Source: an optimization exercise on an open RTL-to-GDS flow (aim: small area, a short achievable clock period and few clock cycles per item). Production flows keep margins and buffers that such runs may drop. The RTL was checked by simulation tests, not by an equivalence proof against the original design. The series may have gaps, and a smaller design here may also do less where the tests do not look.

[flow/design.v]
`default_nettype none
module pe
  ( input  var logic        i_clk
  , input  var logic        i_arst
  , input  var logic        i_doProcess
  , input  var logic [7:0]  i_a
  , input  var logic [7:0]  i_b
  , output var logic [7:0]  o_a
  , output var logic [7:0]  o_b
  , output var logic [31:0] o_y
  );
  logic [7:0]  a_q, b_q;
  logic [31:0] y_q;
  always_ff @(posedge i_clk, posedge i_arst)
    if (i_arst) begin
      a_q <= '0;
      b_q <= '0;
    end else if (i_doProcess) begin
      a_q <= i_a;
      b_q <= i_b;
    end
  always_ff @(posedge i_clk, posedge i_arst)
    if (i_arst)
      y_q <= '0;
    else if (i_doProcess)
      y_q <= y_q + (32'(i_a) * 32'(i_b));
    else
      y_q <= '0;
  always_comb begin
    o_a = a_q;
    o_b = b_q;
    o_y = y_q;
  end
endmodule
`resetall
`default_nettype none
module systolicArray
  #(parameter int unsigned N = 4)
  ( input  var logic                         i_clk
  , input  var logic                         i_arst
  , input  var logic                         i_doProcess
  , input  var logic [N-1:0][(2*N)-2:0][7:0] i_row
  , input  var logic [N-1:0][(2*N)-2:0][7:0] i_col
  , output var logic [N-1:0][N-1:0][31:0]    o_c
  );
  /*verilator lint_off UNUSED*/
  logic [N-1:0][N:0][7:0] rowInterConnect;
  logic [N:0][N-1:0][7:0] colInterConnect;
  /*verilator lint_on UNUSED*/
  for (genvar i = 0; i < N; i++) begin: PerDummyRowColInterconnect
    always_comb
      rowInterConnect[i][0] = i_row[i][0];
    always_comb
      colInterConnect[0][i] = i_col[i][0];
  end: PerDummyRowColInterconnect
  for (genvar i = 0; i < N; i++) begin: PerRow
    for (genvar j = 0; j < N; j++) begin: PerCol
      pe u_pe
      ( .i_clk
      , .i_arst
      , .i_doProcess
      , .i_a (rowInterConnect[i][j])
      , .i_b (colInterConnect[i][j])
      , .o_a (rowInterConnect[i][j+1])
      , .o_b (colInterConnect[i+1][j])
      , .o_y (o_c[i][j])
      );
    end: PerCol
  end: PerRow
endmodule
`resetall
`default_nettype none
module topSystolicArray
  #(parameter int unsigned N = 4)                              
  ( input  var logic                      i_clk
  , input  var logic                      i_arst
  , input  var logic [N-1:0][N-1:0][7:0]  i_a
  , input  var logic [N-1:0][N-1:0][7:0]  i_b
  , input  var logic                      i_validInput
  , output var logic [N-1:0][N-1:0][31:0] o_c
  , output var logic                      o_validResult
  );
    localparam bit N_VALID =
      &{ N > 2
      ,  N < 257
      };
  if (!N_VALID) begin: ParamCheck
    $error("Matrix dimension size 'N' is invalid.");
  end: ParamCheck
  localparam int unsigned MULT_CYCLES = 3*N-2;
  localparam int unsigned MULT_CYCLES_W = $clog2(MULT_CYCLES+1);
  logic [MULT_CYCLES_W-1:0] counter_d, counter_q;
  always_ff @(posedge i_clk, posedge i_arst)
    if (i_arst)
      counter_q <= 0;
    else
      counter_q <= counter_d;
  always_comb
    if (doProcess_d == '1)
      counter_d = counter_q + 1'b1;
    else
      counter_d = '0;
  logic validResult_q;
  always_ff @(posedge i_clk, posedge i_arst)
    if (i_arst)
      validResult_q <= '0;
    else if (counter_q == MULT_CYCLES_W'(MULT_CYCLES))
      validResult_q <= '1;
    else
      validResult_q <= '0;
  always_comb
    o_validResult = validResult_q;
  logic doProcess_d, doProcess_q;
  always_ff @(posedge i_clk, posedge i_arst)
    if (i_arst)
      doProcess_q <= '0;
    else
      doProcess_q <= doProcess_d;
  always_comb
    if (i_validInput)
      doProcess_d = '1;
    else if (counter_q == MULT_CYCLES_W'(MULT_CYCLES+1))
      doProcess_d = '0;
    else
      doProcess_d = doProcess_q;
  localparam int unsigned PAD = 8*(N-1);
  localparam bit [PAD-1:0] APPEND_ZERO = PAD'(0);
  logic [N-1:0][(2*N)-2:0][7:0] row_d, row_q;
  logic [N-1:0][(2*N)-2:0][7:0] col_d, col_q;
  logic [N-1:0][N-1:0][7:0] invertedRowElements;
  logic [N-1:0][N-1:0][7:0] invertedColElements;
  for (genvar i = 0; i < N; i++) begin: perRowCol
    always_ff @(posedge i_clk, posedge i_arst)
      if (i_arst)
        row_q[i] <= '0;
      else
        row_q[i] <= row_d[i];
    always_comb
      if (i_validInput)
        row_d[i] = {APPEND_ZERO, invertedRowElements[i]} << i*8;
      else if (counter_q != '0)
        row_d[i] = row_q[i] >> 8;
      else
        row_d[i] = row_q[i];
    for (genvar j = 0; j < N; j++) begin: perRowElement
      always_comb
        invertedRowElements[i][j] = i_a[i][N-j-1];
    end: perRowElement
    always_ff @(posedge i_clk, posedge i_arst)
      if (i_arst)
        col_q[i] <= '0;
      else
        col_q[i] <= col_d[i];
    always_comb
      if (i_validInput)
        col_d[i] = {APPEND_ZERO, invertedColElements[i]} << i*8;
      else if (counter_q != '0)
        col_d[i] = col_q[i] >> 8;
      else
        col_d[i] = col_q[i];
    for (genvar j = 0; j < N; j++) begin: perColElement
      always_comb
        invertedColElements[i][j] = i_b[N-j-1][i];
    end: perColElement
  end: perRowCol
  systolicArray
  #(.N (N))
  u_systolicArray
  ( .i_clk
  , .i_arst
  , .i_doProcess (doProcess_q)
  , .i_row (row_q)
  , .i_col (col_q)
  , .o_c
  );
endmodule
`resetall
[flow/run.sh]
#!/bin/bash
# synth_recipe.tcl (not shown) runs the flow's synth.tcl, then flattens the netlist and writes it again
# the make line also repeats each setting of config.mk as NAME=value (left out here)
make -C /OpenROAD-flow-scripts/flow DESIGN_CONFIG=/design/flow/config.mk WORK_HOME=/design/flow/orfs CLKGATE_MAP_FILE= SYNTH_SCRIPT=/design/flow/synth_recipe.tcl finish
[flow/config.mk]
export PLATFORM = sky130hd
export DESIGN_NAME = topSystolicArray
export DESIGN_NICKNAME = topSystolicArray
export VERILOG_FILES = /design/flow/design.v
export SDC_FILE = /design/flow/constraint.sdc
export NUM_CORES = 4
export LEC_CHECK = 0
export CAP_MARGIN = 20
export CORE_MARGIN = 2
export CORE_UTILIZATION = 40
export SLEW_MARGIN = 20
[flow/constraint.sdc]
create_clock -name core_clock -period 7.0 [get_ports {i_clk}]
set_input_delay 1.4000 -clock core_clock [delete_from_list [all_inputs] [get_ports {i_clk}]]
set_output_delay 1.4000 -clock core_clock [all_outputs]
set_load 0.01 [all_outputs]
==> run_1/met2.png <==
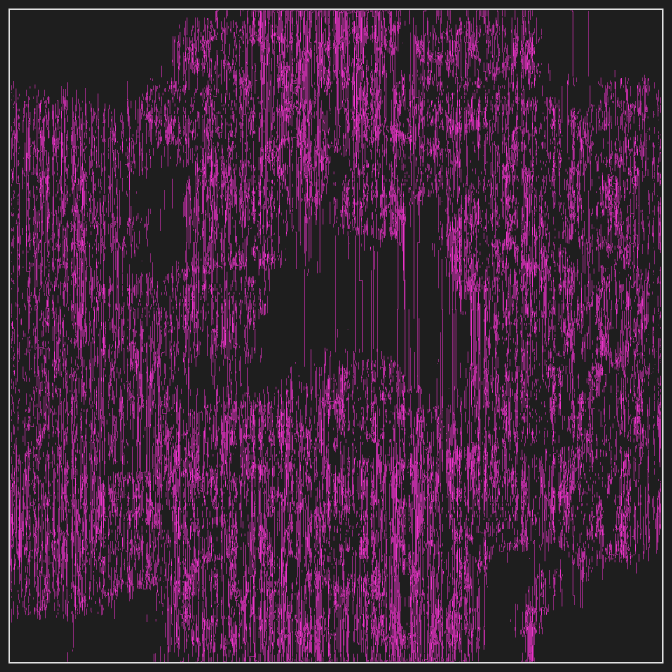
share of all routed wire	48%
wire length on this layer	120 mm
met2 Use GR: 37.8%
final WL: 248 mm

==> run_1/metal_stack.png <==
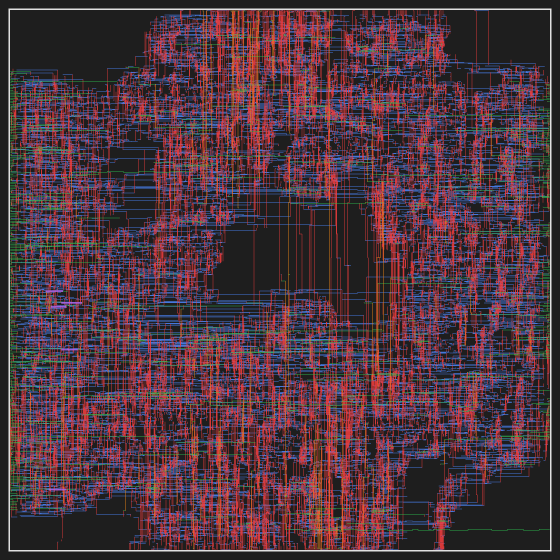
colour	layer	wire length
blue	met1	109 mm
green	met3	12200 um
red	met2	120 mm
orange	met4	7080 um
purple	met5	69.0 um
drt wl/cell: 19.1 um
global router's overall resource usage: 22.3%
vias after detailed routing: 68100

==> run_1/final_placement.png <==
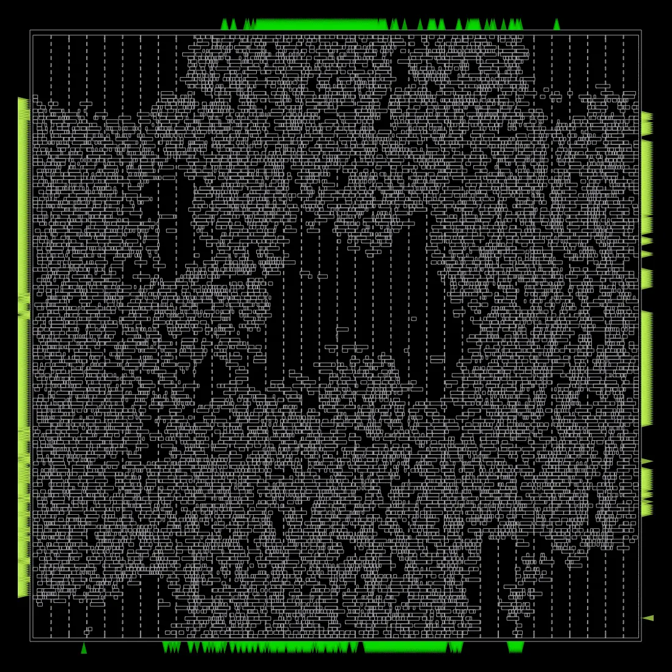
Tap Count: 2854
CORE AREA: 0.217 mm^2

==> run_1/registers.png <==
Other sequential cells in the stronger grey, the rest of the logic in the fainter grey.
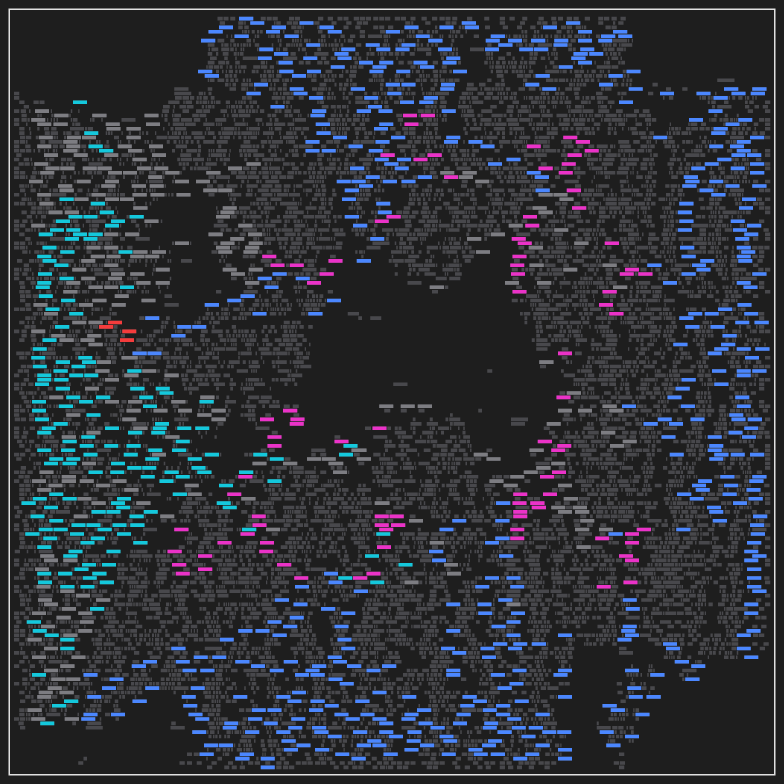
colour	name in the netlist	placed flops
blue	u_systolicArray.PerRow.PerCol.u_pe.y_q	512
magenta	u_systolicArray.PerRow.PerCol.u_pe.a_q	96
red	counter_q	4
cyan	col_q	176
not coloured	274
register area: 0.0266 mm^2
share of the core filled with cells: 47.6%
sequential share of cell area: 25.7%

==> run notes, run 1 <==
- Pre-CTS WS: 0.323 ns
- Final Net Count: 11800
- Post-DP HPWL: 192 mm
- # DRC: 0
- Worst-path fanout max: 10
- Worst Setup Start Kind: flip-flop
- Most flops, register: u_systolicArray.PerRow.PerCol.u_pe.y_q
- Die height: 472 um
- Worst setup margin: 0.445 ns
- Slew HR: 26.3%
- Fillers: 20500
- CP most frequent cell: fa_1
- Fraction of area in multi-input gates: 54.4%
- Synth cell types: 96
- Post-CTS sizing: 0
- Number of CTS-inserted buffers: 138
- Most frequent cell after synthesis: dfrtp_1
- Hold Buf Count CTS: 0
- Main combinational cell family by area after synthesis: adder cells
- Leading cell types in the layout, fill and taps excluded: 1058 x dfrtp_1, 991 x inv_1, 923 x nand2_1
- Critical path class: flip-flop to flip-flop
- Async SR Flop Fraction: 100%
- Status: no timing/DRC/antenna violations
- Top routing layer used: met5
- Reg clk slew, reported paths: 0.06 ns
- Ports: 772
- Area occupied by multi-input gates: 0.0563 mm^2
- Post-Syn Instances: 9306
- CTS Sinks: 1062
- Htree depth: 4
- # setup viols final: 0
- Fin. max-slew vios: 0
- Max reg flops: 512
- Seq cells post-synth: 1062
- Worst skew pair latency: 0.82 ns
- Setup Buffers After CTS: 0
- RSZ-0062 raised after global routing: false
- Worst-Margin Slew: 1.11 ns
- Hold Vio Cnt, Final: 0
- Compound-cell area share of the yosys netlist: 10.5%
- GPL Wtd Cong: 0.904
- First DRT Iteration DRCs: 3853
- #MultiIn Comb: 6998
- CP cell instances: and2_1 > fa_1 > fa_1 > inv_1 > fa_1 > fa_1 > inv_1 > ha_1 > nor2b_1 > o21a_1 > nor4_1 > nor2_1 > xnor2_1 > ha_1 > a21o_1 > or3_1 > nor4_1 > nor3_1 > o31ai_1 > buf_4 > nor2_1 > xnor2_1 > nor2_1
- DR pass1 iterations: 6
- Synthesized-area fraction occupied by and/or/nand/nor cells: 17.8%
- Die X: 472 um
- Initial core utilization: 40.3%
- GR peak layer: met2
- Met1 Use GR: 29.1%
- Post-synth top area cell: dfrtp_1
- CP endpoint kind: flip-flop
- Final period util: 93.6%
- Sequential area share after synthesis: 30.4%
- Wire length on met2: 120 mm
- Max cap viols: 0
- Vias in the first global route: 70100
- Commonest non-fill, non-tap cell in the layout: dfrtp_1
- Overflow after GRT: 0
- Worst Hold Slack: 0.515 ns
- Largest net degree at the start of global routing: 235
- Via/cell ratio: 5.23
- First-pass GRT wire length: 397 mm
- Largest area class, layout: multi-input gates
- Clock tree from TritonCTS: built
- Placed cell count: 12800
- Most instantiated cells after synthesis: 1062 x dfrtp_1, 993 x inv_1, 924 x nand2_1
- Max incr delay on CP: 0.58 ns
- Routing usage on met3: 3.85%
- Largest delay contributor family on the critical path: adder cells
- Fin area: 0.103 mm^2
- Met1 WL: 109 mm
- Clock buf count: 187
- Syn Std Cell Area: 0.0875 mm^2
- TNS Setup: 0 ns
- Top_reg_cell synth: dfrtp_1
- CTS Buffer Depth: 3
- WP buf/inv: 3
- Post-synthesis mux area share: 4.86%
- Post-synthesis xor/xnor area fraction: 5.21%
- Antenna viol nets, final: 0
- Non-clk buf share: 8.22%
- Root buffer cell: clkbuf_16
- DR WL met3: 12.2 mm
- Yosys top cell area share: 30.4%
- Yosys warning total: 3
- Post-Synth Adder-Cell Area: 25.9%
- ANT cells: 5
- Port Buffers: 771
- Hold Path Class: flip-flop to flip-flop
- Top post-synthesis cells by area: dfrtp_1 30%, fa_1 14%, ha_1 12%
- Area growth syn-to-layout: 18.1%
- Initial antenna violation count: 17
- Required time of the critical path: 7.63 ns
- FFs & Latches: 1062
- Peak Freq: 153 MHz
- Regs by FF count: u_systolicArray.PerRow.PerCol.u_pe.y_q x512, col_q x176, row_q x176
Testbench counts for the RTL of run 1, summed over its fixed seeds: cycles 6,136, items 512.
[run 1: worst paths after layout]
path	from	end	slack [ns]	depth (start not counted)
min reg2reg	row_q[189]	row_q[181]	0.52	2
min in group asynchronous	i_arst	u_systolicArray.PerRow[0].PerCol[0].u_pe.y_q[4]	0.98	2
min	row_q[189]	row_q[181]	0.52	2
max in group asynchronous	i_arst	u_systolicArray.PerRow[0].PerCol[2].u_pe.b_q[2]	4.41	4
max reg2reg	u_systolicArray.PerRow[0].PerCol[3].u_pe.b_q[2]	u_systolicArray.PerRow[1].PerCol[3].u_pe.y_q[19]	0.45	23
max	u_systolicArray.PerRow[0].PerCol[3].u_pe.b_q[2]	u_systolicArray.PerRow[1].PerCol[3].u_pe.y_q[19]	0.45	23
--- run 2 (changed files replaced; the others as in run 1) ---
==> flow/design.v <==
`default_nettype none
module dotAcc
  ( input  var logic [7:0]  a0
  , input  var logic [7:0]  b0
  , input  var logic [7:0]  a1
  , input  var logic [7:0]  b1
  , input  var logic [17:0] acc
  , output var logic [17:0] s
  );
  logic pp1;
  logic pp2;
  logic pp3;
  logic pp4;
  logic pp5;
  logic pp6;
  logic pp7;
  logic pp8;
  logic pp9;
  logic pp10;
  logic pp11;
  logic pp12;
  logic pp13;
  logic pp14;
  logic pp15;
  logic pp16;
  logic pp17;
  logic pp18;
  logic pp19;
  logic pp20;
  logic pp21;
  logic pp22;
  logic pp23;
  logic pp24;
  logic pp25;
  logic pp26;
  logic pp27;
  logic pp28;
  logic pp29;
  logic pp30;
  logic pp31;
  logic pp32;
  logic pp33;
  logic pp34;
  logic pp35;
  logic pp36;
  logic pp37;
  logic pp38;
  logic pp39;
  logic pp40;
  logic pp41;
  logic pp42;
  logic pp43;
  logic pp44;
  logic pp45;
  logic pp46;
  logic pp47;
  logic pp48;
  logic pp49;
  logic pp50;
  logic pp51;
  logic pp52;
  logic pp53;
  logic pp54;
  logic pp55;
  logic pp56;
  logic pp57;
  logic pp58;
  logic pp59;
  logic pp60;
  logic pp61;
  logic pp62;
  logic pp63;
  logic pp64;
  logic pp65;
  logic pp66;
  logic pp67;
  logic pp68;
  logic pp69;
  logic pp70;
  logic pp71;
  logic pp72;
  logic pp73;
  logic pp74;
  logic pp75;
  logic pp76;
  logic pp77;
  logic pp78;
  logic pp79;
  logic pp80;
  logic pp81;
  logic pp82;
  logic pp83;
  logic pp84;
  logic pp85;
  logic pp86;
  logic pp87;
  logic pp88;
  logic pp89;
  logic pp90;
  logic pp91;
  logic pp92;
  logic pp93;
  logic pp94;
  logic pp95;
  logic pp96;
  logic pp97;
  logic pp98;
  logic pp99;
  logic pp100;
  logic pp101;
  logic pp102;
  logic pp103;
  logic pp104;
  logic pp105;
  logic pp106;
  logic pp107;
  logic pp108;
  logic pp109;
  logic pp110;
  logic pp111;
  logic pp112;
  logic pp113;
  logic pp114;
  logic pp115;
  logic pp116;
  logic pp117;
  logic pp118;
  logic pp119;
  logic pp120;
  logic pp121;
  logic pp122;
  logic pp123;
  logic pp124;
  logic pp125;
  logic pp126;
  logic pp127;
  logic pp128;
  logic s129;
  logic c130;
  logic s131;
  logic c132;
  logic s133;
  logic c134;
  logic s135;
  logic c136;
  logic s137;
  logic c138;
  logic s139;
  logic c140;
  logic s141;
  logic c142;
  logic s143;
  logic c144;
  logic s145;
  logic c146;
  logic s147;
  logic c148;
  logic s149;
  logic c150;
  logic s151;
  logic c152;
  logic s153;
  logic c154;
  logic s155;
  logic c156;
  logic s157;
  logic c158;
  logic s159;
  logic c160;
  logic s161;
  logic c162;
  logic s163;
  logic c164;
  logic s165;
  logic c166;
  logic s167;
  logic c168;
  logic s169;
  logic c170;
  logic s171;
  logic c172;
  logic s173;
  logic c174;
  logic s175;
  logic c176;
  logic s177;
  logic c178;
  logic s179;
  logic c180;
  logic s181;
  logic c182;
  logic s183;
  logic c184;
  logic s185;
  logic c186;
  logic s187;
  logic c188;
  logic s189;
  logic c190;
  logic s191;
  logic c192;
  logic s193;
  logic c194;
  logic s195;
  logic c196;
  logic s197;
  logic c198;
  logic s199;
  logic c200;
  logic s201;
  logic c202;
  logic s203;
  logic c204;
  logic s205;
  logic c206;
  logic s207;
  logic c208;
  logic s209;
  logic c210;
  logic s211;
  logic c212;
  logic s213;
  logic c214;
  logic s215;
  logic c216;
  logic s217;
  logic c218;
  logic s219;
  logic c220;
  logic s221;
  logic c222;
  logic s223;
  logic c224;
  logic s225;
  logic c226;
  logic s227;
  logic c228;
  logic s229;
  logic c230;
  logic s231;
  logic c232;
  logic s233;
  logic c234;
  logic s235;
  logic c236;
  logic s237;
  logic c238;
  logic s239;
  logic c240;
  logic s241;
  logic c242;
  logic s243;
  logic c244;
  logic s245;
  logic c246;
  logic s247;
  logic c248;
  logic s249;
  logic c250;
  logic s251;
  logic c252;
  logic s253;
  logic c254;
  logic s255;
  logic c256;
  logic s257;
  logic c258;
  logic s259;
  logic c260;
  logic s261;
  logic c262;
  logic s263;
  logic c264;
  logic s265;
  logic c266;
  logic s267;
  logic c268;
  logic s269;
  logic c270;
  logic s271;
  logic c272;
  logic s273;
  logic c274;
  logic s275;
  logic c276;
  logic s277;
  logic c278;
  logic s279;
  logic c280;
  logic s281;
  logic c282;
  logic s283;
  logic c284;
  logic s285;
  logic c286;
  logic s287;
  logic c288;
  logic s289;
  logic c290;
  logic s291;
  logic c292;
  logic s293;
  logic c294;
  logic s295;
  logic c296;
  logic s297;
  logic c298;
  logic s299;
  logic c300;
  logic s301;
  logic c302;
  logic s303;
  logic c304;
  logic s305;
  logic c306;
  logic s307;
  logic c308;
  logic s309;
  logic c310;
  logic s311;
  logic c312;
  logic s313;
  logic c314;
  logic s315;
  logic c316;
  logic s317;
  logic c318;
  logic s319;
  logic c320;
  logic s321;
  logic c322;
  logic s323;
  logic c324;
  logic s325;
  logic c326;
  logic s327;
  logic c328;
  logic s329;
  logic c330;
  logic s331;
  logic c332;
  logic s333;
  logic c334;
  logic s335;
  logic c336;
  logic s337;
  logic c338;
  logic s339;
  logic c340;
  logic s341;
  logic c342;
  logic s343;
  logic c344;
  logic s345;
  logic c346;
  logic s347;
  logic c348;
  logic s349;
  logic c350;
  logic s351;
  logic c352;
  logic s353;
  logic c354;
  logic s355;
  logic c356;
  logic s357;
  logic c358;
  logic s359;
  logic c360;
  logic s361;
  logic c362;
  logic s363;
  logic c364;
  logic s365;
  logic c366;
  logic s367;
  logic c368;
  logic s369;
  logic c370;
  logic s371;
  logic c372;
  assign pp1 = a0[0] & b0[0];
  assign pp2 = a0[0] & b0[1];
  assign pp3 = a0[0] & b0[2];
  assign pp4 = a0[0] & b0[3];
  assign pp5 = a0[0] & b0[4];
  assign pp6 = a0[0] & b0[5];
  assign pp7 = a0[0] & b0[6];
  assign pp8 = a0[0] & b0[7];
  assign pp9 = a0[1] & b0[0];
  assign pp10 = a0[1] & b0[1];
  assign pp11 = a0[1] & b0[2];
  assign pp12 = a0[1] & b0[3];
  assign pp13 = a0[1] & b0[4];
  assign pp14 = a0[1] & b0[5];
  assign pp15 = a0[1] & b0[6];
  assign pp16 = a0[1] & b0[7];
  assign pp17 = a0[2] & b0[0];
  assign pp18 = a0[2] & b0[1];
  assign pp19 = a0[2] & b0[2];
  assign pp20 = a0[2] & b0[3];
  assign pp21 = a0[2] & b0[4];
  assign pp22 = a0[2] & b0[5];
  assign pp23 = a0[2] & b0[6];
  assign pp24 = a0[2] & b0[7];
  assign pp25 = a0[3] & b0[0];
  assign pp26 = a0[3] & b0[1];
  assign pp27 = a0[3] & b0[2];
  assign pp28 = a0[3] & b0[3];
  assign pp29 = a0[3] & b0[4];
  assign pp30 = a0[3] & b0[5];
  assign pp31 = a0[3] & b0[6];
  assign pp32 = a0[3] & b0[7];
  assign pp33 = a0[4] & b0[0];
  assign pp34 = a0[4] & b0[1];
  assign pp35 = a0[4] & b0[2];
  assign pp36 = a0[4] & b0[3];
  assign pp37 = a0[4] & b0[4];
  assign pp38 = a0[4] & b0[5];
  assign pp39 = a0[4] & b0[6];
  assign pp40 = a0[4] & b0[7];
  assign pp41 = a0[5] & b0[0];
  assign pp42 = a0[5] & b0[1];
  assign pp43 = a0[5] & b0[2];
  assign pp44 = a0[5] & b0[3];
  assign pp45 = a0[5] & b0[4];
  assign pp46 = a0[5] & b0[5];
  assign pp47 = a0[5] & b0[6];
  assign pp48 = a0[5] & b0[7];
  assign pp49 = a0[6] & b0[0];
  assign pp50 = a0[6] & b0[1];
  assign pp51 = a0[6] & b0[2];
  assign pp52 = a0[6] & b0[3];
  assign pp53 = a0[6] & b0[4];
  assign pp54 = a0[6] & b0[5];
  assign pp55 = a0[6] & b0[6];
  assign pp56 = a0[6] & b0[7];
  assign pp57 = a0[7] & b0[0];
  assign pp58 = a0[7] & b0[1];
  assign pp59 = a0[7] & b0[2];
  assign pp60 = a0[7] & b0[3];
  assign pp61 = a0[7] & b0[4];
  assign pp62 = a0[7] & b0[5];
  assign pp63 = a0[7] & b0[6];
  assign pp64 = a0[7] & b0[7];
  assign pp65 = a1[0] & b1[0];
  assign pp66 = a1[0] & b1[1];
  assign pp67 = a1[0] & b1[2];
  assign pp68 = a1[0] & b1[3];
  assign pp69 = a1[0] & b1[4];
  assign pp70 = a1[0] & b1[5];
  assign pp71 = a1[0] & b1[6];
  assign pp72 = a1[0] & b1[7];
  assign pp73 = a1[1] & b1[0];
  assign pp74 = a1[1] & b1[1];
  assign pp75 = a1[1] & b1[2];
  assign pp76 = a1[1] & b1[3];
  assign pp77 = a1[1] & b1[4];
  assign pp78 = a1[1] & b1[5];
  assign pp79 = a1[1] & b1[6];
  assign pp80 = a1[1] & b1[7];
  assign pp81 = a1[2] & b1[0];
  assign pp82 = a1[2] & b1[1];
  assign pp83 = a1[2] & b1[2];
  assign pp84 = a1[2] & b1[3];
  assign pp85 = a1[2] & b1[4];
  assign pp86 = a1[2] & b1[5];
  assign pp87 = a1[2] & b1[6];
  assign pp88 = a1[2] & b1[7];
  assign pp89 = a1[3] & b1[0];
  assign pp90 = a1[3] & b1[1];
  assign pp91 = a1[3] & b1[2];
  assign pp92 = a1[3] & b1[3];
  assign pp93 = a1[3] & b1[4];
  assign pp94 = a1[3] & b1[5];
  assign pp95 = a1[3] & b1[6];
  assign pp96 = a1[3] & b1[7];
  assign pp97 = a1[4] & b1[0];
  assign pp98 = a1[4] & b1[1];
  assign pp99 = a1[4] & b1[2];
  assign pp100 = a1[4] & b1[3];
  assign pp101 = a1[4] & b1[4];
  assign pp102 = a1[4] & b1[5];
  assign pp103 = a1[4] & b1[6];
  assign pp104 = a1[4] & b1[7];
  assign pp105 = a1[5] & b1[0];
  assign pp106 = a1[5] & b1[1];
  assign pp107 = a1[5] & b1[2];
  assign pp108 = a1[5] & b1[3];
  assign pp109 = a1[5] & b1[4];
  assign pp110 = a1[5] & b1[5];
  assign pp111 = a1[5] & b1[6];
  assign pp112 = a1[5] & b1[7];
  assign pp113 = a1[6] & b1[0];
  assign pp114 = a1[6] & b1[1];
  assign pp115 = a1[6] & b1[2];
  assign pp116 = a1[6] & b1[3];
  assign pp117 = a1[6] & b1[4];
  assign pp118 = a1[6] & b1[5];
  assign pp119 = a1[6] & b1[6];
  assign pp120 = a1[6] & b1[7];
  assign pp121 = a1[7] & b1[0];
  assign pp122 = a1[7] & b1[1];
  assign pp123 = a1[7] & b1[2];
  assign pp124 = a1[7] & b1[3];
  assign pp125 = a1[7] & b1[4];
  assign pp126 = a1[7] & b1[5];
  assign pp127 = a1[7] & b1[6];
  assign pp128 = a1[7] & b1[7];
  assign s129 = acc[6] ^ pp7 ^ pp14;
  assign c130 = (acc[6] & pp7) | (acc[6] & pp14) | (pp7 & pp14);
  assign s131 = acc[7] ^ pp8 ^ pp15;
  assign c132 = (acc[7] & pp8) | (acc[7] & pp15) | (pp8 & pp15);
  assign s133 = pp22 ^ pp29 ^ pp36;
  assign c134 = (pp22 & pp29) | (pp22 & pp36) | (pp29 & pp36);
  assign s135 = pp43 ^ pp50;
  assign c136 = pp43 & pp50;
  assign s137 = acc[8] ^ pp16 ^ pp23;
  assign c138 = (acc[8] & pp16) | (acc[8] & pp23) | (pp16 & pp23);
  assign s139 = pp30 ^ pp37 ^ pp44;
  assign c140 = (pp30 & pp37) | (pp30 & pp44) | (pp37 & pp44);
  assign s141 = pp51 ^ pp58;
  assign c142 = pp51 & pp58;
  assign s143 = acc[9] ^ pp24 ^ pp31;
  assign c144 = (acc[9] & pp24) | (acc[9] & pp31) | (pp24 & pp31);
  assign s145 = pp38 ^ pp45;
  assign c146 = pp38 & pp45;
  assign s147 = acc[4] ^ pp5 ^ pp12;
  assign c148 = (acc[4] & pp5) | (acc[4] & pp12) | (pp5 & pp12);
  assign s149 = acc[5] ^ pp6 ^ pp13;
  assign c150 = (acc[5] & pp6) | (acc[5] & pp13) | (pp6 & pp13);
  assign s151 = pp20 ^ pp27 ^ pp34;
  assign c152 = (pp20 & pp27) | (pp20 & pp34) | (pp27 & pp34);
  assign s153 = pp41 ^ pp70;
  assign c154 = pp41 & pp70;
  assign s155 = pp21 ^ pp28 ^ pp35;
  assign c156 = (pp21 & pp28) | (pp21 & pp35) | (pp28 & pp35);
  assign s157 = pp42 ^ pp49 ^ pp71;
  assign c158 = (pp42 & pp49) | (pp42 & pp71) | (pp49 & pp71);
  assign s159 = pp78 ^ pp85 ^ pp92;
  assign c160 = (pp78 & pp85) | (pp78 & pp92) | (pp85 & pp92);
  assign s161 = pp99 ^ pp106;
  assign c162 = pp99 & pp106;
  assign s163 = pp57 ^ pp72 ^ pp79;
  assign c164 = (pp57 & pp72) | (pp57 & pp79) | (pp72 & pp79);
  assign s165 = pp86 ^ pp93 ^ pp100;
  assign c166 = (pp86 & pp93) | (pp86 & pp100) | (pp93 & pp100);
  assign s167 = pp107 ^ pp114 ^ pp121;
  assign c168 = (pp107 & pp114) | (pp107 & pp121) | (pp114 & pp121);
  assign s169 = s131 ^ s133 ^ s135;
  assign c170 = (s131 & s133) | (s131 & s135) | (s133 & s135);
  assign s171 = pp80 ^ pp87 ^ pp94;
  assign c172 = (pp80 & pp87) | (pp80 & pp94) | (pp87 & pp94);
  assign s173 = pp101 ^ pp108 ^ pp115;
  assign c174 = (pp101 & pp108) | (pp101 & pp115) | (pp108 & pp115);
  assign s175 = pp122 ^ s137 ^ s139;
  assign c176 = (pp122 & s137) | (pp122 & s139) | (s137 & s139);
  assign s177 = s141 ^ c132 ^ c134;
  assign c178 = (s141 & c132) | (s141 & c134) | (c132 & c134);
  assign s179 = pp52 ^ pp59 ^ pp88;
  assign c180 = (pp52 & pp59) | (pp52 & pp88) | (pp59 & pp88);
  assign s181 = pp95 ^ pp102 ^ pp109;
  assign c182 = (pp95 & pp102) | (pp95 & pp109) | (pp102 & pp109);
  assign s183 = pp116 ^ pp123 ^ s143;
  assign c184 = (pp116 & pp123) | (pp116 & s143) | (pp123 & s143);
  assign s185 = s145 ^ c138 ^ c140;
  assign c186 = (s145 & c138) | (s145 & c140) | (c138 & c140);
  assign s187 = acc[10] ^ pp32 ^ pp39;
  assign c188 = (acc[10] & pp32) | (acc[10] & pp39) | (pp32 & pp39);
  assign s189 = pp46 ^ pp53 ^ pp60;
  assign c190 = (pp46 & pp53) | (pp46 & pp60) | (pp53 & pp60);
  assign s191 = pp96 ^ pp103 ^ pp110;
  assign c192 = (pp96 & pp103) | (pp96 & pp110) | (pp103 & pp110);
  assign s193 = pp117 ^ pp124 ^ c144;
  assign c194 = (pp117 & pp124) | (pp117 & c144) | (pp124 & c144);
  assign s195 = acc[11] ^ pp40 ^ pp47;
  assign c196 = (acc[11] & pp40) | (acc[11] & pp47) | (pp40 & pp47);
  assign s197 = pp54 ^ pp61 ^ pp104;
  assign c198 = (pp54 & pp61) | (pp54 & pp104) | (pp61 & pp104);
  assign s199 = acc[2] ^ pp3;
  assign c200 = acc[2] & pp3;
  assign s201 = acc[3] ^ pp4 ^ pp11;
  assign c202 = (acc[3] & pp4) | (acc[3] & pp11) | (pp4 & pp11);
  assign s203 = pp18 ^ pp25 ^ pp68;
  assign c204 = (pp18 & pp25) | (pp18 & pp68) | (pp25 & pp68);
  assign s205 = pp19 ^ pp26 ^ pp33;
  assign c206 = (pp19 & pp26) | (pp19 & pp33) | (pp26 & pp33);
  assign s207 = pp69 ^ pp76 ^ pp83;
  assign c208 = (pp69 & pp76) | (pp69 & pp83) | (pp76 & pp83);
  assign s209 = pp90 ^ pp97;
  assign c210 = pp90 & pp97;
  assign s211 = pp77 ^ pp84 ^ pp91;
  assign c212 = (pp77 & pp84) | (pp77 & pp91) | (pp84 & pp91);
  assign s213 = pp98 ^ pp105 ^ s149;
  assign c214 = (pp98 & pp105) | (pp98 & s149) | (pp105 & s149);
  assign s215 = s151 ^ s153 ^ c148;
  assign c216 = (s151 & s153) | (s151 & c148) | (s153 & c148);
  assign s217 = pp113 ^ s129 ^ s155;
  assign c218 = (pp113 & s129) | (pp113 & s155) | (s129 & s155);
  assign s219 = s157 ^ s159 ^ s161;
  assign c220 = (s157 & s159) | (s157 & s161) | (s159 & s161);
  assign s221 = c150 ^ c152 ^ c154;
  assign c222 = (c150 & c152) | (c150 & c154) | (c152 & c154);
  assign s223 = c130 ^ s163 ^ s165;
  assign c224 = (c130 & s163) | (c130 & s165) | (s163 & s165);
  assign s225 = s167 ^ s169 ^ c156;
  assign c226 = (s167 & s169) | (s167 & c156) | (s169 & c156);
  assign s227 = c158 ^ c160 ^ c162;
  assign c228 = (c158 & c160) | (c158 & c162) | (c160 & c162);
  assign s229 = c136 ^ s171 ^ s173;
  assign c230 = (c136 & s171) | (c136 & s173) | (s171 & s173);
  assign s231 = s175 ^ s177 ^ c164;
  assign c232 = (s175 & s177) | (s175 & c164) | (s177 & c164);
  assign s233 = c166 ^ c168 ^ c170;
  assign c234 = (c166 & c168) | (c166 & c170) | (c168 & c170);
  assign s235 = c142 ^ s179 ^ s181;
  assign c236 = (c142 & s179) | (c142 & s181) | (s179 & s181);
  assign s237 = s183 ^ s185 ^ c172;
  assign c238 = (s183 & s185) | (s183 & c172) | (s185 & c172);
  assign s239 = c174 ^ c176 ^ c178;
  assign c240 = (c174 & c176) | (c174 & c178) | (c176 & c178);
  assign s241 = c146 ^ s187 ^ s189;
  assign c242 = (c146 & s187) | (c146 & s189) | (s187 & s189);
  assign s243 = s191 ^ s193 ^ c180;
  assign c244 = (s191 & s193) | (s191 & c180) | (s193 & c180);
  assign s245 = c182 ^ c184 ^ c186;
  assign c246 = (c182 & c184) | (c182 & c186) | (c184 & c186);
  assign s247 = pp111 ^ pp118 ^ pp125;
  assign c248 = (pp111 & pp118) | (pp111 & pp125) | (pp118 & pp125);
  assign s249 = s195 ^ s197 ^ c188;
  assign c250 = (s195 & s197) | (s195 & c188) | (s197 & c188);
  assign s251 = c190 ^ c192 ^ c194;
  assign c252 = (c190 & c192) | (c190 & c194) | (c192 & c194);
  assign s253 = acc[12] ^ pp48 ^ pp55;
  assign c254 = (acc[12] & pp48) | (acc[12] & pp55) | (pp48 & pp55);
  assign s255 = pp62 ^ pp112 ^ pp119;
  assign c256 = (pp62 & pp112) | (pp62 & pp119) | (pp112 & pp119);
  assign s257 = pp126 ^ c196 ^ c198;
  assign c258 = (pp126 & c196) | (pp126 & c198) | (c196 & c198);
  assign s259 = acc[13] ^ pp56 ^ pp63;
  assign c260 = (acc[13] & pp56) | (acc[13] & pp63) | (pp56 & pp63);
  assign s261 = acc[1] ^ pp2;
  assign c262 = acc[1] & pp2;
  assign s263 = pp10 ^ pp17 ^ pp67;
  assign c264 = (pp10 & pp17) | (pp10 & pp67) | (pp17 & pp67);
  assign s265 = pp74 ^ pp81;
  assign c266 = pp74 & pp81;
  assign s267 = pp75 ^ pp82 ^ pp89;
  assign c268 = (pp75 & pp82) | (pp75 & pp89) | (pp82 & pp89);
  assign s269 = s201 ^ s203 ^ c200;
  assign c270 = (s201 & s203) | (s201 & c200) | (s203 & c200);
  assign s271 = s147 ^ s205 ^ s207;
  assign c272 = (s147 & s205) | (s147 & s207) | (s205 & s207);
  assign s273 = s209 ^ c202 ^ c204;
  assign c274 = (s209 & c202) | (s209 & c204) | (c202 & c204);
  assign s275 = s211 ^ s213 ^ s215;
  assign c276 = (s211 & s213) | (s211 & s215) | (s213 & s215);
  assign s277 = c206 ^ c208 ^ c210;
  assign c278 = (c206 & c208) | (c206 & c210) | (c208 & c210);
  assign s279 = s217 ^ s219 ^ s221;
  assign c280 = (s217 & s219) | (s217 & s221) | (s219 & s221);
  assign s281 = c212 ^ c214 ^ c216;
  assign c282 = (c212 & c214) | (c212 & c216) | (c214 & c216);
  assign s283 = s223 ^ s225 ^ s227;
  assign c284 = (s223 & s225) | (s223 & s227) | (s225 & s227);
  assign s285 = c218 ^ c220 ^ c222;
  assign c286 = (c218 & c220) | (c218 & c222) | (c220 & c222);
  assign s287 = s229 ^ s231 ^ s233;
  assign c288 = (s229 & s231) | (s229 & s233) | (s231 & s233);
  assign s289 = c224 ^ c226 ^ c228;
  assign c290 = (c224 & c226) | (c224 & c228) | (c226 & c228);
  assign s291 = s235 ^ s237 ^ s239;
  assign c292 = (s235 & s237) | (s235 & s239) | (s237 & s239);
  assign s293 = c230 ^ c232 ^ c234;
  assign c294 = (c230 & c232) | (c230 & c234) | (c232 & c234);
  assign s295 = s241 ^ s243 ^ s245;
  assign c296 = (s241 & s243) | (s241 & s245) | (s243 & s245);
  assign s297 = c236 ^ c238 ^ c240;
  assign c298 = (c236 & c238) | (c236 & c240) | (c238 & c240);
  assign s299 = s247 ^ s249 ^ s251;
  assign c300 = (s247 & s249) | (s247 & s251) | (s249 & s251);
  assign s301 = c242 ^ c244 ^ c246;
  assign c302 = (c242 & c244) | (c242 & c246) | (c244 & c246);
  assign s303 = s253 ^ s255 ^ s257;
  assign c304 = (s253 & s255) | (s253 & s257) | (s255 & s257);
  assign s305 = c248 ^ c250 ^ c252;
  assign c306 = (c248 & c250) | (c248 & c252) | (c250 & c252);
  assign s307 = pp120 ^ pp127 ^ s259;
  assign c308 = (pp120 & pp127) | (pp120 & s259) | (pp127 & s259);
  assign s309 = c254 ^ c256 ^ c258;
  assign c310 = (c254 & c256) | (c254 & c258) | (c256 & c258);
  assign s311 = acc[14] ^ pp64 ^ pp128;
  assign c312 = (acc[14] & pp64) | (acc[14] & pp128) | (pp64 & pp128);
  assign s313 = pp9 ^ pp66;
  assign c314 = pp9 & pp66;
  assign s315 = s199 ^ s263 ^ s265;
  assign c316 = (s199 & s263) | (s199 & s265) | (s263 & s265);
  assign s317 = s267 ^ s269 ^ c264;
  assign c318 = (s267 & s269) | (s267 & c264) | (s269 & c264);
  assign s319 = s271 ^ s273 ^ c268;
  assign c320 = (s271 & s273) | (s271 & c268) | (s273 & c268);
  assign s321 = s275 ^ s277 ^ c272;
  assign c322 = (s275 & s277) | (s275 & c272) | (s277 & c272);
  assign s323 = s279 ^ s281 ^ c276;
  assign c324 = (s279 & s281) | (s279 & c276) | (s281 & c276);
  assign s325 = s283 ^ s285 ^ c280;
  assign c326 = (s283 & s285) | (s283 & c280) | (s285 & c280);
  assign s327 = s287 ^ s289 ^ c284;
  assign c328 = (s287 & s289) | (s287 & c284) | (s289 & c284);
  assign s329 = s291 ^ s293 ^ c288;
  assign c330 = (s291 & s293) | (s291 & c288) | (s293 & c288);
  assign s331 = s295 ^ s297 ^ c292;
  assign c332 = (s295 & s297) | (s295 & c292) | (s297 & c292);
  assign s333 = s299 ^ s301 ^ c296;
  assign c334 = (s299 & s301) | (s299 & c296) | (s301 & c296);
  assign s335 = s303 ^ s305 ^ c300;
  assign c336 = (s303 & s305) | (s303 & c300) | (s305 & c300);
  assign s337 = s307 ^ s309 ^ c304;
  assign c338 = (s307 & s309) | (s307 & c304) | (s309 & c304);
  assign s339 = c260 ^ s311 ^ c308;
  assign c340 = (c260 & s311) | (c260 & c308) | (s311 & c308);
  assign s341 = acc[0] ^ pp1;
  assign c342 = acc[0] & pp1;
  assign s343 = pp73 ^ s261 ^ s313;
  assign c344 = (pp73 & s261) | (pp73 & s313) | (s261 & s313);
  assign s345 = c262 ^ s315 ^ c314;
  assign c346 = (c262 & s315) | (c262 & c314) | (s315 & c314);
  assign s347 = c266 ^ s317 ^ c316;
  assign c348 = (c266 & s317) | (c266 & c316) | (s317 & c316);
  assign s349 = c270 ^ s319 ^ c318;
  assign c350 = (c270 & s319) | (c270 & c318) | (s319 & c318);
  assign s351 = c274 ^ s321 ^ c320;
  assign c352 = (c274 & s321) | (c274 & c320) | (s321 & c320);
  assign s353 = c278 ^ s323 ^ c322;
  assign c354 = (c278 & s323) | (c278 & c322) | (s323 & c322);
  assign s355 = c282 ^ s325 ^ c324;
  assign c356 = (c282 & s325) | (c282 & c324) | (s325 & c324);
  assign s357 = c286 ^ s327 ^ c326;
  assign c358 = (c286 & s327) | (c286 & c326) | (s327 & c326);
  assign s359 = c290 ^ s329 ^ c328;
  assign c360 = (c290 & s329) | (c290 & c328) | (s329 & c328);
  assign s361 = c294 ^ s331 ^ c330;
  assign c362 = (c294 & s331) | (c294 & c330) | (s331 & c330);
  assign s363 = c298 ^ s333 ^ c332;
  assign c364 = (c298 & s333) | (c298 & c332) | (s333 & c332);
  assign s365 = c302 ^ s335 ^ c334;
  assign c366 = (c302 & s335) | (c302 & c334) | (s335 & c334);
  assign s367 = c306 ^ s337 ^ c336;
  assign c368 = (c306 & s337) | (c306 & c336) | (s337 & c336);
  assign s369 = c310 ^ s339 ^ c338;
  assign c370 = (c310 & s339) | (c310 & c338) | (s339 & c338);
  assign s371 = acc[15] ^ c312 ^ c340;
  assign c372 = (acc[15] & c312) | (acc[15] & c340) | (c312 & c340);
  logic [17:0] ra, rb;
  assign ra = {acc[17], acc[16], s371, s369, s367, s365, s363, s361, s359, s357, s355, s353, s351, s349, s347, s345, s343, pp65};
  assign rb = {1'b0, c372, c370, c368, c366, c364, c362, c360, c358, c356, c354, c352, c350, c348, c346, c344, c342, s341};
  assign s = ra + rb;
endmodule
`resetall
`default_nettype none
module systolicArray
  ( input  var logic [3:0][1:0][7:0]  i_a
  , input  var logic [1:0][3:0][7:0]  i_b
  , input  var logic [3:0][3:0][17:0] i_acc
  , output var logic [3:0][3:0][17:0] o_c
  );
  for (genvar i = 0; i < 4; i++) begin: PerRow
    for (genvar j = 0; j < 4; j++) begin: PerCol
      dotAcc u_dotAcc
      ( .a0  (i_a[i][0])
      , .b0  (i_b[0][j])
      , .a1  (i_a[i][1])
      , .b1  (i_b[1][j])
      , .acc (i_acc[i][j])
      , .s   (o_c[i][j])
      );
    end: PerCol
  end: PerRow
endmodule
`resetall
`default_nettype none
module topSystolicArray
  ( input  var logic                  i_clk
  , input  var logic                  i_arst
  , input  var logic [3:0][3:0][7:0]  i_a
  , input  var logic [3:0][3:0][7:0]  i_b
  , input  var logic                  i_validInput
  , output var logic [3:0][3:0][31:0] o_c
  , output var logic                  o_validResult
  );
  logic validResult_q;
  always_ff @(posedge i_clk, posedge i_arst)
    if (i_arst)
      validResult_q <= 1'b0;
    else
      validResult_q <= i_validInput;
  always_comb
    o_validResult = validResult_q;
  logic [3:0][1:0][7:0] aHi_q;
  logic [1:0][3:0][7:0] bHi_q;
  for (genvar i = 0; i < 4; i++) begin: perHalf
    always_ff @(posedge i_clk) begin
      aHi_q[i] <= {i_a[i][3], i_a[i][2]};
      bHi_q[i/2][(i%2)*2 +: 2] <= {i_b[2 + i/2][(i%2)*2 + 1], i_b[2 + i/2][(i%2)*2]};
    end
  end: perHalf
  logic [3:0][1:0][7:0] xa;
  logic [1:0][3:0][7:0] xb;
  for (genvar i = 0; i < 4; i++) begin: perOperand
    for (genvar m = 0; m < 2; m++) begin: perK
      always_comb begin
        xa[i][m] = validResult_q ? aHi_q[i][m] : i_a[i][m];
        xb[m][i] = validResult_q ? bHi_q[m][i] : i_b[m][i];
      end
    end: perK
  end: perOperand
  logic [3:0][3:0][17:0] acc, sum, partial_q;
  for (genvar i = 0; i < 4; i++) begin: perRow
    for (genvar j = 0; j < 4; j++) begin: perCol
      always_comb
        acc[i][j] = validResult_q ? partial_q[i][j] : 18'd0;
      always_ff @(posedge i_clk)
        partial_q[i][j] <= sum[i][j];
      always_comb
        o_c[i][j] = {14'd0, sum[i][j]};
    end: perCol
  end: perRow
  systolicArray u_systolicArray
  ( .i_a   (xa)
  , .i_b   (xb)
  , .i_acc (acc)
  , .o_c   (sum)
  );
endmodule
`resetall
==> run_2/final_placement.png <==
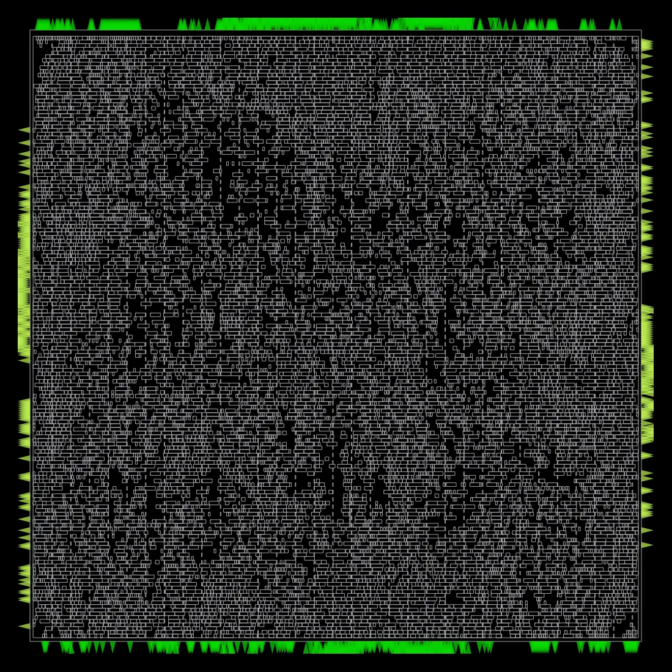
CORE AREA: 0.198 mm^2
std cell rows: 163
Tap Count: 2640
fillers: 17500
sequential share of cell area: 7.15%

==> run_2/metal_stack.png <==
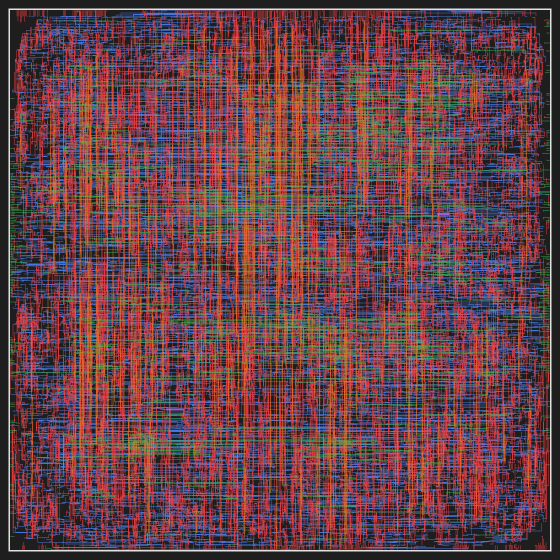
colour	layer	wire length
green	met3	29.9 mm
purple	met5	34.0 um
red	met2	177 mm
blue	met1	156 mm
orange	met4	25.4 mm
vias after detailed routing: 72200
final WL: 388 mm
drt wl/cell: 27.5 um

==> run_2/registers.png <==
Other sequential cells in the stronger grey, the rest of the logic in the fainter grey.
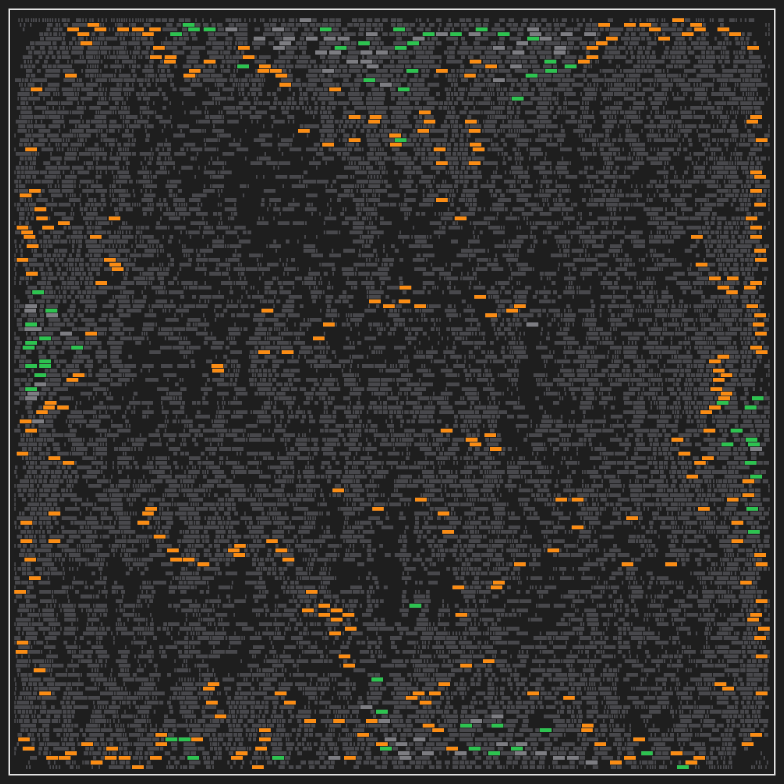
colour	name in the netlist	placed flops	where
green	bHi_q	64	spread over the die
orange	partial_q	288	spread over the die
not coloured	65
register area: 0.00836 mm^2
share of the core filled with cells: 59.1%

==> run_2/met2.png <==
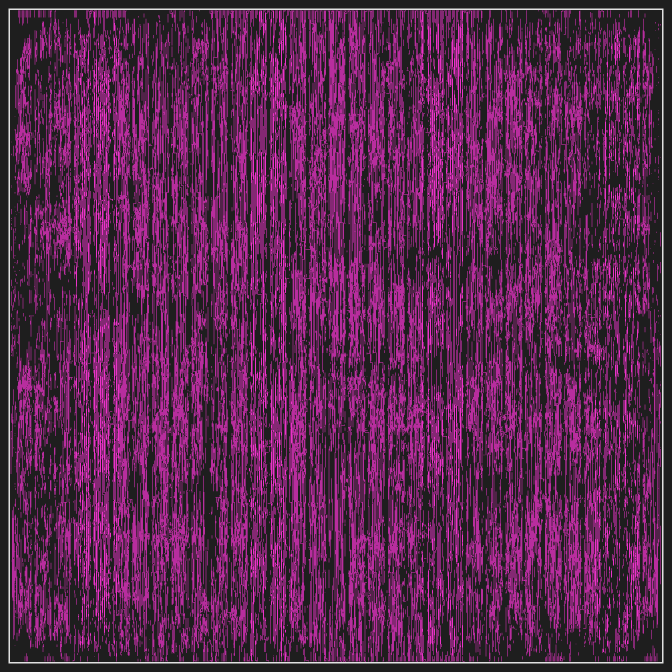
nets with wire on the layer	12285
share of all routed wire	46%
met2 Use GR: 59.5%

==> run 2 against run 1 <==
Now fails the layout checks on negative setup slack. Register-to-register slack worse by 0.05 ns. Core utilization increased by 12 points. Maximum frequency is 25% lower. Hold slack got worse by 0.029 ns. Die area is 8.7% lower.
==> run notes, run 2 <==
- Status: complete, but fails checks
- Fail Reasons: negative setup slack
- R2R Path End: partial_q[233]
- Worst-path fanout max: 8
- ANT cells: 17
- DR pass1 iterations: 6
- Most flops, register: partial_q
- Post-synth top area cell: fa_1
- Largest delay contributor family on the critical path: adder cells
- Final clock-cell share: 1.76%
- Levels on crit path: 24
- Number of non-clock inverters: 1710
- Antenna viol nets, final: 0
- Hold Vio Cnt, Final: 0
- Routing usage on met3: 6.51%
- Worst-Margin Slew: 0.723 ns
- Wire length on met2: 177 mm
- Top_reg_cell synth: dfxtp_1
- Critical Path AT: 7.36 ns
- Area of the die: 0.203 mm^2
- Fin. max-slew vios: 0
- Syn Area/Cell: 8.98 um^2
- CP endpoint kind: output pin
- Worst Setup Start Kind: flip-flop
- Critical path class: flip-flop to output pin
- #MultiIn Comb: 6374
- Top post-synthesis cells by area: fa_1 45%, dfxtp_1 10%, inv_1 8.0%
- GR peak layer: met2
- Met1 WL: 156 mm
- Seq cells post-synth: 417
- Number of CTS-inserted buffers: 60
- # DRC: 0
- Area growth syn-to-layout: 46.4%
- Fraction of area in multi-input gates: 58.8%
- Overflow after GRT: 0
- Global router's overall resource usage: 37.7%
- Final Net Count: 13900
- Worst Hold Slack: 0.486 ns
- Syn Std Cell Area: 0.0798 mm^2
- Peak Freq: 114 MHz
- Leading cell types in the layout, fill and taps excluded: 1774 x buf_4, 1709 x fa_1, 1638 x inv_1
- Dpl cell area: 0.109 mm^2
- Reg clk slew, reported paths: 0.06 ns
- Max cap viols: 0
- Die X: 451 um
- Max incr delay on CP: 0.54 ns
- Yosys warning total: 1
- Non-clk buf share: 23.9%
- Fin area: 0.117 mm^2
- Max reg flops: 288
- Crit path to: o_c[367]
- First DRT Iteration DRCs: 5514
- Htree depth: 2
- Post-Layout Cell Count: 14100
- Most instantiated cells after synthesis: 1792 x fa_1, 1710 x inv_1, 1450 x nor2_1
- Final period util: 125%
- Slowest CP cell: fa_1
- Initial antenna violation count: 21
- CTS Buffer Depth: 3
- Post-DP HPWL: 326 mm
- GPL Wtd Cong: 1.02
- Worst hold start: partial_q[35]
- Flop2flop setup slack: 0.40 ns
- Async SR Flop Fraction: 0.240%
- Worst skew pair latency: 0.77 ns
- Post-CTS sizing: 646
- Most frequent cell after synthesis: fa_1
- Layout cells sized above 1: 31.2%
- Pre-CTS WS: -2.40 ns
- First-pass GRT wire length: 544 mm
- Worst setup margin: -1.76 ns
- Number of non-clock buffers: 2852
- Commonest non-fill, non-tap cell in the layout: buf_4
- Regs by FF count: partial_q x288, aHi_q x64, bHi_q x64
- Setup Buffers After CTS: 141
- Largest area class, layout: multi-input gates
- Hold EP: partial_q[35]
- CTS Sinks: 417
- Largest net degree at the start of global routing: 28
- Hold path depth: 2
- Clock tree from TritonCTS: built
- CP cell instances: buf_12 > buf_16 > buf_16 > buf_12 > mux2i_4 > buf_8 > nor2_4 > fa_1 > fa_1 > fa_1 > fa_1 > inv_1 > fa_1 > inv_1 > fa_1 > ha_4 > a21o_1 > or3_4 > a21oi_4 > o31ai_4 > buf_4 > o311ai_4 > buf_12 > buf_6
- Top routing layer used: met5
- Yosys top cell area share: 44.9%
- FF-to-FF path depth: 23
- Root buffer cell: clkbuf_16
- Area occupied by multi-input gates: 0.0687 mm^2
- Clock buf count: 77
- Hold Buf Count CTS: 0
- EDFF count, synth: 0
- Initial core utilization: 40.4%
- Via/cell ratio: 5.12
- Critical path origin: validResult_q
- Port Buffers: 547
- Required time of the critical path: 5.60 ns
- Post-Syn Instances: 8893
- R2r startpoint: validResult_q
- Met1 Use GR: 49.8%
- # setup viols final: 255
- Ports: 772
- Tmin final: 8.76 ns
- Synth cell types: 76
- Hold Path Class: flip-flop to flip-flop
- Die height: 451 um
- Slew HR: 50.5%
- WP buf/inv: 10
- RSZ-0062 raised after global routing: true
- TNS Setup: -314.30 ns
- Sequential area share after synthesis: 10.5%
- FFs & Latches: 417
- Placed cell count: 13700
- Vias in the first global route: 76700
- Clock skew: 0.0420 ns
- DR WL met3: 29.9 mm
- CP most frequent cell: fa_1
Testbench counts for the RTL of run 2, summed over its fixed seeds: cycles 1,016, items 512.
-- run 2: changes by cell type after synthesis, moves of 271 or more --
| cell | previous run | this run |
|---|---|---|
| o21ai_0 | 431 | 87 |
| a21oi_1 | 465 | 194 |
| ha_1 | 867 | 448 |
| inv_1 | 993 | 1710 |
| fa_1 | 592 | 1792 |
| dfrtp_1 | 1062 | 1 |
| and2_1 | 916 | 185 |
| nor2_1 | 578 | 1450 |
| dfxtp_1 | 0 | 416 |
-- run 2: cells by family after synthesis --
group | Yosys count | share of synthesized area, %
buf+inv | 2325 | 12.0
fa+ha+maj | 2240 | 52.0
xor+xnor | 224 | 2.46
flops | 417 | 10.5
simple gates | 2803 | 14.4
other cells | 1 | 0.00470
compound gates | 629 | 5.29
mux | 254 | 3.38
## Run 3: large edit since run 2, in outline
flow/design.v: 835 -> 1310 lines; modules unchanged: 0
  dotPre: new, 1179 lines
  dotPost: new, 48 lines
  fullAdder: new, 10 lines
  preArray: new, 17 lines
  postArray: new, 13 lines
  topSystolicArray: edited, 53 -> 37 lines
  removed: dotAcc, systolicArray
==> module preArray as of run 3 <==
module preArray
  ( input  var logic [3:0][3:0][7:0]       i_a
  , input  var logic [3:0][3:0][7:0]       i_b
  , output var logic [3:0][3:0][37:0]     o_v
  );
  for (genvar i = 0; i < 4; i++) begin: PerRow
    for (genvar j = 0; j < 4; j++) begin: PerCol
      dotPre u_dotPre
      ( .a0 (i_a[i][0]), .b0 (i_b[0][j])
      , .a1 (i_a[i][1]), .b1 (i_b[1][j])
      , .a2 (i_a[i][2]), .b2 (i_b[2][j])
      , .a3 (i_a[i][3]), .b3 (i_b[3][j])
      , .v  (o_v[i][j])
      );
    end: PerCol
  end: PerRow
endmodule
==> module topSystolicArray as of run 3 <==
module topSystolicArray
  ( input  var logic                  i_clk
  , input  var logic                  i_arst
  , input  var logic [3:0][3:0][7:0]  i_a
  , input  var logic [3:0][3:0][7:0]  i_b
  , input  var logic                  i_validInput
  , output var logic [3:0][3:0][31:0] o_c
  , output var logic                  o_validResult
  );
  logic validResult_q;
  always_ff @(posedge i_clk, posedge i_arst)
    if (i_arst)
      validResult_q <= 1'b0;
    else
      validResult_q <= i_validInput;
  always_comb
    o_validResult = validResult_q;
  logic [3:0][3:0][37:0] tree_d, tree_q;
  preArray u_preArray
  ( .i_a (i_a)
  , .i_b (i_b)
  , .o_v (tree_d)
  );
  always_ff @(posedge i_clk)
    tree_q <= tree_d;
  logic [3:0][3:0][17:0] c;
  postArray u_postArray
  ( .i_v (tree_q)
  , .o_c (c)
  );
  for (genvar i = 0; i < 4; i++) begin: PerRow
    for (genvar j = 0; j < 4; j++) begin: PerCol
      always_comb
        o_c[i][j] = {14'd0, c[i][j]};
    end: PerCol
  end: PerRow
endmodule
==> module fullAdder as of run 3 <==
module fullAdder
  ( input  var logic a
  , input  var logic b
  , input  var logic c
  , output var logic s
  , output var logic co
  );
  assign s = a ^ b ^ c;
  assign co = (a & b) | (a & c) | (b & c);
endmodule
==> module dotPost as of run 3 <==
module dotPost
  ( input  var logic [37:0]      v
  , output var logic [17:0]      s
  );
  logic s693;
  logic c694;
  logic s695;
  logic c696;
  logic s697;
  logic c698;
  logic s699;
  logic c700;
  logic s701;
  logic c702;
  logic s703;
  logic c704;
  logic s705;
  logic c706;
  logic s707;
  logic c708;
  logic s709;
  logic c710;
  logic s711;
  logic c712;
  logic s713;
  logic c714;
  logic s715;
  logic c716;
  logic s717;
  logic c718;
  fullAdder u_s693 (.a(v[8]), .b(v[9]), .c(v[10]), .s(s693), .co(c694));
  fullAdder u_s695 (.a(v[13]), .b(v[14]), .c(v[15]), .s(s695), .co(c696));
  fullAdder u_s697 (.a(v[17]), .b(v[18]), .c(v[19]), .s(s697), .co(c698));
  fullAdder u_s699 (.a(v[20]), .b(v[21]), .c(v[22]), .s(s699), .co(c700));
  fullAdder u_s701 (.a(v[23]), .b(v[24]), .c(v[25]), .s(s701), .co(c702));
  fullAdder u_s703 (.a(v[29]), .b(v[30]), .c(v[31]), .s(s703), .co(c704));
  fullAdder u_s705 (.a(v[32]), .b(v[33]), .c(v[34]), .s(s705), .co(c706));
  fullAdder u_s707 (.a(v[11]), .b(v[12]), .c(c694), .s(s707), .co(c708));
  fullAdder u_s709 (.a(v[26]), .b(c700), .c(s701), .s(s709), .co(c710));
  fullAdder u_s711 (.a(v[27]), .b(v[28]), .c(c702), .s(s711), .co(c712));
  fullAdder u_s713 (.a(v[16]), .b(s695), .c(c708), .s(s713), .co(c714));
  fullAdder u_s715 (.a(c696), .b(s697), .c(c714), .s(s715), .co(c716));
  fullAdder u_s717 (.a(c698), .b(s699), .c(c716), .s(s717), .co(c718));
  logic [17:0] raN, rbN;
  assign raN = {1'b1, v[36], v[35], c704, s703, s711, s709, s717, s715, s713, s707, s693, v[7], v[6], v[5], v[3], v[2], v[0]};
  assign rbN = {1'b1, v[37], c706, s705, c712, c710, c718, 1'b1, 1'b1, 1'b1, 1'b1, 1'b1, 1'b1, 1'b1, 1'b1, v[4], 1'b1, v[1]};
  assign s = ~(raN + rbN + 18'd1);
endmodule
==> module postArray as of run 3 <==
module postArray
  ( input  var logic [3:0][3:0][37:0]     i_v
  , output var logic [3:0][3:0][17:0]      o_c
  );
  for (genvar i = 0; i < 4; i++) begin: PerRow
    for (genvar j = 0; j < 4; j++) begin: PerCol
      dotPost u_dotPost
      ( .v (i_v[i][j])
      , .s (o_c[i][j])
      );
    end: PerCol
  end: PerRow
endmodule
--- a/flow/config.mk
+++ b/flow/config.mk
@@ -10,2 +10,4 @@
 export CORE_UTILIZATION = 40
 export SLEW_MARGIN = 20
+export SYNTH_HIERARCHICAL = 1
+export SYNTH_MINIMUM_KEEP_SIZE = 0
==> run_3/zoom.png <==
Window x 123 to 163, y 410 to 450 um. Cells in grey, sequential cells in the stronger grey; small squares are vias.
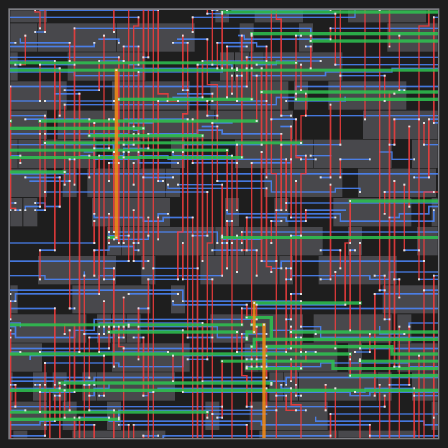
colour	layer
orange	met4
blue	met1
red	met2
green	met3
most frequent	nand2_1 (40), fa_1 (37)
sequential cells in the window	0
cells with their middle in the window	77

==> run_3/met2.png <==
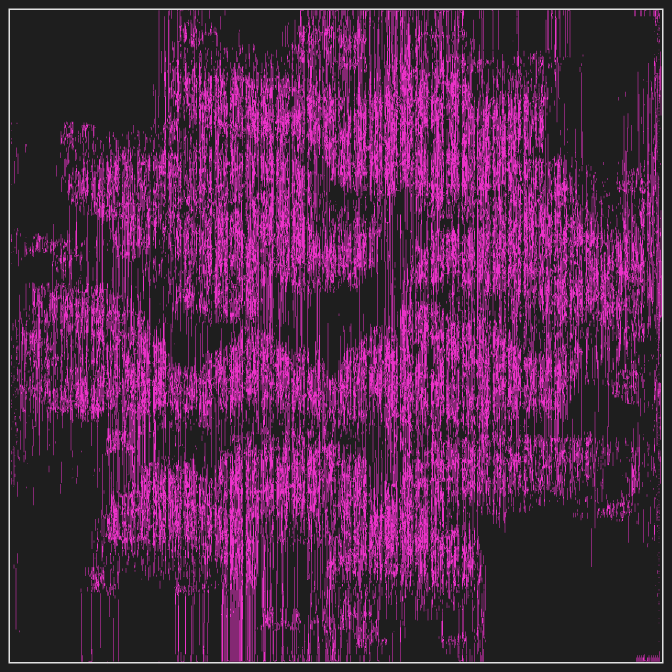
nets with wire on the layer	13610
wire length on this layer	208 mm
main direction	vertical
share of all routed wire	45%
final WL: 466 mm
vias after detailed routing: 87900
met2 Use GR: 43.4%

==> run_3/metal_stack.png <==
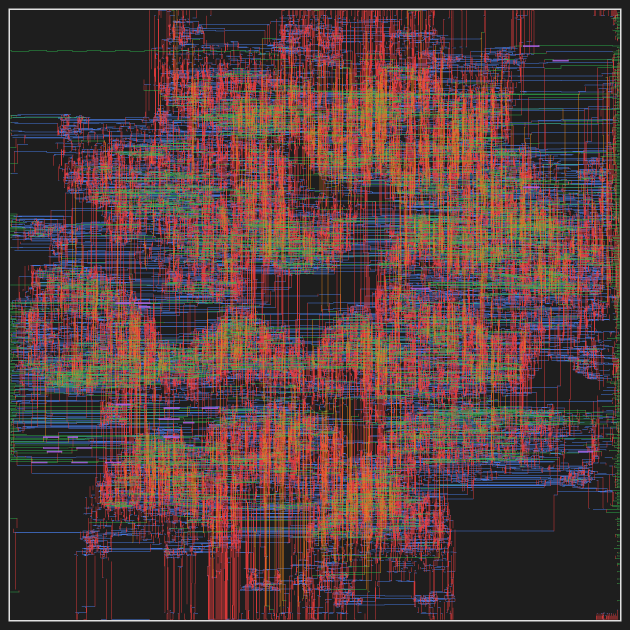
colour	layer	wire length
red	met2	208 mm
purple	met5	291 um
green	met3	58.2 mm
orange	met4	30.4 mm
blue	met1	169 mm
drt wl/cell: 30.3 um
global router's overall resource usage: 28.4%

==> run_3/final_placement.png <==
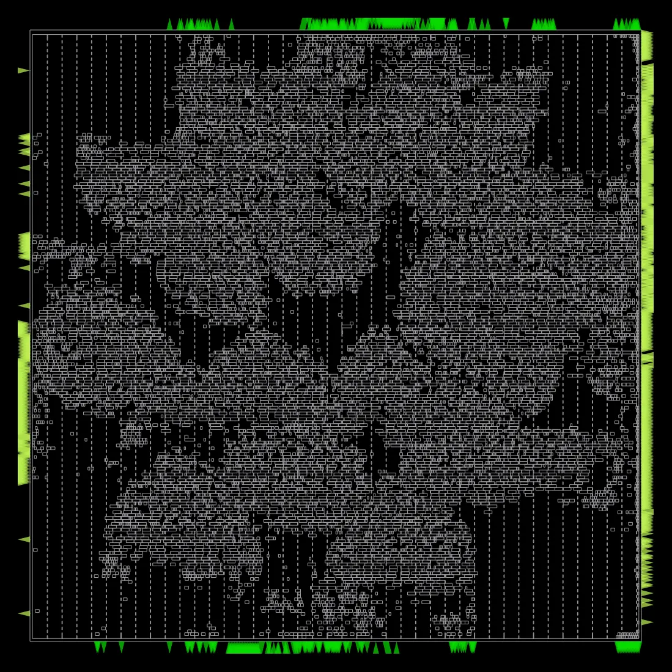
std cell rows: 208
FFs & Latches: 609
sequential share of cell area: 9.54%
Tap Count: 4305
Post-Layout Cell Count: 15400

==> run 3 against run 2 <==
Now clean on timing, DRC and antenna. Sequential share of layout area is 2.4 points higher. Sequential cell count is 192 higher. Critical path type unchanged. Maximum frequency is 28% higher.
==> run notes, run 3 <==
- Clock buf count: 100
- Top_reg_cell synth: dfxtp_1
- Seq cells post-synth: 609
- Number of non-clock inverters: 81
- Post-Synth Adder-Cell Area: 58.6%
- CP endpoint kind: output pin
- Async SR Flop Fraction: 0.164%
- # setup viols final: 0
- Final clock-cell share: 2.10%
- Initial core utilization: 40.3%
- Die X: 573 um
- Post-DP HPWL: 342 mm
- Worst-path fanout max: 4
- Max cap viols: 0
- Commonest non-fill, non-tap cell in the layout: nand2_1
- Share of the core filled with cells: 39.8%
- Slowest CP cell: clkdlybuf4s50_1
- Routing usage on met3: 9.35%
- Max incr delay on CP: 0.62 ns
- Top post-synthesis cells by area: fa_1 57%, nand2_1 12%, dfxtp_1 9.4%
- Initial antenna violation count: 59
- Most flops, register: tree_q
- Leading cell types in the layout, fill and taps excluded: 4160 x nand2_1, 3696 x fa_1, 608 x dfxtp_1
- RSZ-0062 raised after global routing: false
- Largest net degree at the start of global routing: 33
- Overflow after GRT: 0
- Compound-cell area share of the yosys netlist: 2.09%
- Status: no timing/DRC/antenna violations
- Layout cells sized above 1: 7.48%
- Area of the die: 0.328 mm^2
- First-pass GRT wire length: 675 mm
- EDFF count, synth: 0
- Worst-Margin Slew: 1.26 ns
- Antenna viol nets, final: 0
- Largest delay contributor family on the critical path: adder cells
- Htree depth: 3
- Post-synthesis mux area share: 0.263%
- Regs by FF count: tree_q x608, validResult_q x1
- Die height: 573 um
- Critical Path AT: 5.44 ns
- CP most frequent cell: fa_1
- Port Buffers: 547
- Max reg flops: 608
- Clock tree from TritonCTS: built
- Non-clk buf share: 5.84%
- Root buffer cell: clkbuf_16
- Main combinational cell family by area after synthesis: adder cells
- ANT cells: 24
- Levels on crit path: 10
- Number of non-clock buffers: 935
- DR pass1 iterations: 6
- GR peak layer: met2
- TNS Setup: 0 ns
- Hold Buf Count CTS: 0
- Fin area: 0.128 mm^2
- Reg clk slew, reported paths: 0.07 ns
- Tmin final: 6.84 ns
- Fin. max-slew vios: 0
- Hold Vio Cnt, Final: 0
- CORE AREA: 0.321 mm^2
- Largest area class, layout: multi-input gates
- Critical path class: flip-flop to output pin
- Required time of the critical path: 5.60 ns
- Setup Buffers After CTS: 0
- Fraction of area in multi-input gates: 78.0%
- Top routing layer used: met5
- Final Net Count: 15100
- Via/cell ratio: 5.71
- CP cell instances: fa_1 > fa_1 > fa_1 > fa_1 > fa_1 > or3_1 > o41a_1 > o211a_1 > a2111oi_4 > clkdlybuf4s50_1
- Area occupied by multi-input gates: 0.0998 mm^2
- Post-CTS sizing: 2
- Sequential area share after synthesis: 9.42%
- Synth cell types: 39
- Most frequent cell after synthesis: nand2_1
- Ports: 772
- # DRC: 0
- Yosys warning total: 7
- Worst Hold Slack: 0.796 ns
- Fillers: 30900
- Hold Path Class: primary input to async pin
- Slew HR: 16.0%
- GPL Wtd Cong: 0.914
- Met1 Use GR: 35.7%
- WP buf/inv: 1
- Synthesized-area fraction occupied by and/or/nand/nor cells: 14.2%
- Post-Syn Instances: 11700
- Vias in the first global route: 97300
- Post-synth top area cell: fa_1
- First DRT Iteration DRCs: 10100
- Peak Freq: 146 MHz
- Dpl cell area: 0.125 mm^2
- Yosys top cell area share: 57.2%
- Register area: 0.0122 mm^2
- #MultiIn Comb: 9296
- CTS Sinks: 609
- Post-synthesis xor/xnor area fraction: 1.30%
- Final period util: 97.7%
- Worst Setup Start Kind: flip-flop
- Wire length on met2: 208 mm
- CTS Buffer Depth: 3
- DR WL met3: 58.2 mm
- Number of CTS-inserted buffers: 79
- Area growth syn-to-layout: -1.17%
- Met1 WL: 169 mm
- Syn Area/Cell: 11.1 um^2
- Syn Std Cell Area: 0.129 mm^2
- Most instantiated cells after synthesis: 4160 x nand2_1, 3696 x fa_1, 1024 x buf_6
Testbench counts for the RTL of run 3, summed over its fixed seeds: cycles 1,016, items 512.
[run 3: cell count changes in the layout (fill, tap and decap cells not counted), sizes merged, moves of 108 or more]
cell | previous run | this run
mux2i | 130 | 16
inv | 1718 | 93
buf | 2418 | 597
fa | 1792 | 3696
mux2 | 124 | 16
nor2 | 1450 | 192
nand2 | 925 | 4176
dfxtp | 416 | 608
and2 | 185 | 0
ha | 448 | 144
[run 3: through the flow]
stage | setup WS [ns] | std cells
6_report | 0.159 | 15400
5_1_grt | 0.000865 | 15400
4_1_cts | 0.00566 | 15400
3_5_place_dp | 0.760 | 15200
3_3_place_gp | 0.781 | 15200
2_1_floorplan | 1.81 | 11900
[run 3: worst max path at each step]
stage / slack, ns / to / from
final: 0.16 / o_c[112] / tree_q[122]
after global routing: 0.0009 / o_c[144] / tree_q[160]
after CTS: 0.006 / o_c[110] / tree_q[122]
after detailed placement: 0.76 / o_c[112] / tree_q[122]
after global placement: 0.78 / o_c[112] / tree_q[122]
after floorplan: 1.81 / o_c[112] / tree_q[122]
--- run 4 (diff from run 3) ---
--- a/flow/design.v
+++ b/flow/design.v
@@ -1210,18 +1210,18 @@
   logic c718;
-  fullAdder u_s693 (.a(v[8]), .b(v[9]), .c(v[10]), .s(s693), .co(c694));
-  fullAdder u_s695 (.a(v[13]), .b(v[14]), .c(v[15]), .s(s695), .co(c696));
-  fullAdder u_s697 (.a(v[17]), .b(v[18]), .c(v[19]), .s(s697), .co(c698));
-  fullAdder u_s699 (.a(v[20]), .b(v[21]), .c(v[22]), .s(s699), .co(c700));
-  fullAdder u_s701 (.a(v[23]), .b(v[24]), .c(v[25]), .s(s701), .co(c702));
-  fullAdder u_s703 (.a(v[29]), .b(v[30]), .c(v[31]), .s(s703), .co(c704));
-  fullAdder u_s705 (.a(v[32]), .b(v[33]), .c(v[34]), .s(s705), .co(c706));
-  fullAdder u_s707 (.a(v[11]), .b(v[12]), .c(c694), .s(s707), .co(c708));
-  fullAdder u_s709 (.a(v[26]), .b(c700), .c(s701), .s(s709), .co(c710));
-  fullAdder u_s711 (.a(v[27]), .b(v[28]), .c(c702), .s(s711), .co(c712));
-  fullAdder u_s713 (.a(v[16]), .b(s695), .c(c708), .s(s713), .co(c714));
-  fullAdder u_s715 (.a(c696), .b(s697), .c(c714), .s(s715), .co(c716));
-  fullAdder u_s717 (.a(c698), .b(s699), .c(c716), .s(s717), .co(c718));
+  fullAdder u_s693 (.a(v[13]), .b(v[14]), .c(1'b1), .s(s693), .co(c694));
+  fullAdder u_s695 (.a(v[17]), .b(v[18]), .c(1'b1), .s(s695), .co(c696));
+  fullAdder u_s697 (.a(v[20]), .b(v[21]), .c(1'b1), .s(s697), .co(c698));
+  fullAdder u_s699 (.a(v[23]), .b(v[24]), .c(v[25]), .s(s699), .co(c700));
+  fullAdder u_s701 (.a(v[8]), .b(v[9]), .c(1'b1), .s(s701), .co(c702));
+  fullAdder u_s703 (.a(v[11]), .b(v[12]), .c(1'b1), .s(s703), .co(c704));
+  fullAdder u_s705 (.a(v[15]), .b(v[16]), .c(s693), .s(s705), .co(c706));
+  fullAdder u_s707 (.a(v[19]), .b(c694), .c(s695), .s(s707), .co(c708));
+  fullAdder u_s709 (.a(v[22]), .b(c696), .c(s697), .s(s709), .co(c710));
+  fullAdder u_s711 (.a(v[26]), .b(c698), .c(s699), .s(s711), .co(c712));
+  fullAdder u_s713 (.a(v[27]), .b(v[28]), .c(c700), .s(s713), .co(c714));
+  fullAdder u_s715 (.a(v[29]), .b(v[30]), .c(v[31]), .s(s715), .co(c716));
+  fullAdder u_s717 (.a(v[32]), .b(v[33]), .c(v[34]), .s(s717), .co(c718));
   logic [17:0] raN, rbN;
-  assign raN = {1'b1, v[36], v[35], c704, s703, s711, s709, s717, s715, s713, s707, s693, v[7], v[6], v[5], v[3], v[2], v[0]};
-  assign rbN = {1'b1, v[37], c706, s705, c712, c710, c718, 1'b1, 1'b1, 1'b1, 1'b1, 1'b1, 1'b1, 1'b1, 1'b1, v[4], 1'b1, v[1]};
+  assign raN = {1'b1, v[36], v[35], s717, s715, s713, s711, s709, s707, s705, s703, v[10], v[7], v[6], v[5], v[3], v[2], v[0]};
+  assign rbN = {1'b1, v[37], c718, c716, c714, c712, c710, c708, c706, c704, c702, s701, 1'b1, 1'b1, 1'b1, v[4], 1'b1, v[1]};
   assign s = ~(raN + rbN + 18'd1);
==> run_4/met2.png <==
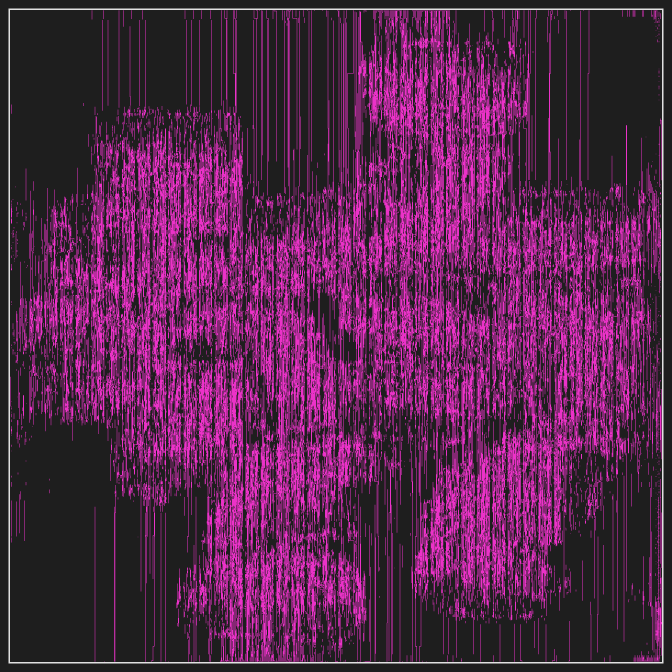
main direction	vertical
share of all routed wire	44%
wire length on this layer	211 mm
final WL: 474 mm
vias after detailed routing: 88000
met2 Use GR: 44.2%

==> run_4/final_placement.png <==
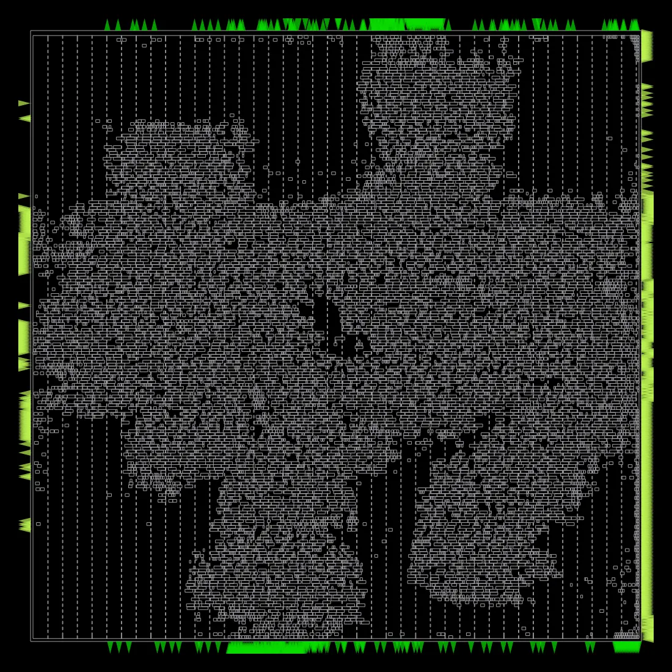
fillers: 30900
share of the core filled with cells: 40.0%
sequential share of cell area: 9.48%
Post-Layout Cell Count: 15500
CORE AREA: 0.322 mm^2

==> run 4 against run 3 <==
Still clean. Synthesized area up 0.12%. Synthesized cell count up 0.27%. Critical endpoint is now o_c[337]. Critical path depth unchanged.
==> run notes, run 4 <==
- Fin. max-slew vios: 0
- Post-Synth Adder-Cell Area: 59.3%
- Compound-cell area share of the yosys netlist: 2.41%
- Syn Std Cell Area: 0.130 mm^2
- First-pass GRT wire length: 685 mm
- Ports: 772
- Met1 Use GR: 34.9%
- Regs by FF count: tree_q x608, validResult_q x1
- GR peak layer: met2
- Post-CTS sizing: 0
- Worst Setup Start Kind: flip-flop
- GPL Wtd Cong: 0.914
- Dpl cell area: 0.126 mm^2
- Async SR Flop Fraction: 0.164%
- DR pass1 iterations: 8
- Max cap viols: 0
- Required time of the critical path: 5.60 ns
- Largest net degree at the start of global routing: 33
- Critical path class: flip-flop to output pin
- Area of the die: 0.329 mm^2
- FFs & Latches: 609
- RSZ-0062 raised after global routing: false
- Clock tree from TritonCTS: built
- WP buf/inv: 1
- Seq cells post-synth: 609
- Critical Path AT: 4.94 ns
- Setup Buffers After CTS: 0
- Vias in the first global route: 98100
- Sequential area share after synthesis: 9.41%
- Post-synthesis mux area share: 0%
- EDFF count, synth: 0
- Hold Path Class: primary input to async pin
- Worst-path fanout max: 5
- Top_reg_cell synth: dfxtp_1
- Syn Area/Cell: 11.1 um^2
- Std cell rows: 208
- Synthesized-area fraction occupied by and/or/nand/nor cells: 13.3%
- Worst Hold Slack: 0.712 ns
- First DRT Iteration DRCs: 10200
- Reg clk slew, reported paths: 0.07 ns
- Max reg flops: 608
- Largest area class, layout: multi-input gates
- Number of non-clock buffers: 840
- Final Net Count: 15300
- Placed cell count: 15300
- Post-synth top area cell: fa_1
- Most flops, register: tree_q
- Most instantiated cells after synthesis: 4192 x nand2_1, 3696 x fa_1, 1024 x buf_6
- #MultiIn Comb: 9424
- Most frequent cell after synthesis: nand2_1
- Via/cell ratio: 5.68
- Fraction of area in multi-input gates: 78.0%
- Pre-CTS WS: 1.15 ns
- Hold Buf Count CTS: 0
- Htree depth: 3
- Max incr delay on CP: 0.80 ns
- Port Buffers: 547
- Commonest non-fill, non-tap cell in the layout: nand2_1
- Slowest CP cell: a21oi_1
- Post-Syn Instances: 11700
- Routing usage on met3: 10.7%
- Wire length on met2: 211 mm
- CP cell instances: fa_1 > fa_1 > ha_1 > a21oi_1 > o22ai_1 > a31o_1 > a21oi_1 > o21ai_0 > a21oi_1 > clkdlybuf4s50_1
- Number of non-clock inverters: 113
- Largest delay contributor family on the critical path: compound AO/OA/AOI/OAI gates
- Initial core utilization: 40.3%
- Overflow after GRT: 0
- Area occupied by multi-input gates: 0.100 mm^2
- Final period util: 90.6%
- Initial antenna violation count: 79
- Worst setup margin: 0.659 ns
- Top routing layer used: met5
- Met1 WL: 165 mm
- Slew HR: 15.6%
- Main combinational cell family by area after synthesis: adder cells
- # setup viols final: 0
- Hold Vio Cnt, Final: 0
- CP most frequent cell: a21oi_1
- ANT cells: 41
- CTS Sinks: 609
- CTS Buffer Depth: 4
- Die height: 573 um
- Yosys warning total: 7
- Peak Freq: 158 MHz
- Root buffer cell: clkbuf_16
- Antenna viol nets, final: 0
- Register area: 0.0122 mm^2
- Layout cells sized above 1: 5.59%
- CP endpoint kind: output pin
- Tmin final: 6.34 ns
- Die X: 573 um
- Final clock-cell share: 2.29%
- Tap Count: 4305
- Area growth syn-to-layout: -0.758%
- Leading cell types in the layout, fill and taps excluded: 4192 x nand2_1, 3696 x fa_1, 608 x dfxtp_1
- Status: no timing/DRC/antenna violations
- # DRC: 0
- Yosys top cell area share: 57.1%
- TNS Setup: 0 ns
- Top post-synthesis cells by area: fa_1 57%, nand2_1 12%, dfxtp_1 9.4%
- DR WL met3: 63.6 mm
- Fin area: 0.129 mm^2
- Number of CTS-inserted buffers: 86
- Clock buf count: 107
- Worst-Margin Slew: 1.27 ns
- Post-synthesis xor/xnor area fraction: 1.51%
- Non-clk buf share: 5.67%
- Post-DP HPWL: 334 mm
- Synth cell types: 33
Testbench counts for the RTL of run 4, summed over its fixed seeds: cycles 1,016, items 512.
==> run_4/metal_stack.png <==
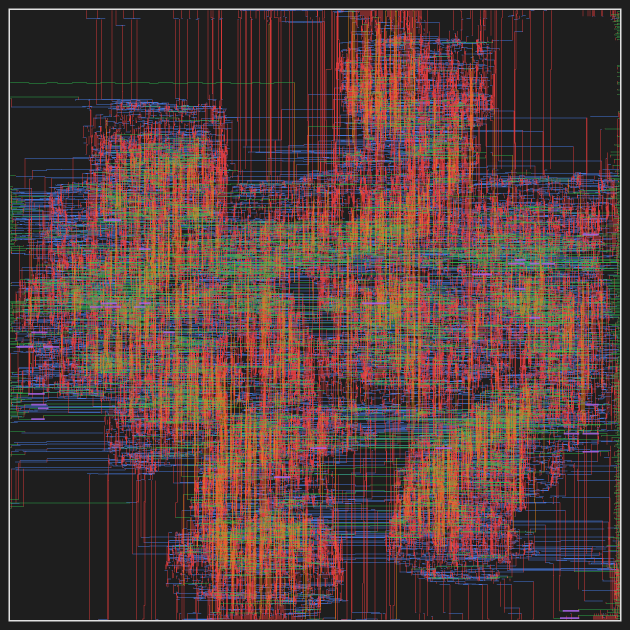
colour	layer	wire length
purple	met5	410 um
red	met2	211 mm
orange	met4	33.7 mm
green	met3	63.6 mm
blue	met1	165 mm
global router's overall resource usage: 28.9%
drt wl/cell: 30.6 um

==> run_4/zoom.png <==
Window x 123 to 163, y 410 to 450 um. Cells in grey, sequential cells in the stronger grey; small squares are vias.
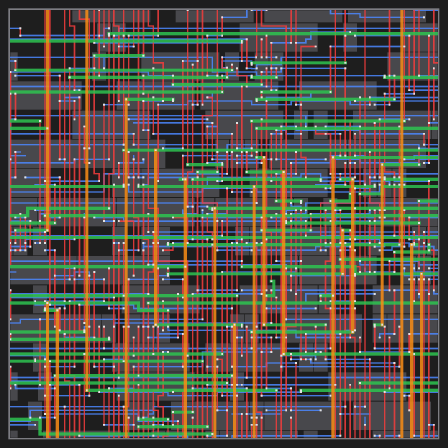
colour	layer
red	met2
orange	met4
green	met3
blue	met1
sequential cells in the window	0
most frequent	nand2_1 (54), fa_1 (37)
cells with their middle in the window	91

==> run 4: cell count changes after synthesis, sizes merged, moves of 48 or more <==
cell / delta
o21ai: +64
nor2: -64
a21o: +48
a21oi: +80
clkbuf: -64
ha: +80
==> run 4: Yosys stat by module, one instance, submodules excluded, excerpt <==
module,flops+latches,cells,area (um^2),copies in the design
topSystolicArray,609,835,13900,1
fullAdder,0,1,20.0,3696
dotPre,0,358,1970,16
dotPost,0,91,637,16
==> run 4: worst max-delay path by stage <==
| stage | slack [ns] | start | endpoint | cells after the start |
|---|---|---|---|---|
| 2_1_floorplan | 2.37 | i_b[6] | tree_q[11] | 9 |
| 3_3_place_gp | 1.18 | i_a[91] | tree_q[369] | 9 |
| 3_5_place_dp | 1.15 | i_a[91] | tree_q[391] | 9 |
| 4_1_cts | 0.71 | tree_q[545] | o_c[463] | 10 |
| 5_1_grt | 0.54 | tree_q[545] | o_c[463] | 10 |
| 6_report | 0.66 | tree_q[393] | o_c[337] | 10 |
--- run 5 (diff from run 4) ---
--- a/flow/design.v
+++ b/flow/design.v
@@ -10,3 +10,3 @@
   , input  var logic [7:0]       b3
-  , output var logic [37:0]      v
+  , output var logic [30:0]      v
   );
@@ -704,2 +704,16 @@
   logic c692;
+  logic s693;
+  logic c694;
+  logic s695;
+  logic c696;
+  logic s697;
+  logic c698;
+  logic s699;
+  logic c700;
+  logic s701;
+  logic c702;
+  logic s703;
+  logic c704;
+  logic s705;
+  logic c706;
   assign pp1 = ~(a0[0] & b0[0]);
@@ -1178,22 +1192,15 @@
   fullAdder u_s691 (.a(c642), .b(s643), .c(c672), .s(s691), .co(c692));
-  assign v = {c692, c644, s691, c690, s671, c670, c688, s689, c668, c686, s687, c684, s685, c664, s665, c682, s683, s663, c680, s681, s659, c678, s679, c654, s655, c676, s677, c674, s675, s649, s673, s645, s595, s525, c524, s523, s257, pp193};
+  fullAdder u_s693 (.a(s649), .b(s675), .c(c674), .s(s693), .co(c694));
+  fullAdder u_s695 (.a(s655), .b(c654), .c(s679), .s(s695), .co(c696));
+  fullAdder u_s697 (.a(s659), .b(c680), .c(s681), .s(s697), .co(c698));
+  fullAdder u_s699 (.a(s663), .b(c682), .c(s683), .s(s699), .co(c700));
+  fullAdder u_s701 (.a(s665), .b(c664), .c(s685), .s(s701), .co(c702));
+  fullAdder u_s703 (.a(c668), .b(s689), .c(c688), .s(s703), .co(c704));
+  fullAdder u_s705 (.a(c670), .b(s671), .c(c690), .s(s705), .co(c706));
+  assign v = {c692, c644, c706, s691, c704, s705, s703, c702, s687, c686, c700, s701, c684, c698, s699, c696, s697, s695, c678, c694, s677, c676, s693, s673, s645, s595, s525, c524, s523, s257, pp193};
 endmodule
 module dotPost
-  ( input  var logic [37:0]      v
+  ( input  var logic [30:0]      v
   , output var logic [17:0]      s
   );
-  logic s693;
-  logic c694;
-  logic s695;
-  logic c696;
-  logic s697;
-  logic c698;
-  logic s699;
-  logic c700;
-  logic s701;
-  logic c702;
-  logic s703;
-  logic c704;
-  logic s705;
-  logic c706;
   logic s707;
@@ -1210,18 +1217,11 @@
   logic c718;
-  fullAdder u_s693 (.a(v[13]), .b(v[14]), .c(1'b1), .s(s693), .co(c694));
-  fullAdder u_s695 (.a(v[17]), .b(v[18]), .c(1'b1), .s(s695), .co(c696));
-  fullAdder u_s697 (.a(v[20]), .b(v[21]), .c(1'b1), .s(s697), .co(c698));
-  fullAdder u_s699 (.a(v[23]), .b(v[24]), .c(v[25]), .s(s699), .co(c700));
-  fullAdder u_s701 (.a(v[8]), .b(v[9]), .c(1'b1), .s(s701), .co(c702));
-  fullAdder u_s703 (.a(v[11]), .b(v[12]), .c(1'b1), .s(s703), .co(c704));
-  fullAdder u_s705 (.a(v[15]), .b(v[16]), .c(s693), .s(s705), .co(c706));
-  fullAdder u_s707 (.a(v[19]), .b(c694), .c(s695), .s(s707), .co(c708));
-  fullAdder u_s709 (.a(v[22]), .b(c696), .c(s697), .s(s709), .co(c710));
-  fullAdder u_s711 (.a(v[26]), .b(c698), .c(s699), .s(s711), .co(c712));
-  fullAdder u_s713 (.a(v[27]), .b(v[28]), .c(c700), .s(s713), .co(c714));
-  fullAdder u_s715 (.a(v[29]), .b(v[30]), .c(v[31]), .s(s715), .co(c716));
-  fullAdder u_s717 (.a(v[32]), .b(v[33]), .c(v[34]), .s(s717), .co(c718));
+  fullAdder u_s707 (.a(v[9]), .b(v[10]), .c(1'b1), .s(s707), .co(c708));
+  fullAdder u_s709 (.a(v[12]), .b(v[13]), .c(1'b1), .s(s709), .co(c710));
+  fullAdder u_s711 (.a(v[14]), .b(v[15]), .c(1'b1), .s(s711), .co(c712));
+  fullAdder u_s713 (.a(v[16]), .b(v[17]), .c(1'b1), .s(s713), .co(c714));
+  fullAdder u_s715 (.a(v[18]), .b(v[19]), .c(v[20]), .s(s715), .co(c716));
+  fullAdder u_s717 (.a(v[21]), .b(v[22]), .c(v[23]), .s(s717), .co(c718));
   logic [17:0] raN, rbN;
-  assign raN = {1'b1, v[36], v[35], s717, s715, s713, s711, s709, s707, s705, s703, v[10], v[7], v[6], v[5], v[3], v[2], v[0]};
-  assign rbN = {1'b1, v[37], c718, c716, c714, c712, c710, c708, c706, c704, c702, s701, 1'b1, 1'b1, 1'b1, v[4], 1'b1, v[1]};
+  assign raN = {1'b1, v[29], v[27], v[25], v[24], s717, s715, s713, s711, s709, v[11], v[8], v[7], v[6], v[5], v[3], v[2], v[0]};
+  assign rbN = {1'b1, v[30], v[28], v[26], c718, c716, c714, c712, c710, c708, s707, 1'b1, 1'b1, 1'b1, 1'b1, v[4], 1'b1, v[1]};
   assign s = ~(raN + rbN + 18'd1);
@@ -1243,3 +1243,3 @@
   , input  var logic [3:0][3:0][7:0]       i_b
-  , output var logic [3:0][3:0][37:0]     o_v
+  , output var logic [3:0][3:0][30:0]     o_v
   );
@@ -1258,3 +1258,3 @@
 module postArray
-  ( input  var logic [3:0][3:0][37:0]     i_v
+  ( input  var logic [3:0][3:0][30:0]     i_v
   , output var logic [3:0][3:0][17:0]      o_c
@@ -1289,3 +1289,3 @@
     o_validResult = validResult_q;
-  logic [3:0][3:0][37:0] tree_d, tree_q;
+  logic [3:0][3:0][30:0] tree_d, tree_q;
   preArray u_preArray
--- a/flow/config.mk
+++ b/flow/config.mk
@@ -10,2 +10,3 @@
 export CORE_UTILIZATION = 40
+export SETUP_SLACK_MARGIN = 1.5
 export SLEW_MARGIN = 20
==> run_5/met2.png <==
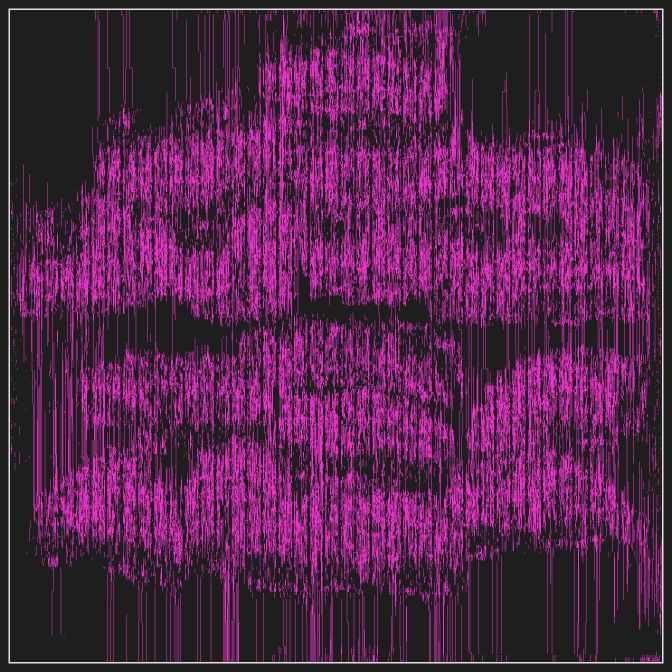
share of all routed wire	43%
longest straight run	214 um
nets with wire on the layer	13635
wire length on this layer	204 mm
main direction	vertical
met2 Use GR: 43.6%
final WL: 470 mm

==> run_5/final_placement.png <==
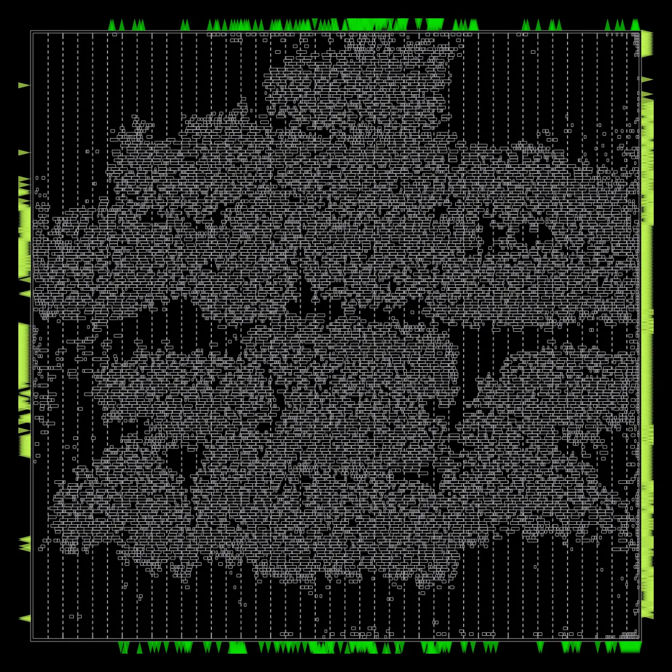
std cell rows: 207
Tap Count: 4180
CORE AREA: 0.317 mm^2
fillers: 30600
Post-Layout Cell Count: 15200

==> run 5 against run 4 <==
Critical path depth shrank 2. Core utilization grew 0.41 points. Global-route usage grew 0.34 points. Sequential share of layout area shrank 1.7 points. Clock-buffer cell count shrank 19. Die area shrank 1.8%. Design area shrank 0.36%. Cell count shrank 1.6%. Critical path type unchanged. Highest routed layer unchanged.
==> run notes, run 5 <==
- Compound-cell area share of the yosys netlist: 3.00%
- Largest net degree at the start of global routing: 33
- Root buffer cell: clkbuf_16
- Post-synthesis mux area share: 0%
- Initial antenna violation count: 64
- CP cell instances: fa_1 > ha_1 > and4_1 > a211oi_1 > a211oi_2 > o2111ai_1 > o211ai_1 > clkdlybuf4s50_1
- Post-DP HPWL: 348 mm
- Reg clk slew, reported paths: 0.07 ns
- Overflow after GRT: 0
- Post-Syn Instances: 11500
- Largest delay contributor family on the critical path: compound AO/OA/AOI/OAI gates
- Post-synth top area cell: fa_1
- Via/cell ratio: 5.73
- Seq cells post-synth: 497
- Worst Setup Start Kind: flip-flop
- Synthesized-area fraction occupied by and/or/nand/nor cells: 13.9%
- Die X: 568 um
- Placed cell count: 15100
- First DRT Iteration DRCs: 9766
- Slowest CP cell: clkdlybuf4s50_1
- Worst Hold Slack: 0.812 ns
- DR WL met3: 61.9 mm
- # DRC: 0
- Number of CTS-inserted buffers: 72
- Antenna viol nets, final: 0
- Synth cell types: 42
- Top routing layer used: met5
- Regs by FF count: tree_q x496, validResult_q x1
- Post-Synth Adder-Cell Area: 60.2%
- Htree depth: 3
- Most instantiated cells after synthesis: 4176 x nand2_1, 3696 x fa_1, 1024 x buf_6
- Async SR Flop Fraction: 0.201%
- Worst-Margin Slew: 1.13 ns
- Layout cells sized above 1: 8.17%
- Main combinational cell family by area after synthesis: adder cells
- Most frequent cell after synthesis: nand2_1
- Setup Buffers After CTS: 0
- Leading cell types in the layout, fill and taps excluded: 4176 x nand2_1, 3696 x fa_1, 496 x dfxtp_1
- Post-synthesis xor/xnor area fraction: 1.54%
- Dpl cell area: 0.125 mm^2
- Vias in the first global route: 97000
- Initial core utilization: 40.1%
- Commonest non-fill, non-tap cell in the layout: nand2_1
- CP endpoint kind: output pin
- Status: no timing/DRC/antenna violations
- Yosys warning total: 7
- Hold Buf Count CTS: 0
- CTS Buffer Depth: 3
- Fin. max-slew vios: 0
- Die height: 568 um
- RSZ-0062 raised after global routing: true
- Hold Vio Cnt, Final: 0
- Required time of the critical path: 5.60 ns
- Ports: 772
- Critical Path AT: 4.05 ns
- Area of the die: 0.323 mm^2
- Syn Area/Cell: 11.1 um^2
- Worst setup margin: 1.55 ns
- Top post-synthesis cells by area: fa_1 58%, nand2_1 12%, buf_6 9.1%
- Pre-CTS WS: 0.885 ns
- CTS Sinks: 497
- Tmin final: 5.45 ns
- # setup viols final: 0
- DR pass1 iterations: 8
- Peak Freq: 183 MHz
- Max reg flops: 496
- EDFF count, synth: 0
- Routing usage on met3: 10.4%
- Final Net Count: 15100
- Critical path class: flip-flop to output pin
- Yosys top cell area share: 58.1%
- TNS Setup: 0 ns
- GR peak layer: met2
- First-pass GRT wire length: 675 mm
- Final period util: 77.9%
- Wire length on met2: 204 mm
- Worst-path fanout max: 6
- Area growth syn-to-layout: 0.678%
- Sequential area share after synthesis: 7.82%
- Most flops, register: tree_q
- Top_reg_cell synth: dfxtp_1
- Met1 Use GR: 37.1%
- GPL Wtd Cong: 0.955
- Max cap viols: 0
- Post-CTS sizing: 15
- Hold Path Class: primary input to async pin
- Port Buffers: 547
- Fin area: 0.128 mm^2
- Met1 WL: 172 mm
- Share of the core filled with cells: 40.4%
- Clock tree from TritonCTS: built
- Syn Std Cell Area: 0.127 mm^2
- WP buf/inv: 1
- Max incr delay on CP: 0.67 ns
- Slew HR: 24.9%
Testbench counts for the RTL of run 5, summed over its fixed seeds: cycles 1,016, items 512.
==> run_5/zoom.png <==
Window x 122 to 162, y 406 to 446 um. Cells in grey, sequential cells in the stronger grey; small squares are vias.
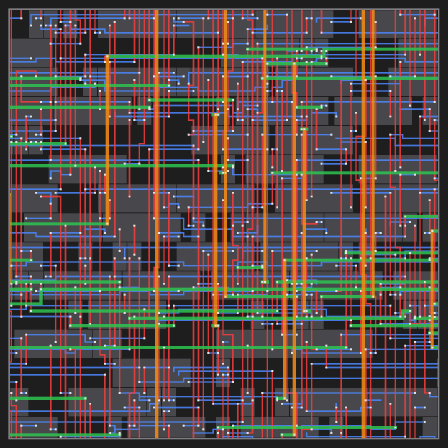
colour	layer
green	met3
orange	met4
red	met2
blue	met1
cells with their middle in the window	87
sequential cells in the window	0
most frequent	fa_1 (48), nand2_1 (38), buf_4 (1)

==> run_5/metal_stack.png <==
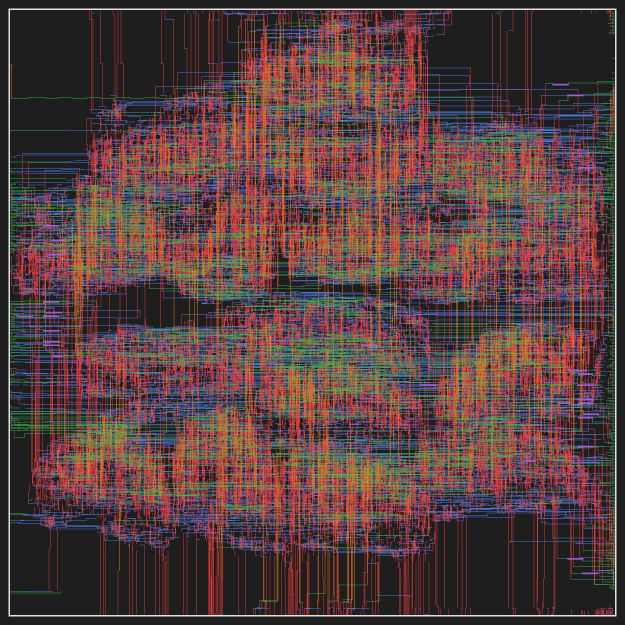
colour	layer	wire length
orange	met4	31.1 mm
purple	met5	391 um
green	met3	61.9 mm
red	met2	204 mm
blue	met1	172 mm
global router's overall resource usage: 29.2%
drt wl/cell: 30.8 um
vias after detailed routing: 87400

run 5: cell count changes after synthesis, moves of 48 or more:
cell and change:
a21oi_1 -48, xor2_1 +48, inv_1 -48, a21o_1 -48
o21ai_0 -80, xnor2_1 -48, buf_4 -112, dfxtp_1 -112
run 5: cell type report:
class	count	area, um^2
inverter	65	244
antenna	20	50.0
clock buffer	88	1970
clock inverter	39	439
fill	30600	189000
multi-input combinational	9424	101000
tap	4180	5230
sequential	497	9950
timing repair buffer	925	8860
run 5: worst max-delay path by stage:
stage          cells after the start           to         from  slack, ns
5_1_grt                            8     o_c[368]  tree_q[355]       1.34
2_1_floorplan                     10  tree_q[109]       i_a[6]       1.93
6_report                           8      o_c[79]   tree_q[76]       1.55
3_5_place_dp                      10  tree_q[357]      i_b[27]       0.88
4_1_cts                            8     o_c[368]  tree_q[355]       1.36
3_3_place_gp                      10  tree_q[357]      i_b[27]       0.90
--- run 6 (diff from run 5) ---
--- a/flow/config.mk
+++ b/flow/config.mk
@@ -10,3 +10,3 @@
 export CORE_UTILIZATION = 40
-export SETUP_SLACK_MARGIN = 1.5
+export SETUP_SLACK_MARGIN = 2.0
 export SLEW_MARGIN = 20
==> run_6/metal_stack.png <==
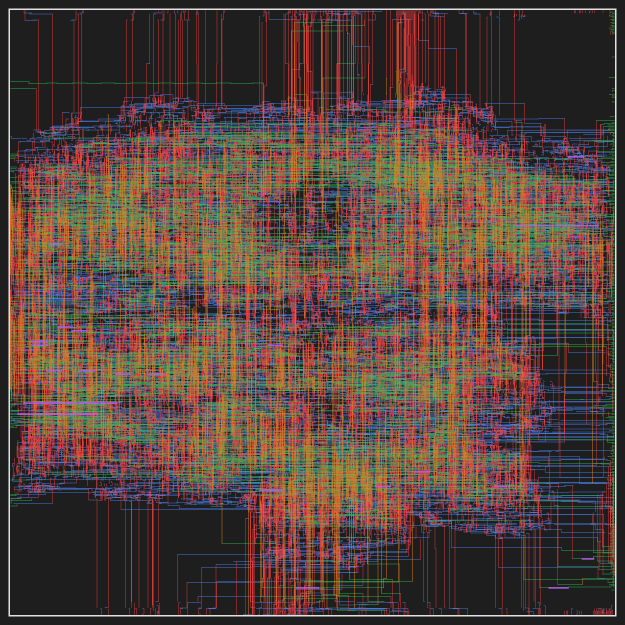
colour	layer	wire length
blue	met1	173 mm
orange	met4	42.3 mm
green	met3	91.4 mm
red	met2	215 mm
purple	met5	491 um
final WL: 523 mm
vias after detailed routing: 91200
global router's overall resource usage: 31.1%
drt wl/cell: 34.1 um

==> run_6/final_placement.png <==
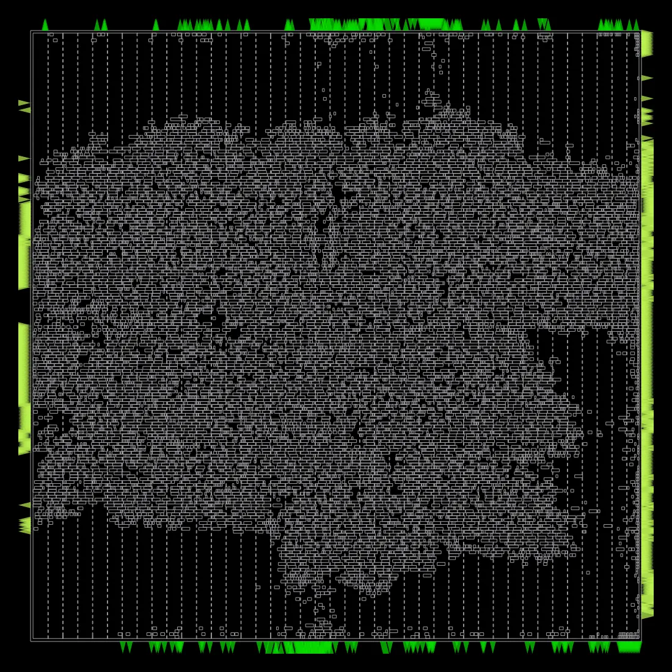
share of the core filled with cells: 41.8%
Post-Layout Cell Count: 15300
FFs & Latches: 497
sequential share of cell area: 7.51%
fillers: 30000

==> run_6/zoom.png <==
Window x 122 to 162, y 406 to 446 um. Cells in grey, sequential cells in the stronger grey; small squares are vias.
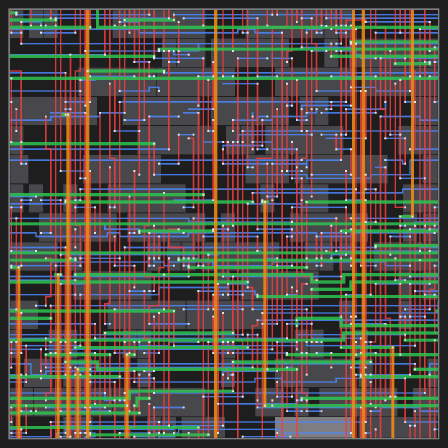
colour	layer
green	met3
orange	met4
blue	met1
red	met2
netlist names of flops here include	tree_q (1)
most frequent	nand2_1 (52), fa_1 (32), buf_4 (5)
cells with their middle in the window	92
sequential cells in the window	1

==> run_6/met2.png <==
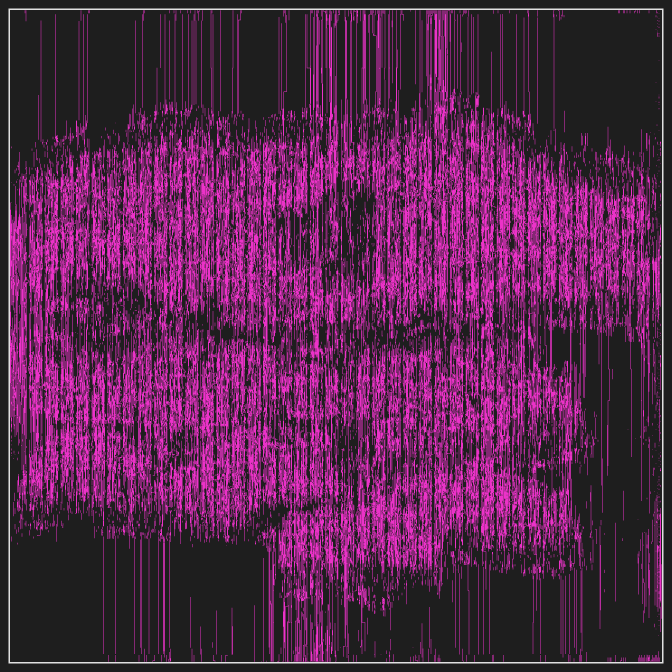
wire length on this layer	215 mm
longest straight run	169 um
main direction	vertical
share of all routed wire	41%
met2 Use GR: 44.8%

==> run 6 against run 5 <==
Still clean on timing, DRC and antenna. Setup slack better by 0.25 ns. Via count rose by 4.3%. Die area stayed put. Routed wire length increased by 11%. Largest cell class unchanged.
==> run notes, run 6 <==
- Synth cell types: 42
- Critical path class: flip-flop to output pin
- Port Buffers: 547
- Max reg flops: 496
- Antenna viol nets, final: 0
- Tap Count: 4180
- CORE AREA: 0.317 mm^2
- EDFF count, synth: 0
- Area growth syn-to-layout: 4.17%
- CTS Sinks: 497
- Max cap viols: 0
- Yosys warning total: 7
- Worst-Margin Slew: 1.23 ns
- Async SR Flop Fraction: 0.201%
- Wire length on met2: 215 mm
- Die X: 568 um
- Placed cell count: 15100
- Ports: 772
- Root buffer cell: clkbuf_16
- Register area: 0.00996 mm^2
- Max incr delay on CP: 0.51 ns
- Number of non-clock buffers: 1012
- Final clock-cell share: 1.96%
- Reg clk slew, reported paths: 0.06 ns
- Critical Path AT: 3.80 ns
- Overflow after GRT: 0
- GR peak layer: met2
- Std cell rows: 207
- Vias in the first global route: 99000
- RSZ-0062 raised after global routing: true
- # setup viols final: 0
- Fraction of area in multi-input gates: 77.5%
- Layout cells sized above 1: 10.9%
- Commonest non-fill, non-tap cell in the layout: nand2_1
- Tmin final: 5.20 ns
- Regs by FF count: tree_q x496, validResult_q x1
- Clock buf count: 95
- Syn Std Cell Area: 0.127 mm^2
- CP cell instances: fa_1 > ha_1 > and2_1 > a221oi_1 > a21boi_4 > o21ai_1 > xnor2_4 > dlygate4sd2_1
- Met1 WL: 173 mm
- Final period util: 74.3%
- Met1 Use GR: 37.4%
- Leading cell types in the layout, fill and taps excluded: 4176 x nand2_1, 3615 x fa_1, 495 x dfxtp_1
- Most flops, register: tree_q
- First DRT Iteration DRCs: 12100
- Largest delay contributor family on the critical path: adder cells
- Required time of the critical path: 5.60 ns
- Post-Syn Instances: 11500
- Largest net degree at the start of global routing: 33
- Area occupied by multi-input gates: 0.103 mm^2
- Status: no timing/DRC/antenna violations
- Initial core utilization: 40.1%
- DR WL met3: 91.4 mm
- #MultiIn Comb: 9424
- Die height: 568 um
- Post-DP HPWL: 358 mm
[run 6: cell counts after synthesis]
No cell type changed its count.
[run 6: path summary, 6_finish.rpt]
kind,start,to,slack [ns],cells past startpoint
max,tree_q[142],o_c[144],1.80,8
min,i_arst,validResult_q,0.79,2
max in group asynchronous,i_arst,validResult_q,6.12,2
min in group core_clock,i_a[56],tree_q[186],1.03,2
[run 6: kinds of logic after synthesis]
family                   Yosys count  synth area share [%]
AND/OR/NAND/NOR                 4512                  13.9
adder cells (fa/ha/maj)         3904                  60.2
buffers and inverters           1809                  13.5
flip-flops                       497                  7.82
AO/OA/AOI/OAI                    496                  3.00
XOR/XNOR                         224                  1.54
other                             17                0.0501
[run 6: repair_timing]
action | CTS | global route
endpoints found under the setup margin | 292 | 213
gates resized for setup | 538 | 265
cloned | 27 | 40
pin swaps | 44 | 28
buffers inserted | 11 | 14
[run 6: metrics by stage]
step	cell area [um^2]	worst slack, ns	hold slack (ns)
2_1_floorplan	128000	2.00	1.13
3_3_place_gp	126000	0.989	1.54
3_5_place_dp	126000	0.932	1.55
4_1_cts	131000	1.74	0.744
5_1_grt	133000	1.66	0.790
6_report	133000	1.80	0.791

afterwards: timing with drivers on the ports:
No port has a modelled driver above. Below, the same layouts with a new extraction and two added sets of constraints. Step 1, drivers: a clkbuf_16 drives i_clk and a buf_2 each remaining input, both assumed. Step 2, shift: input delay + t, output delay - t, t = (earliest + latest rising clock arrival at the registers) / 2. This alone moves slack from input paths to output paths. a / b / c = no drivers / after step 1 / after step 2; a / b = the first two.
run	t, ns	slack for setup (ns)	cell pins on the clock port's net
run 1	0.897	0.445 / 0.445 / 0.445	1
run 2	0.837	-1.760 / -1.848 / -1.771	1
run 3	0.841	0.159 / 0.052 / 0.893	1
run 4	0.915	0.659 / 0.564 / 1.007	1
run 5	0.809	1.547 / 1.449 / 0.855	1
run 6	0.806	1.802 / 1.699 / 1.207	1
For run 5, which loses most, drivers alone change the setup slack by -0.098 ns; drivers and shift together by -0.692 ns.
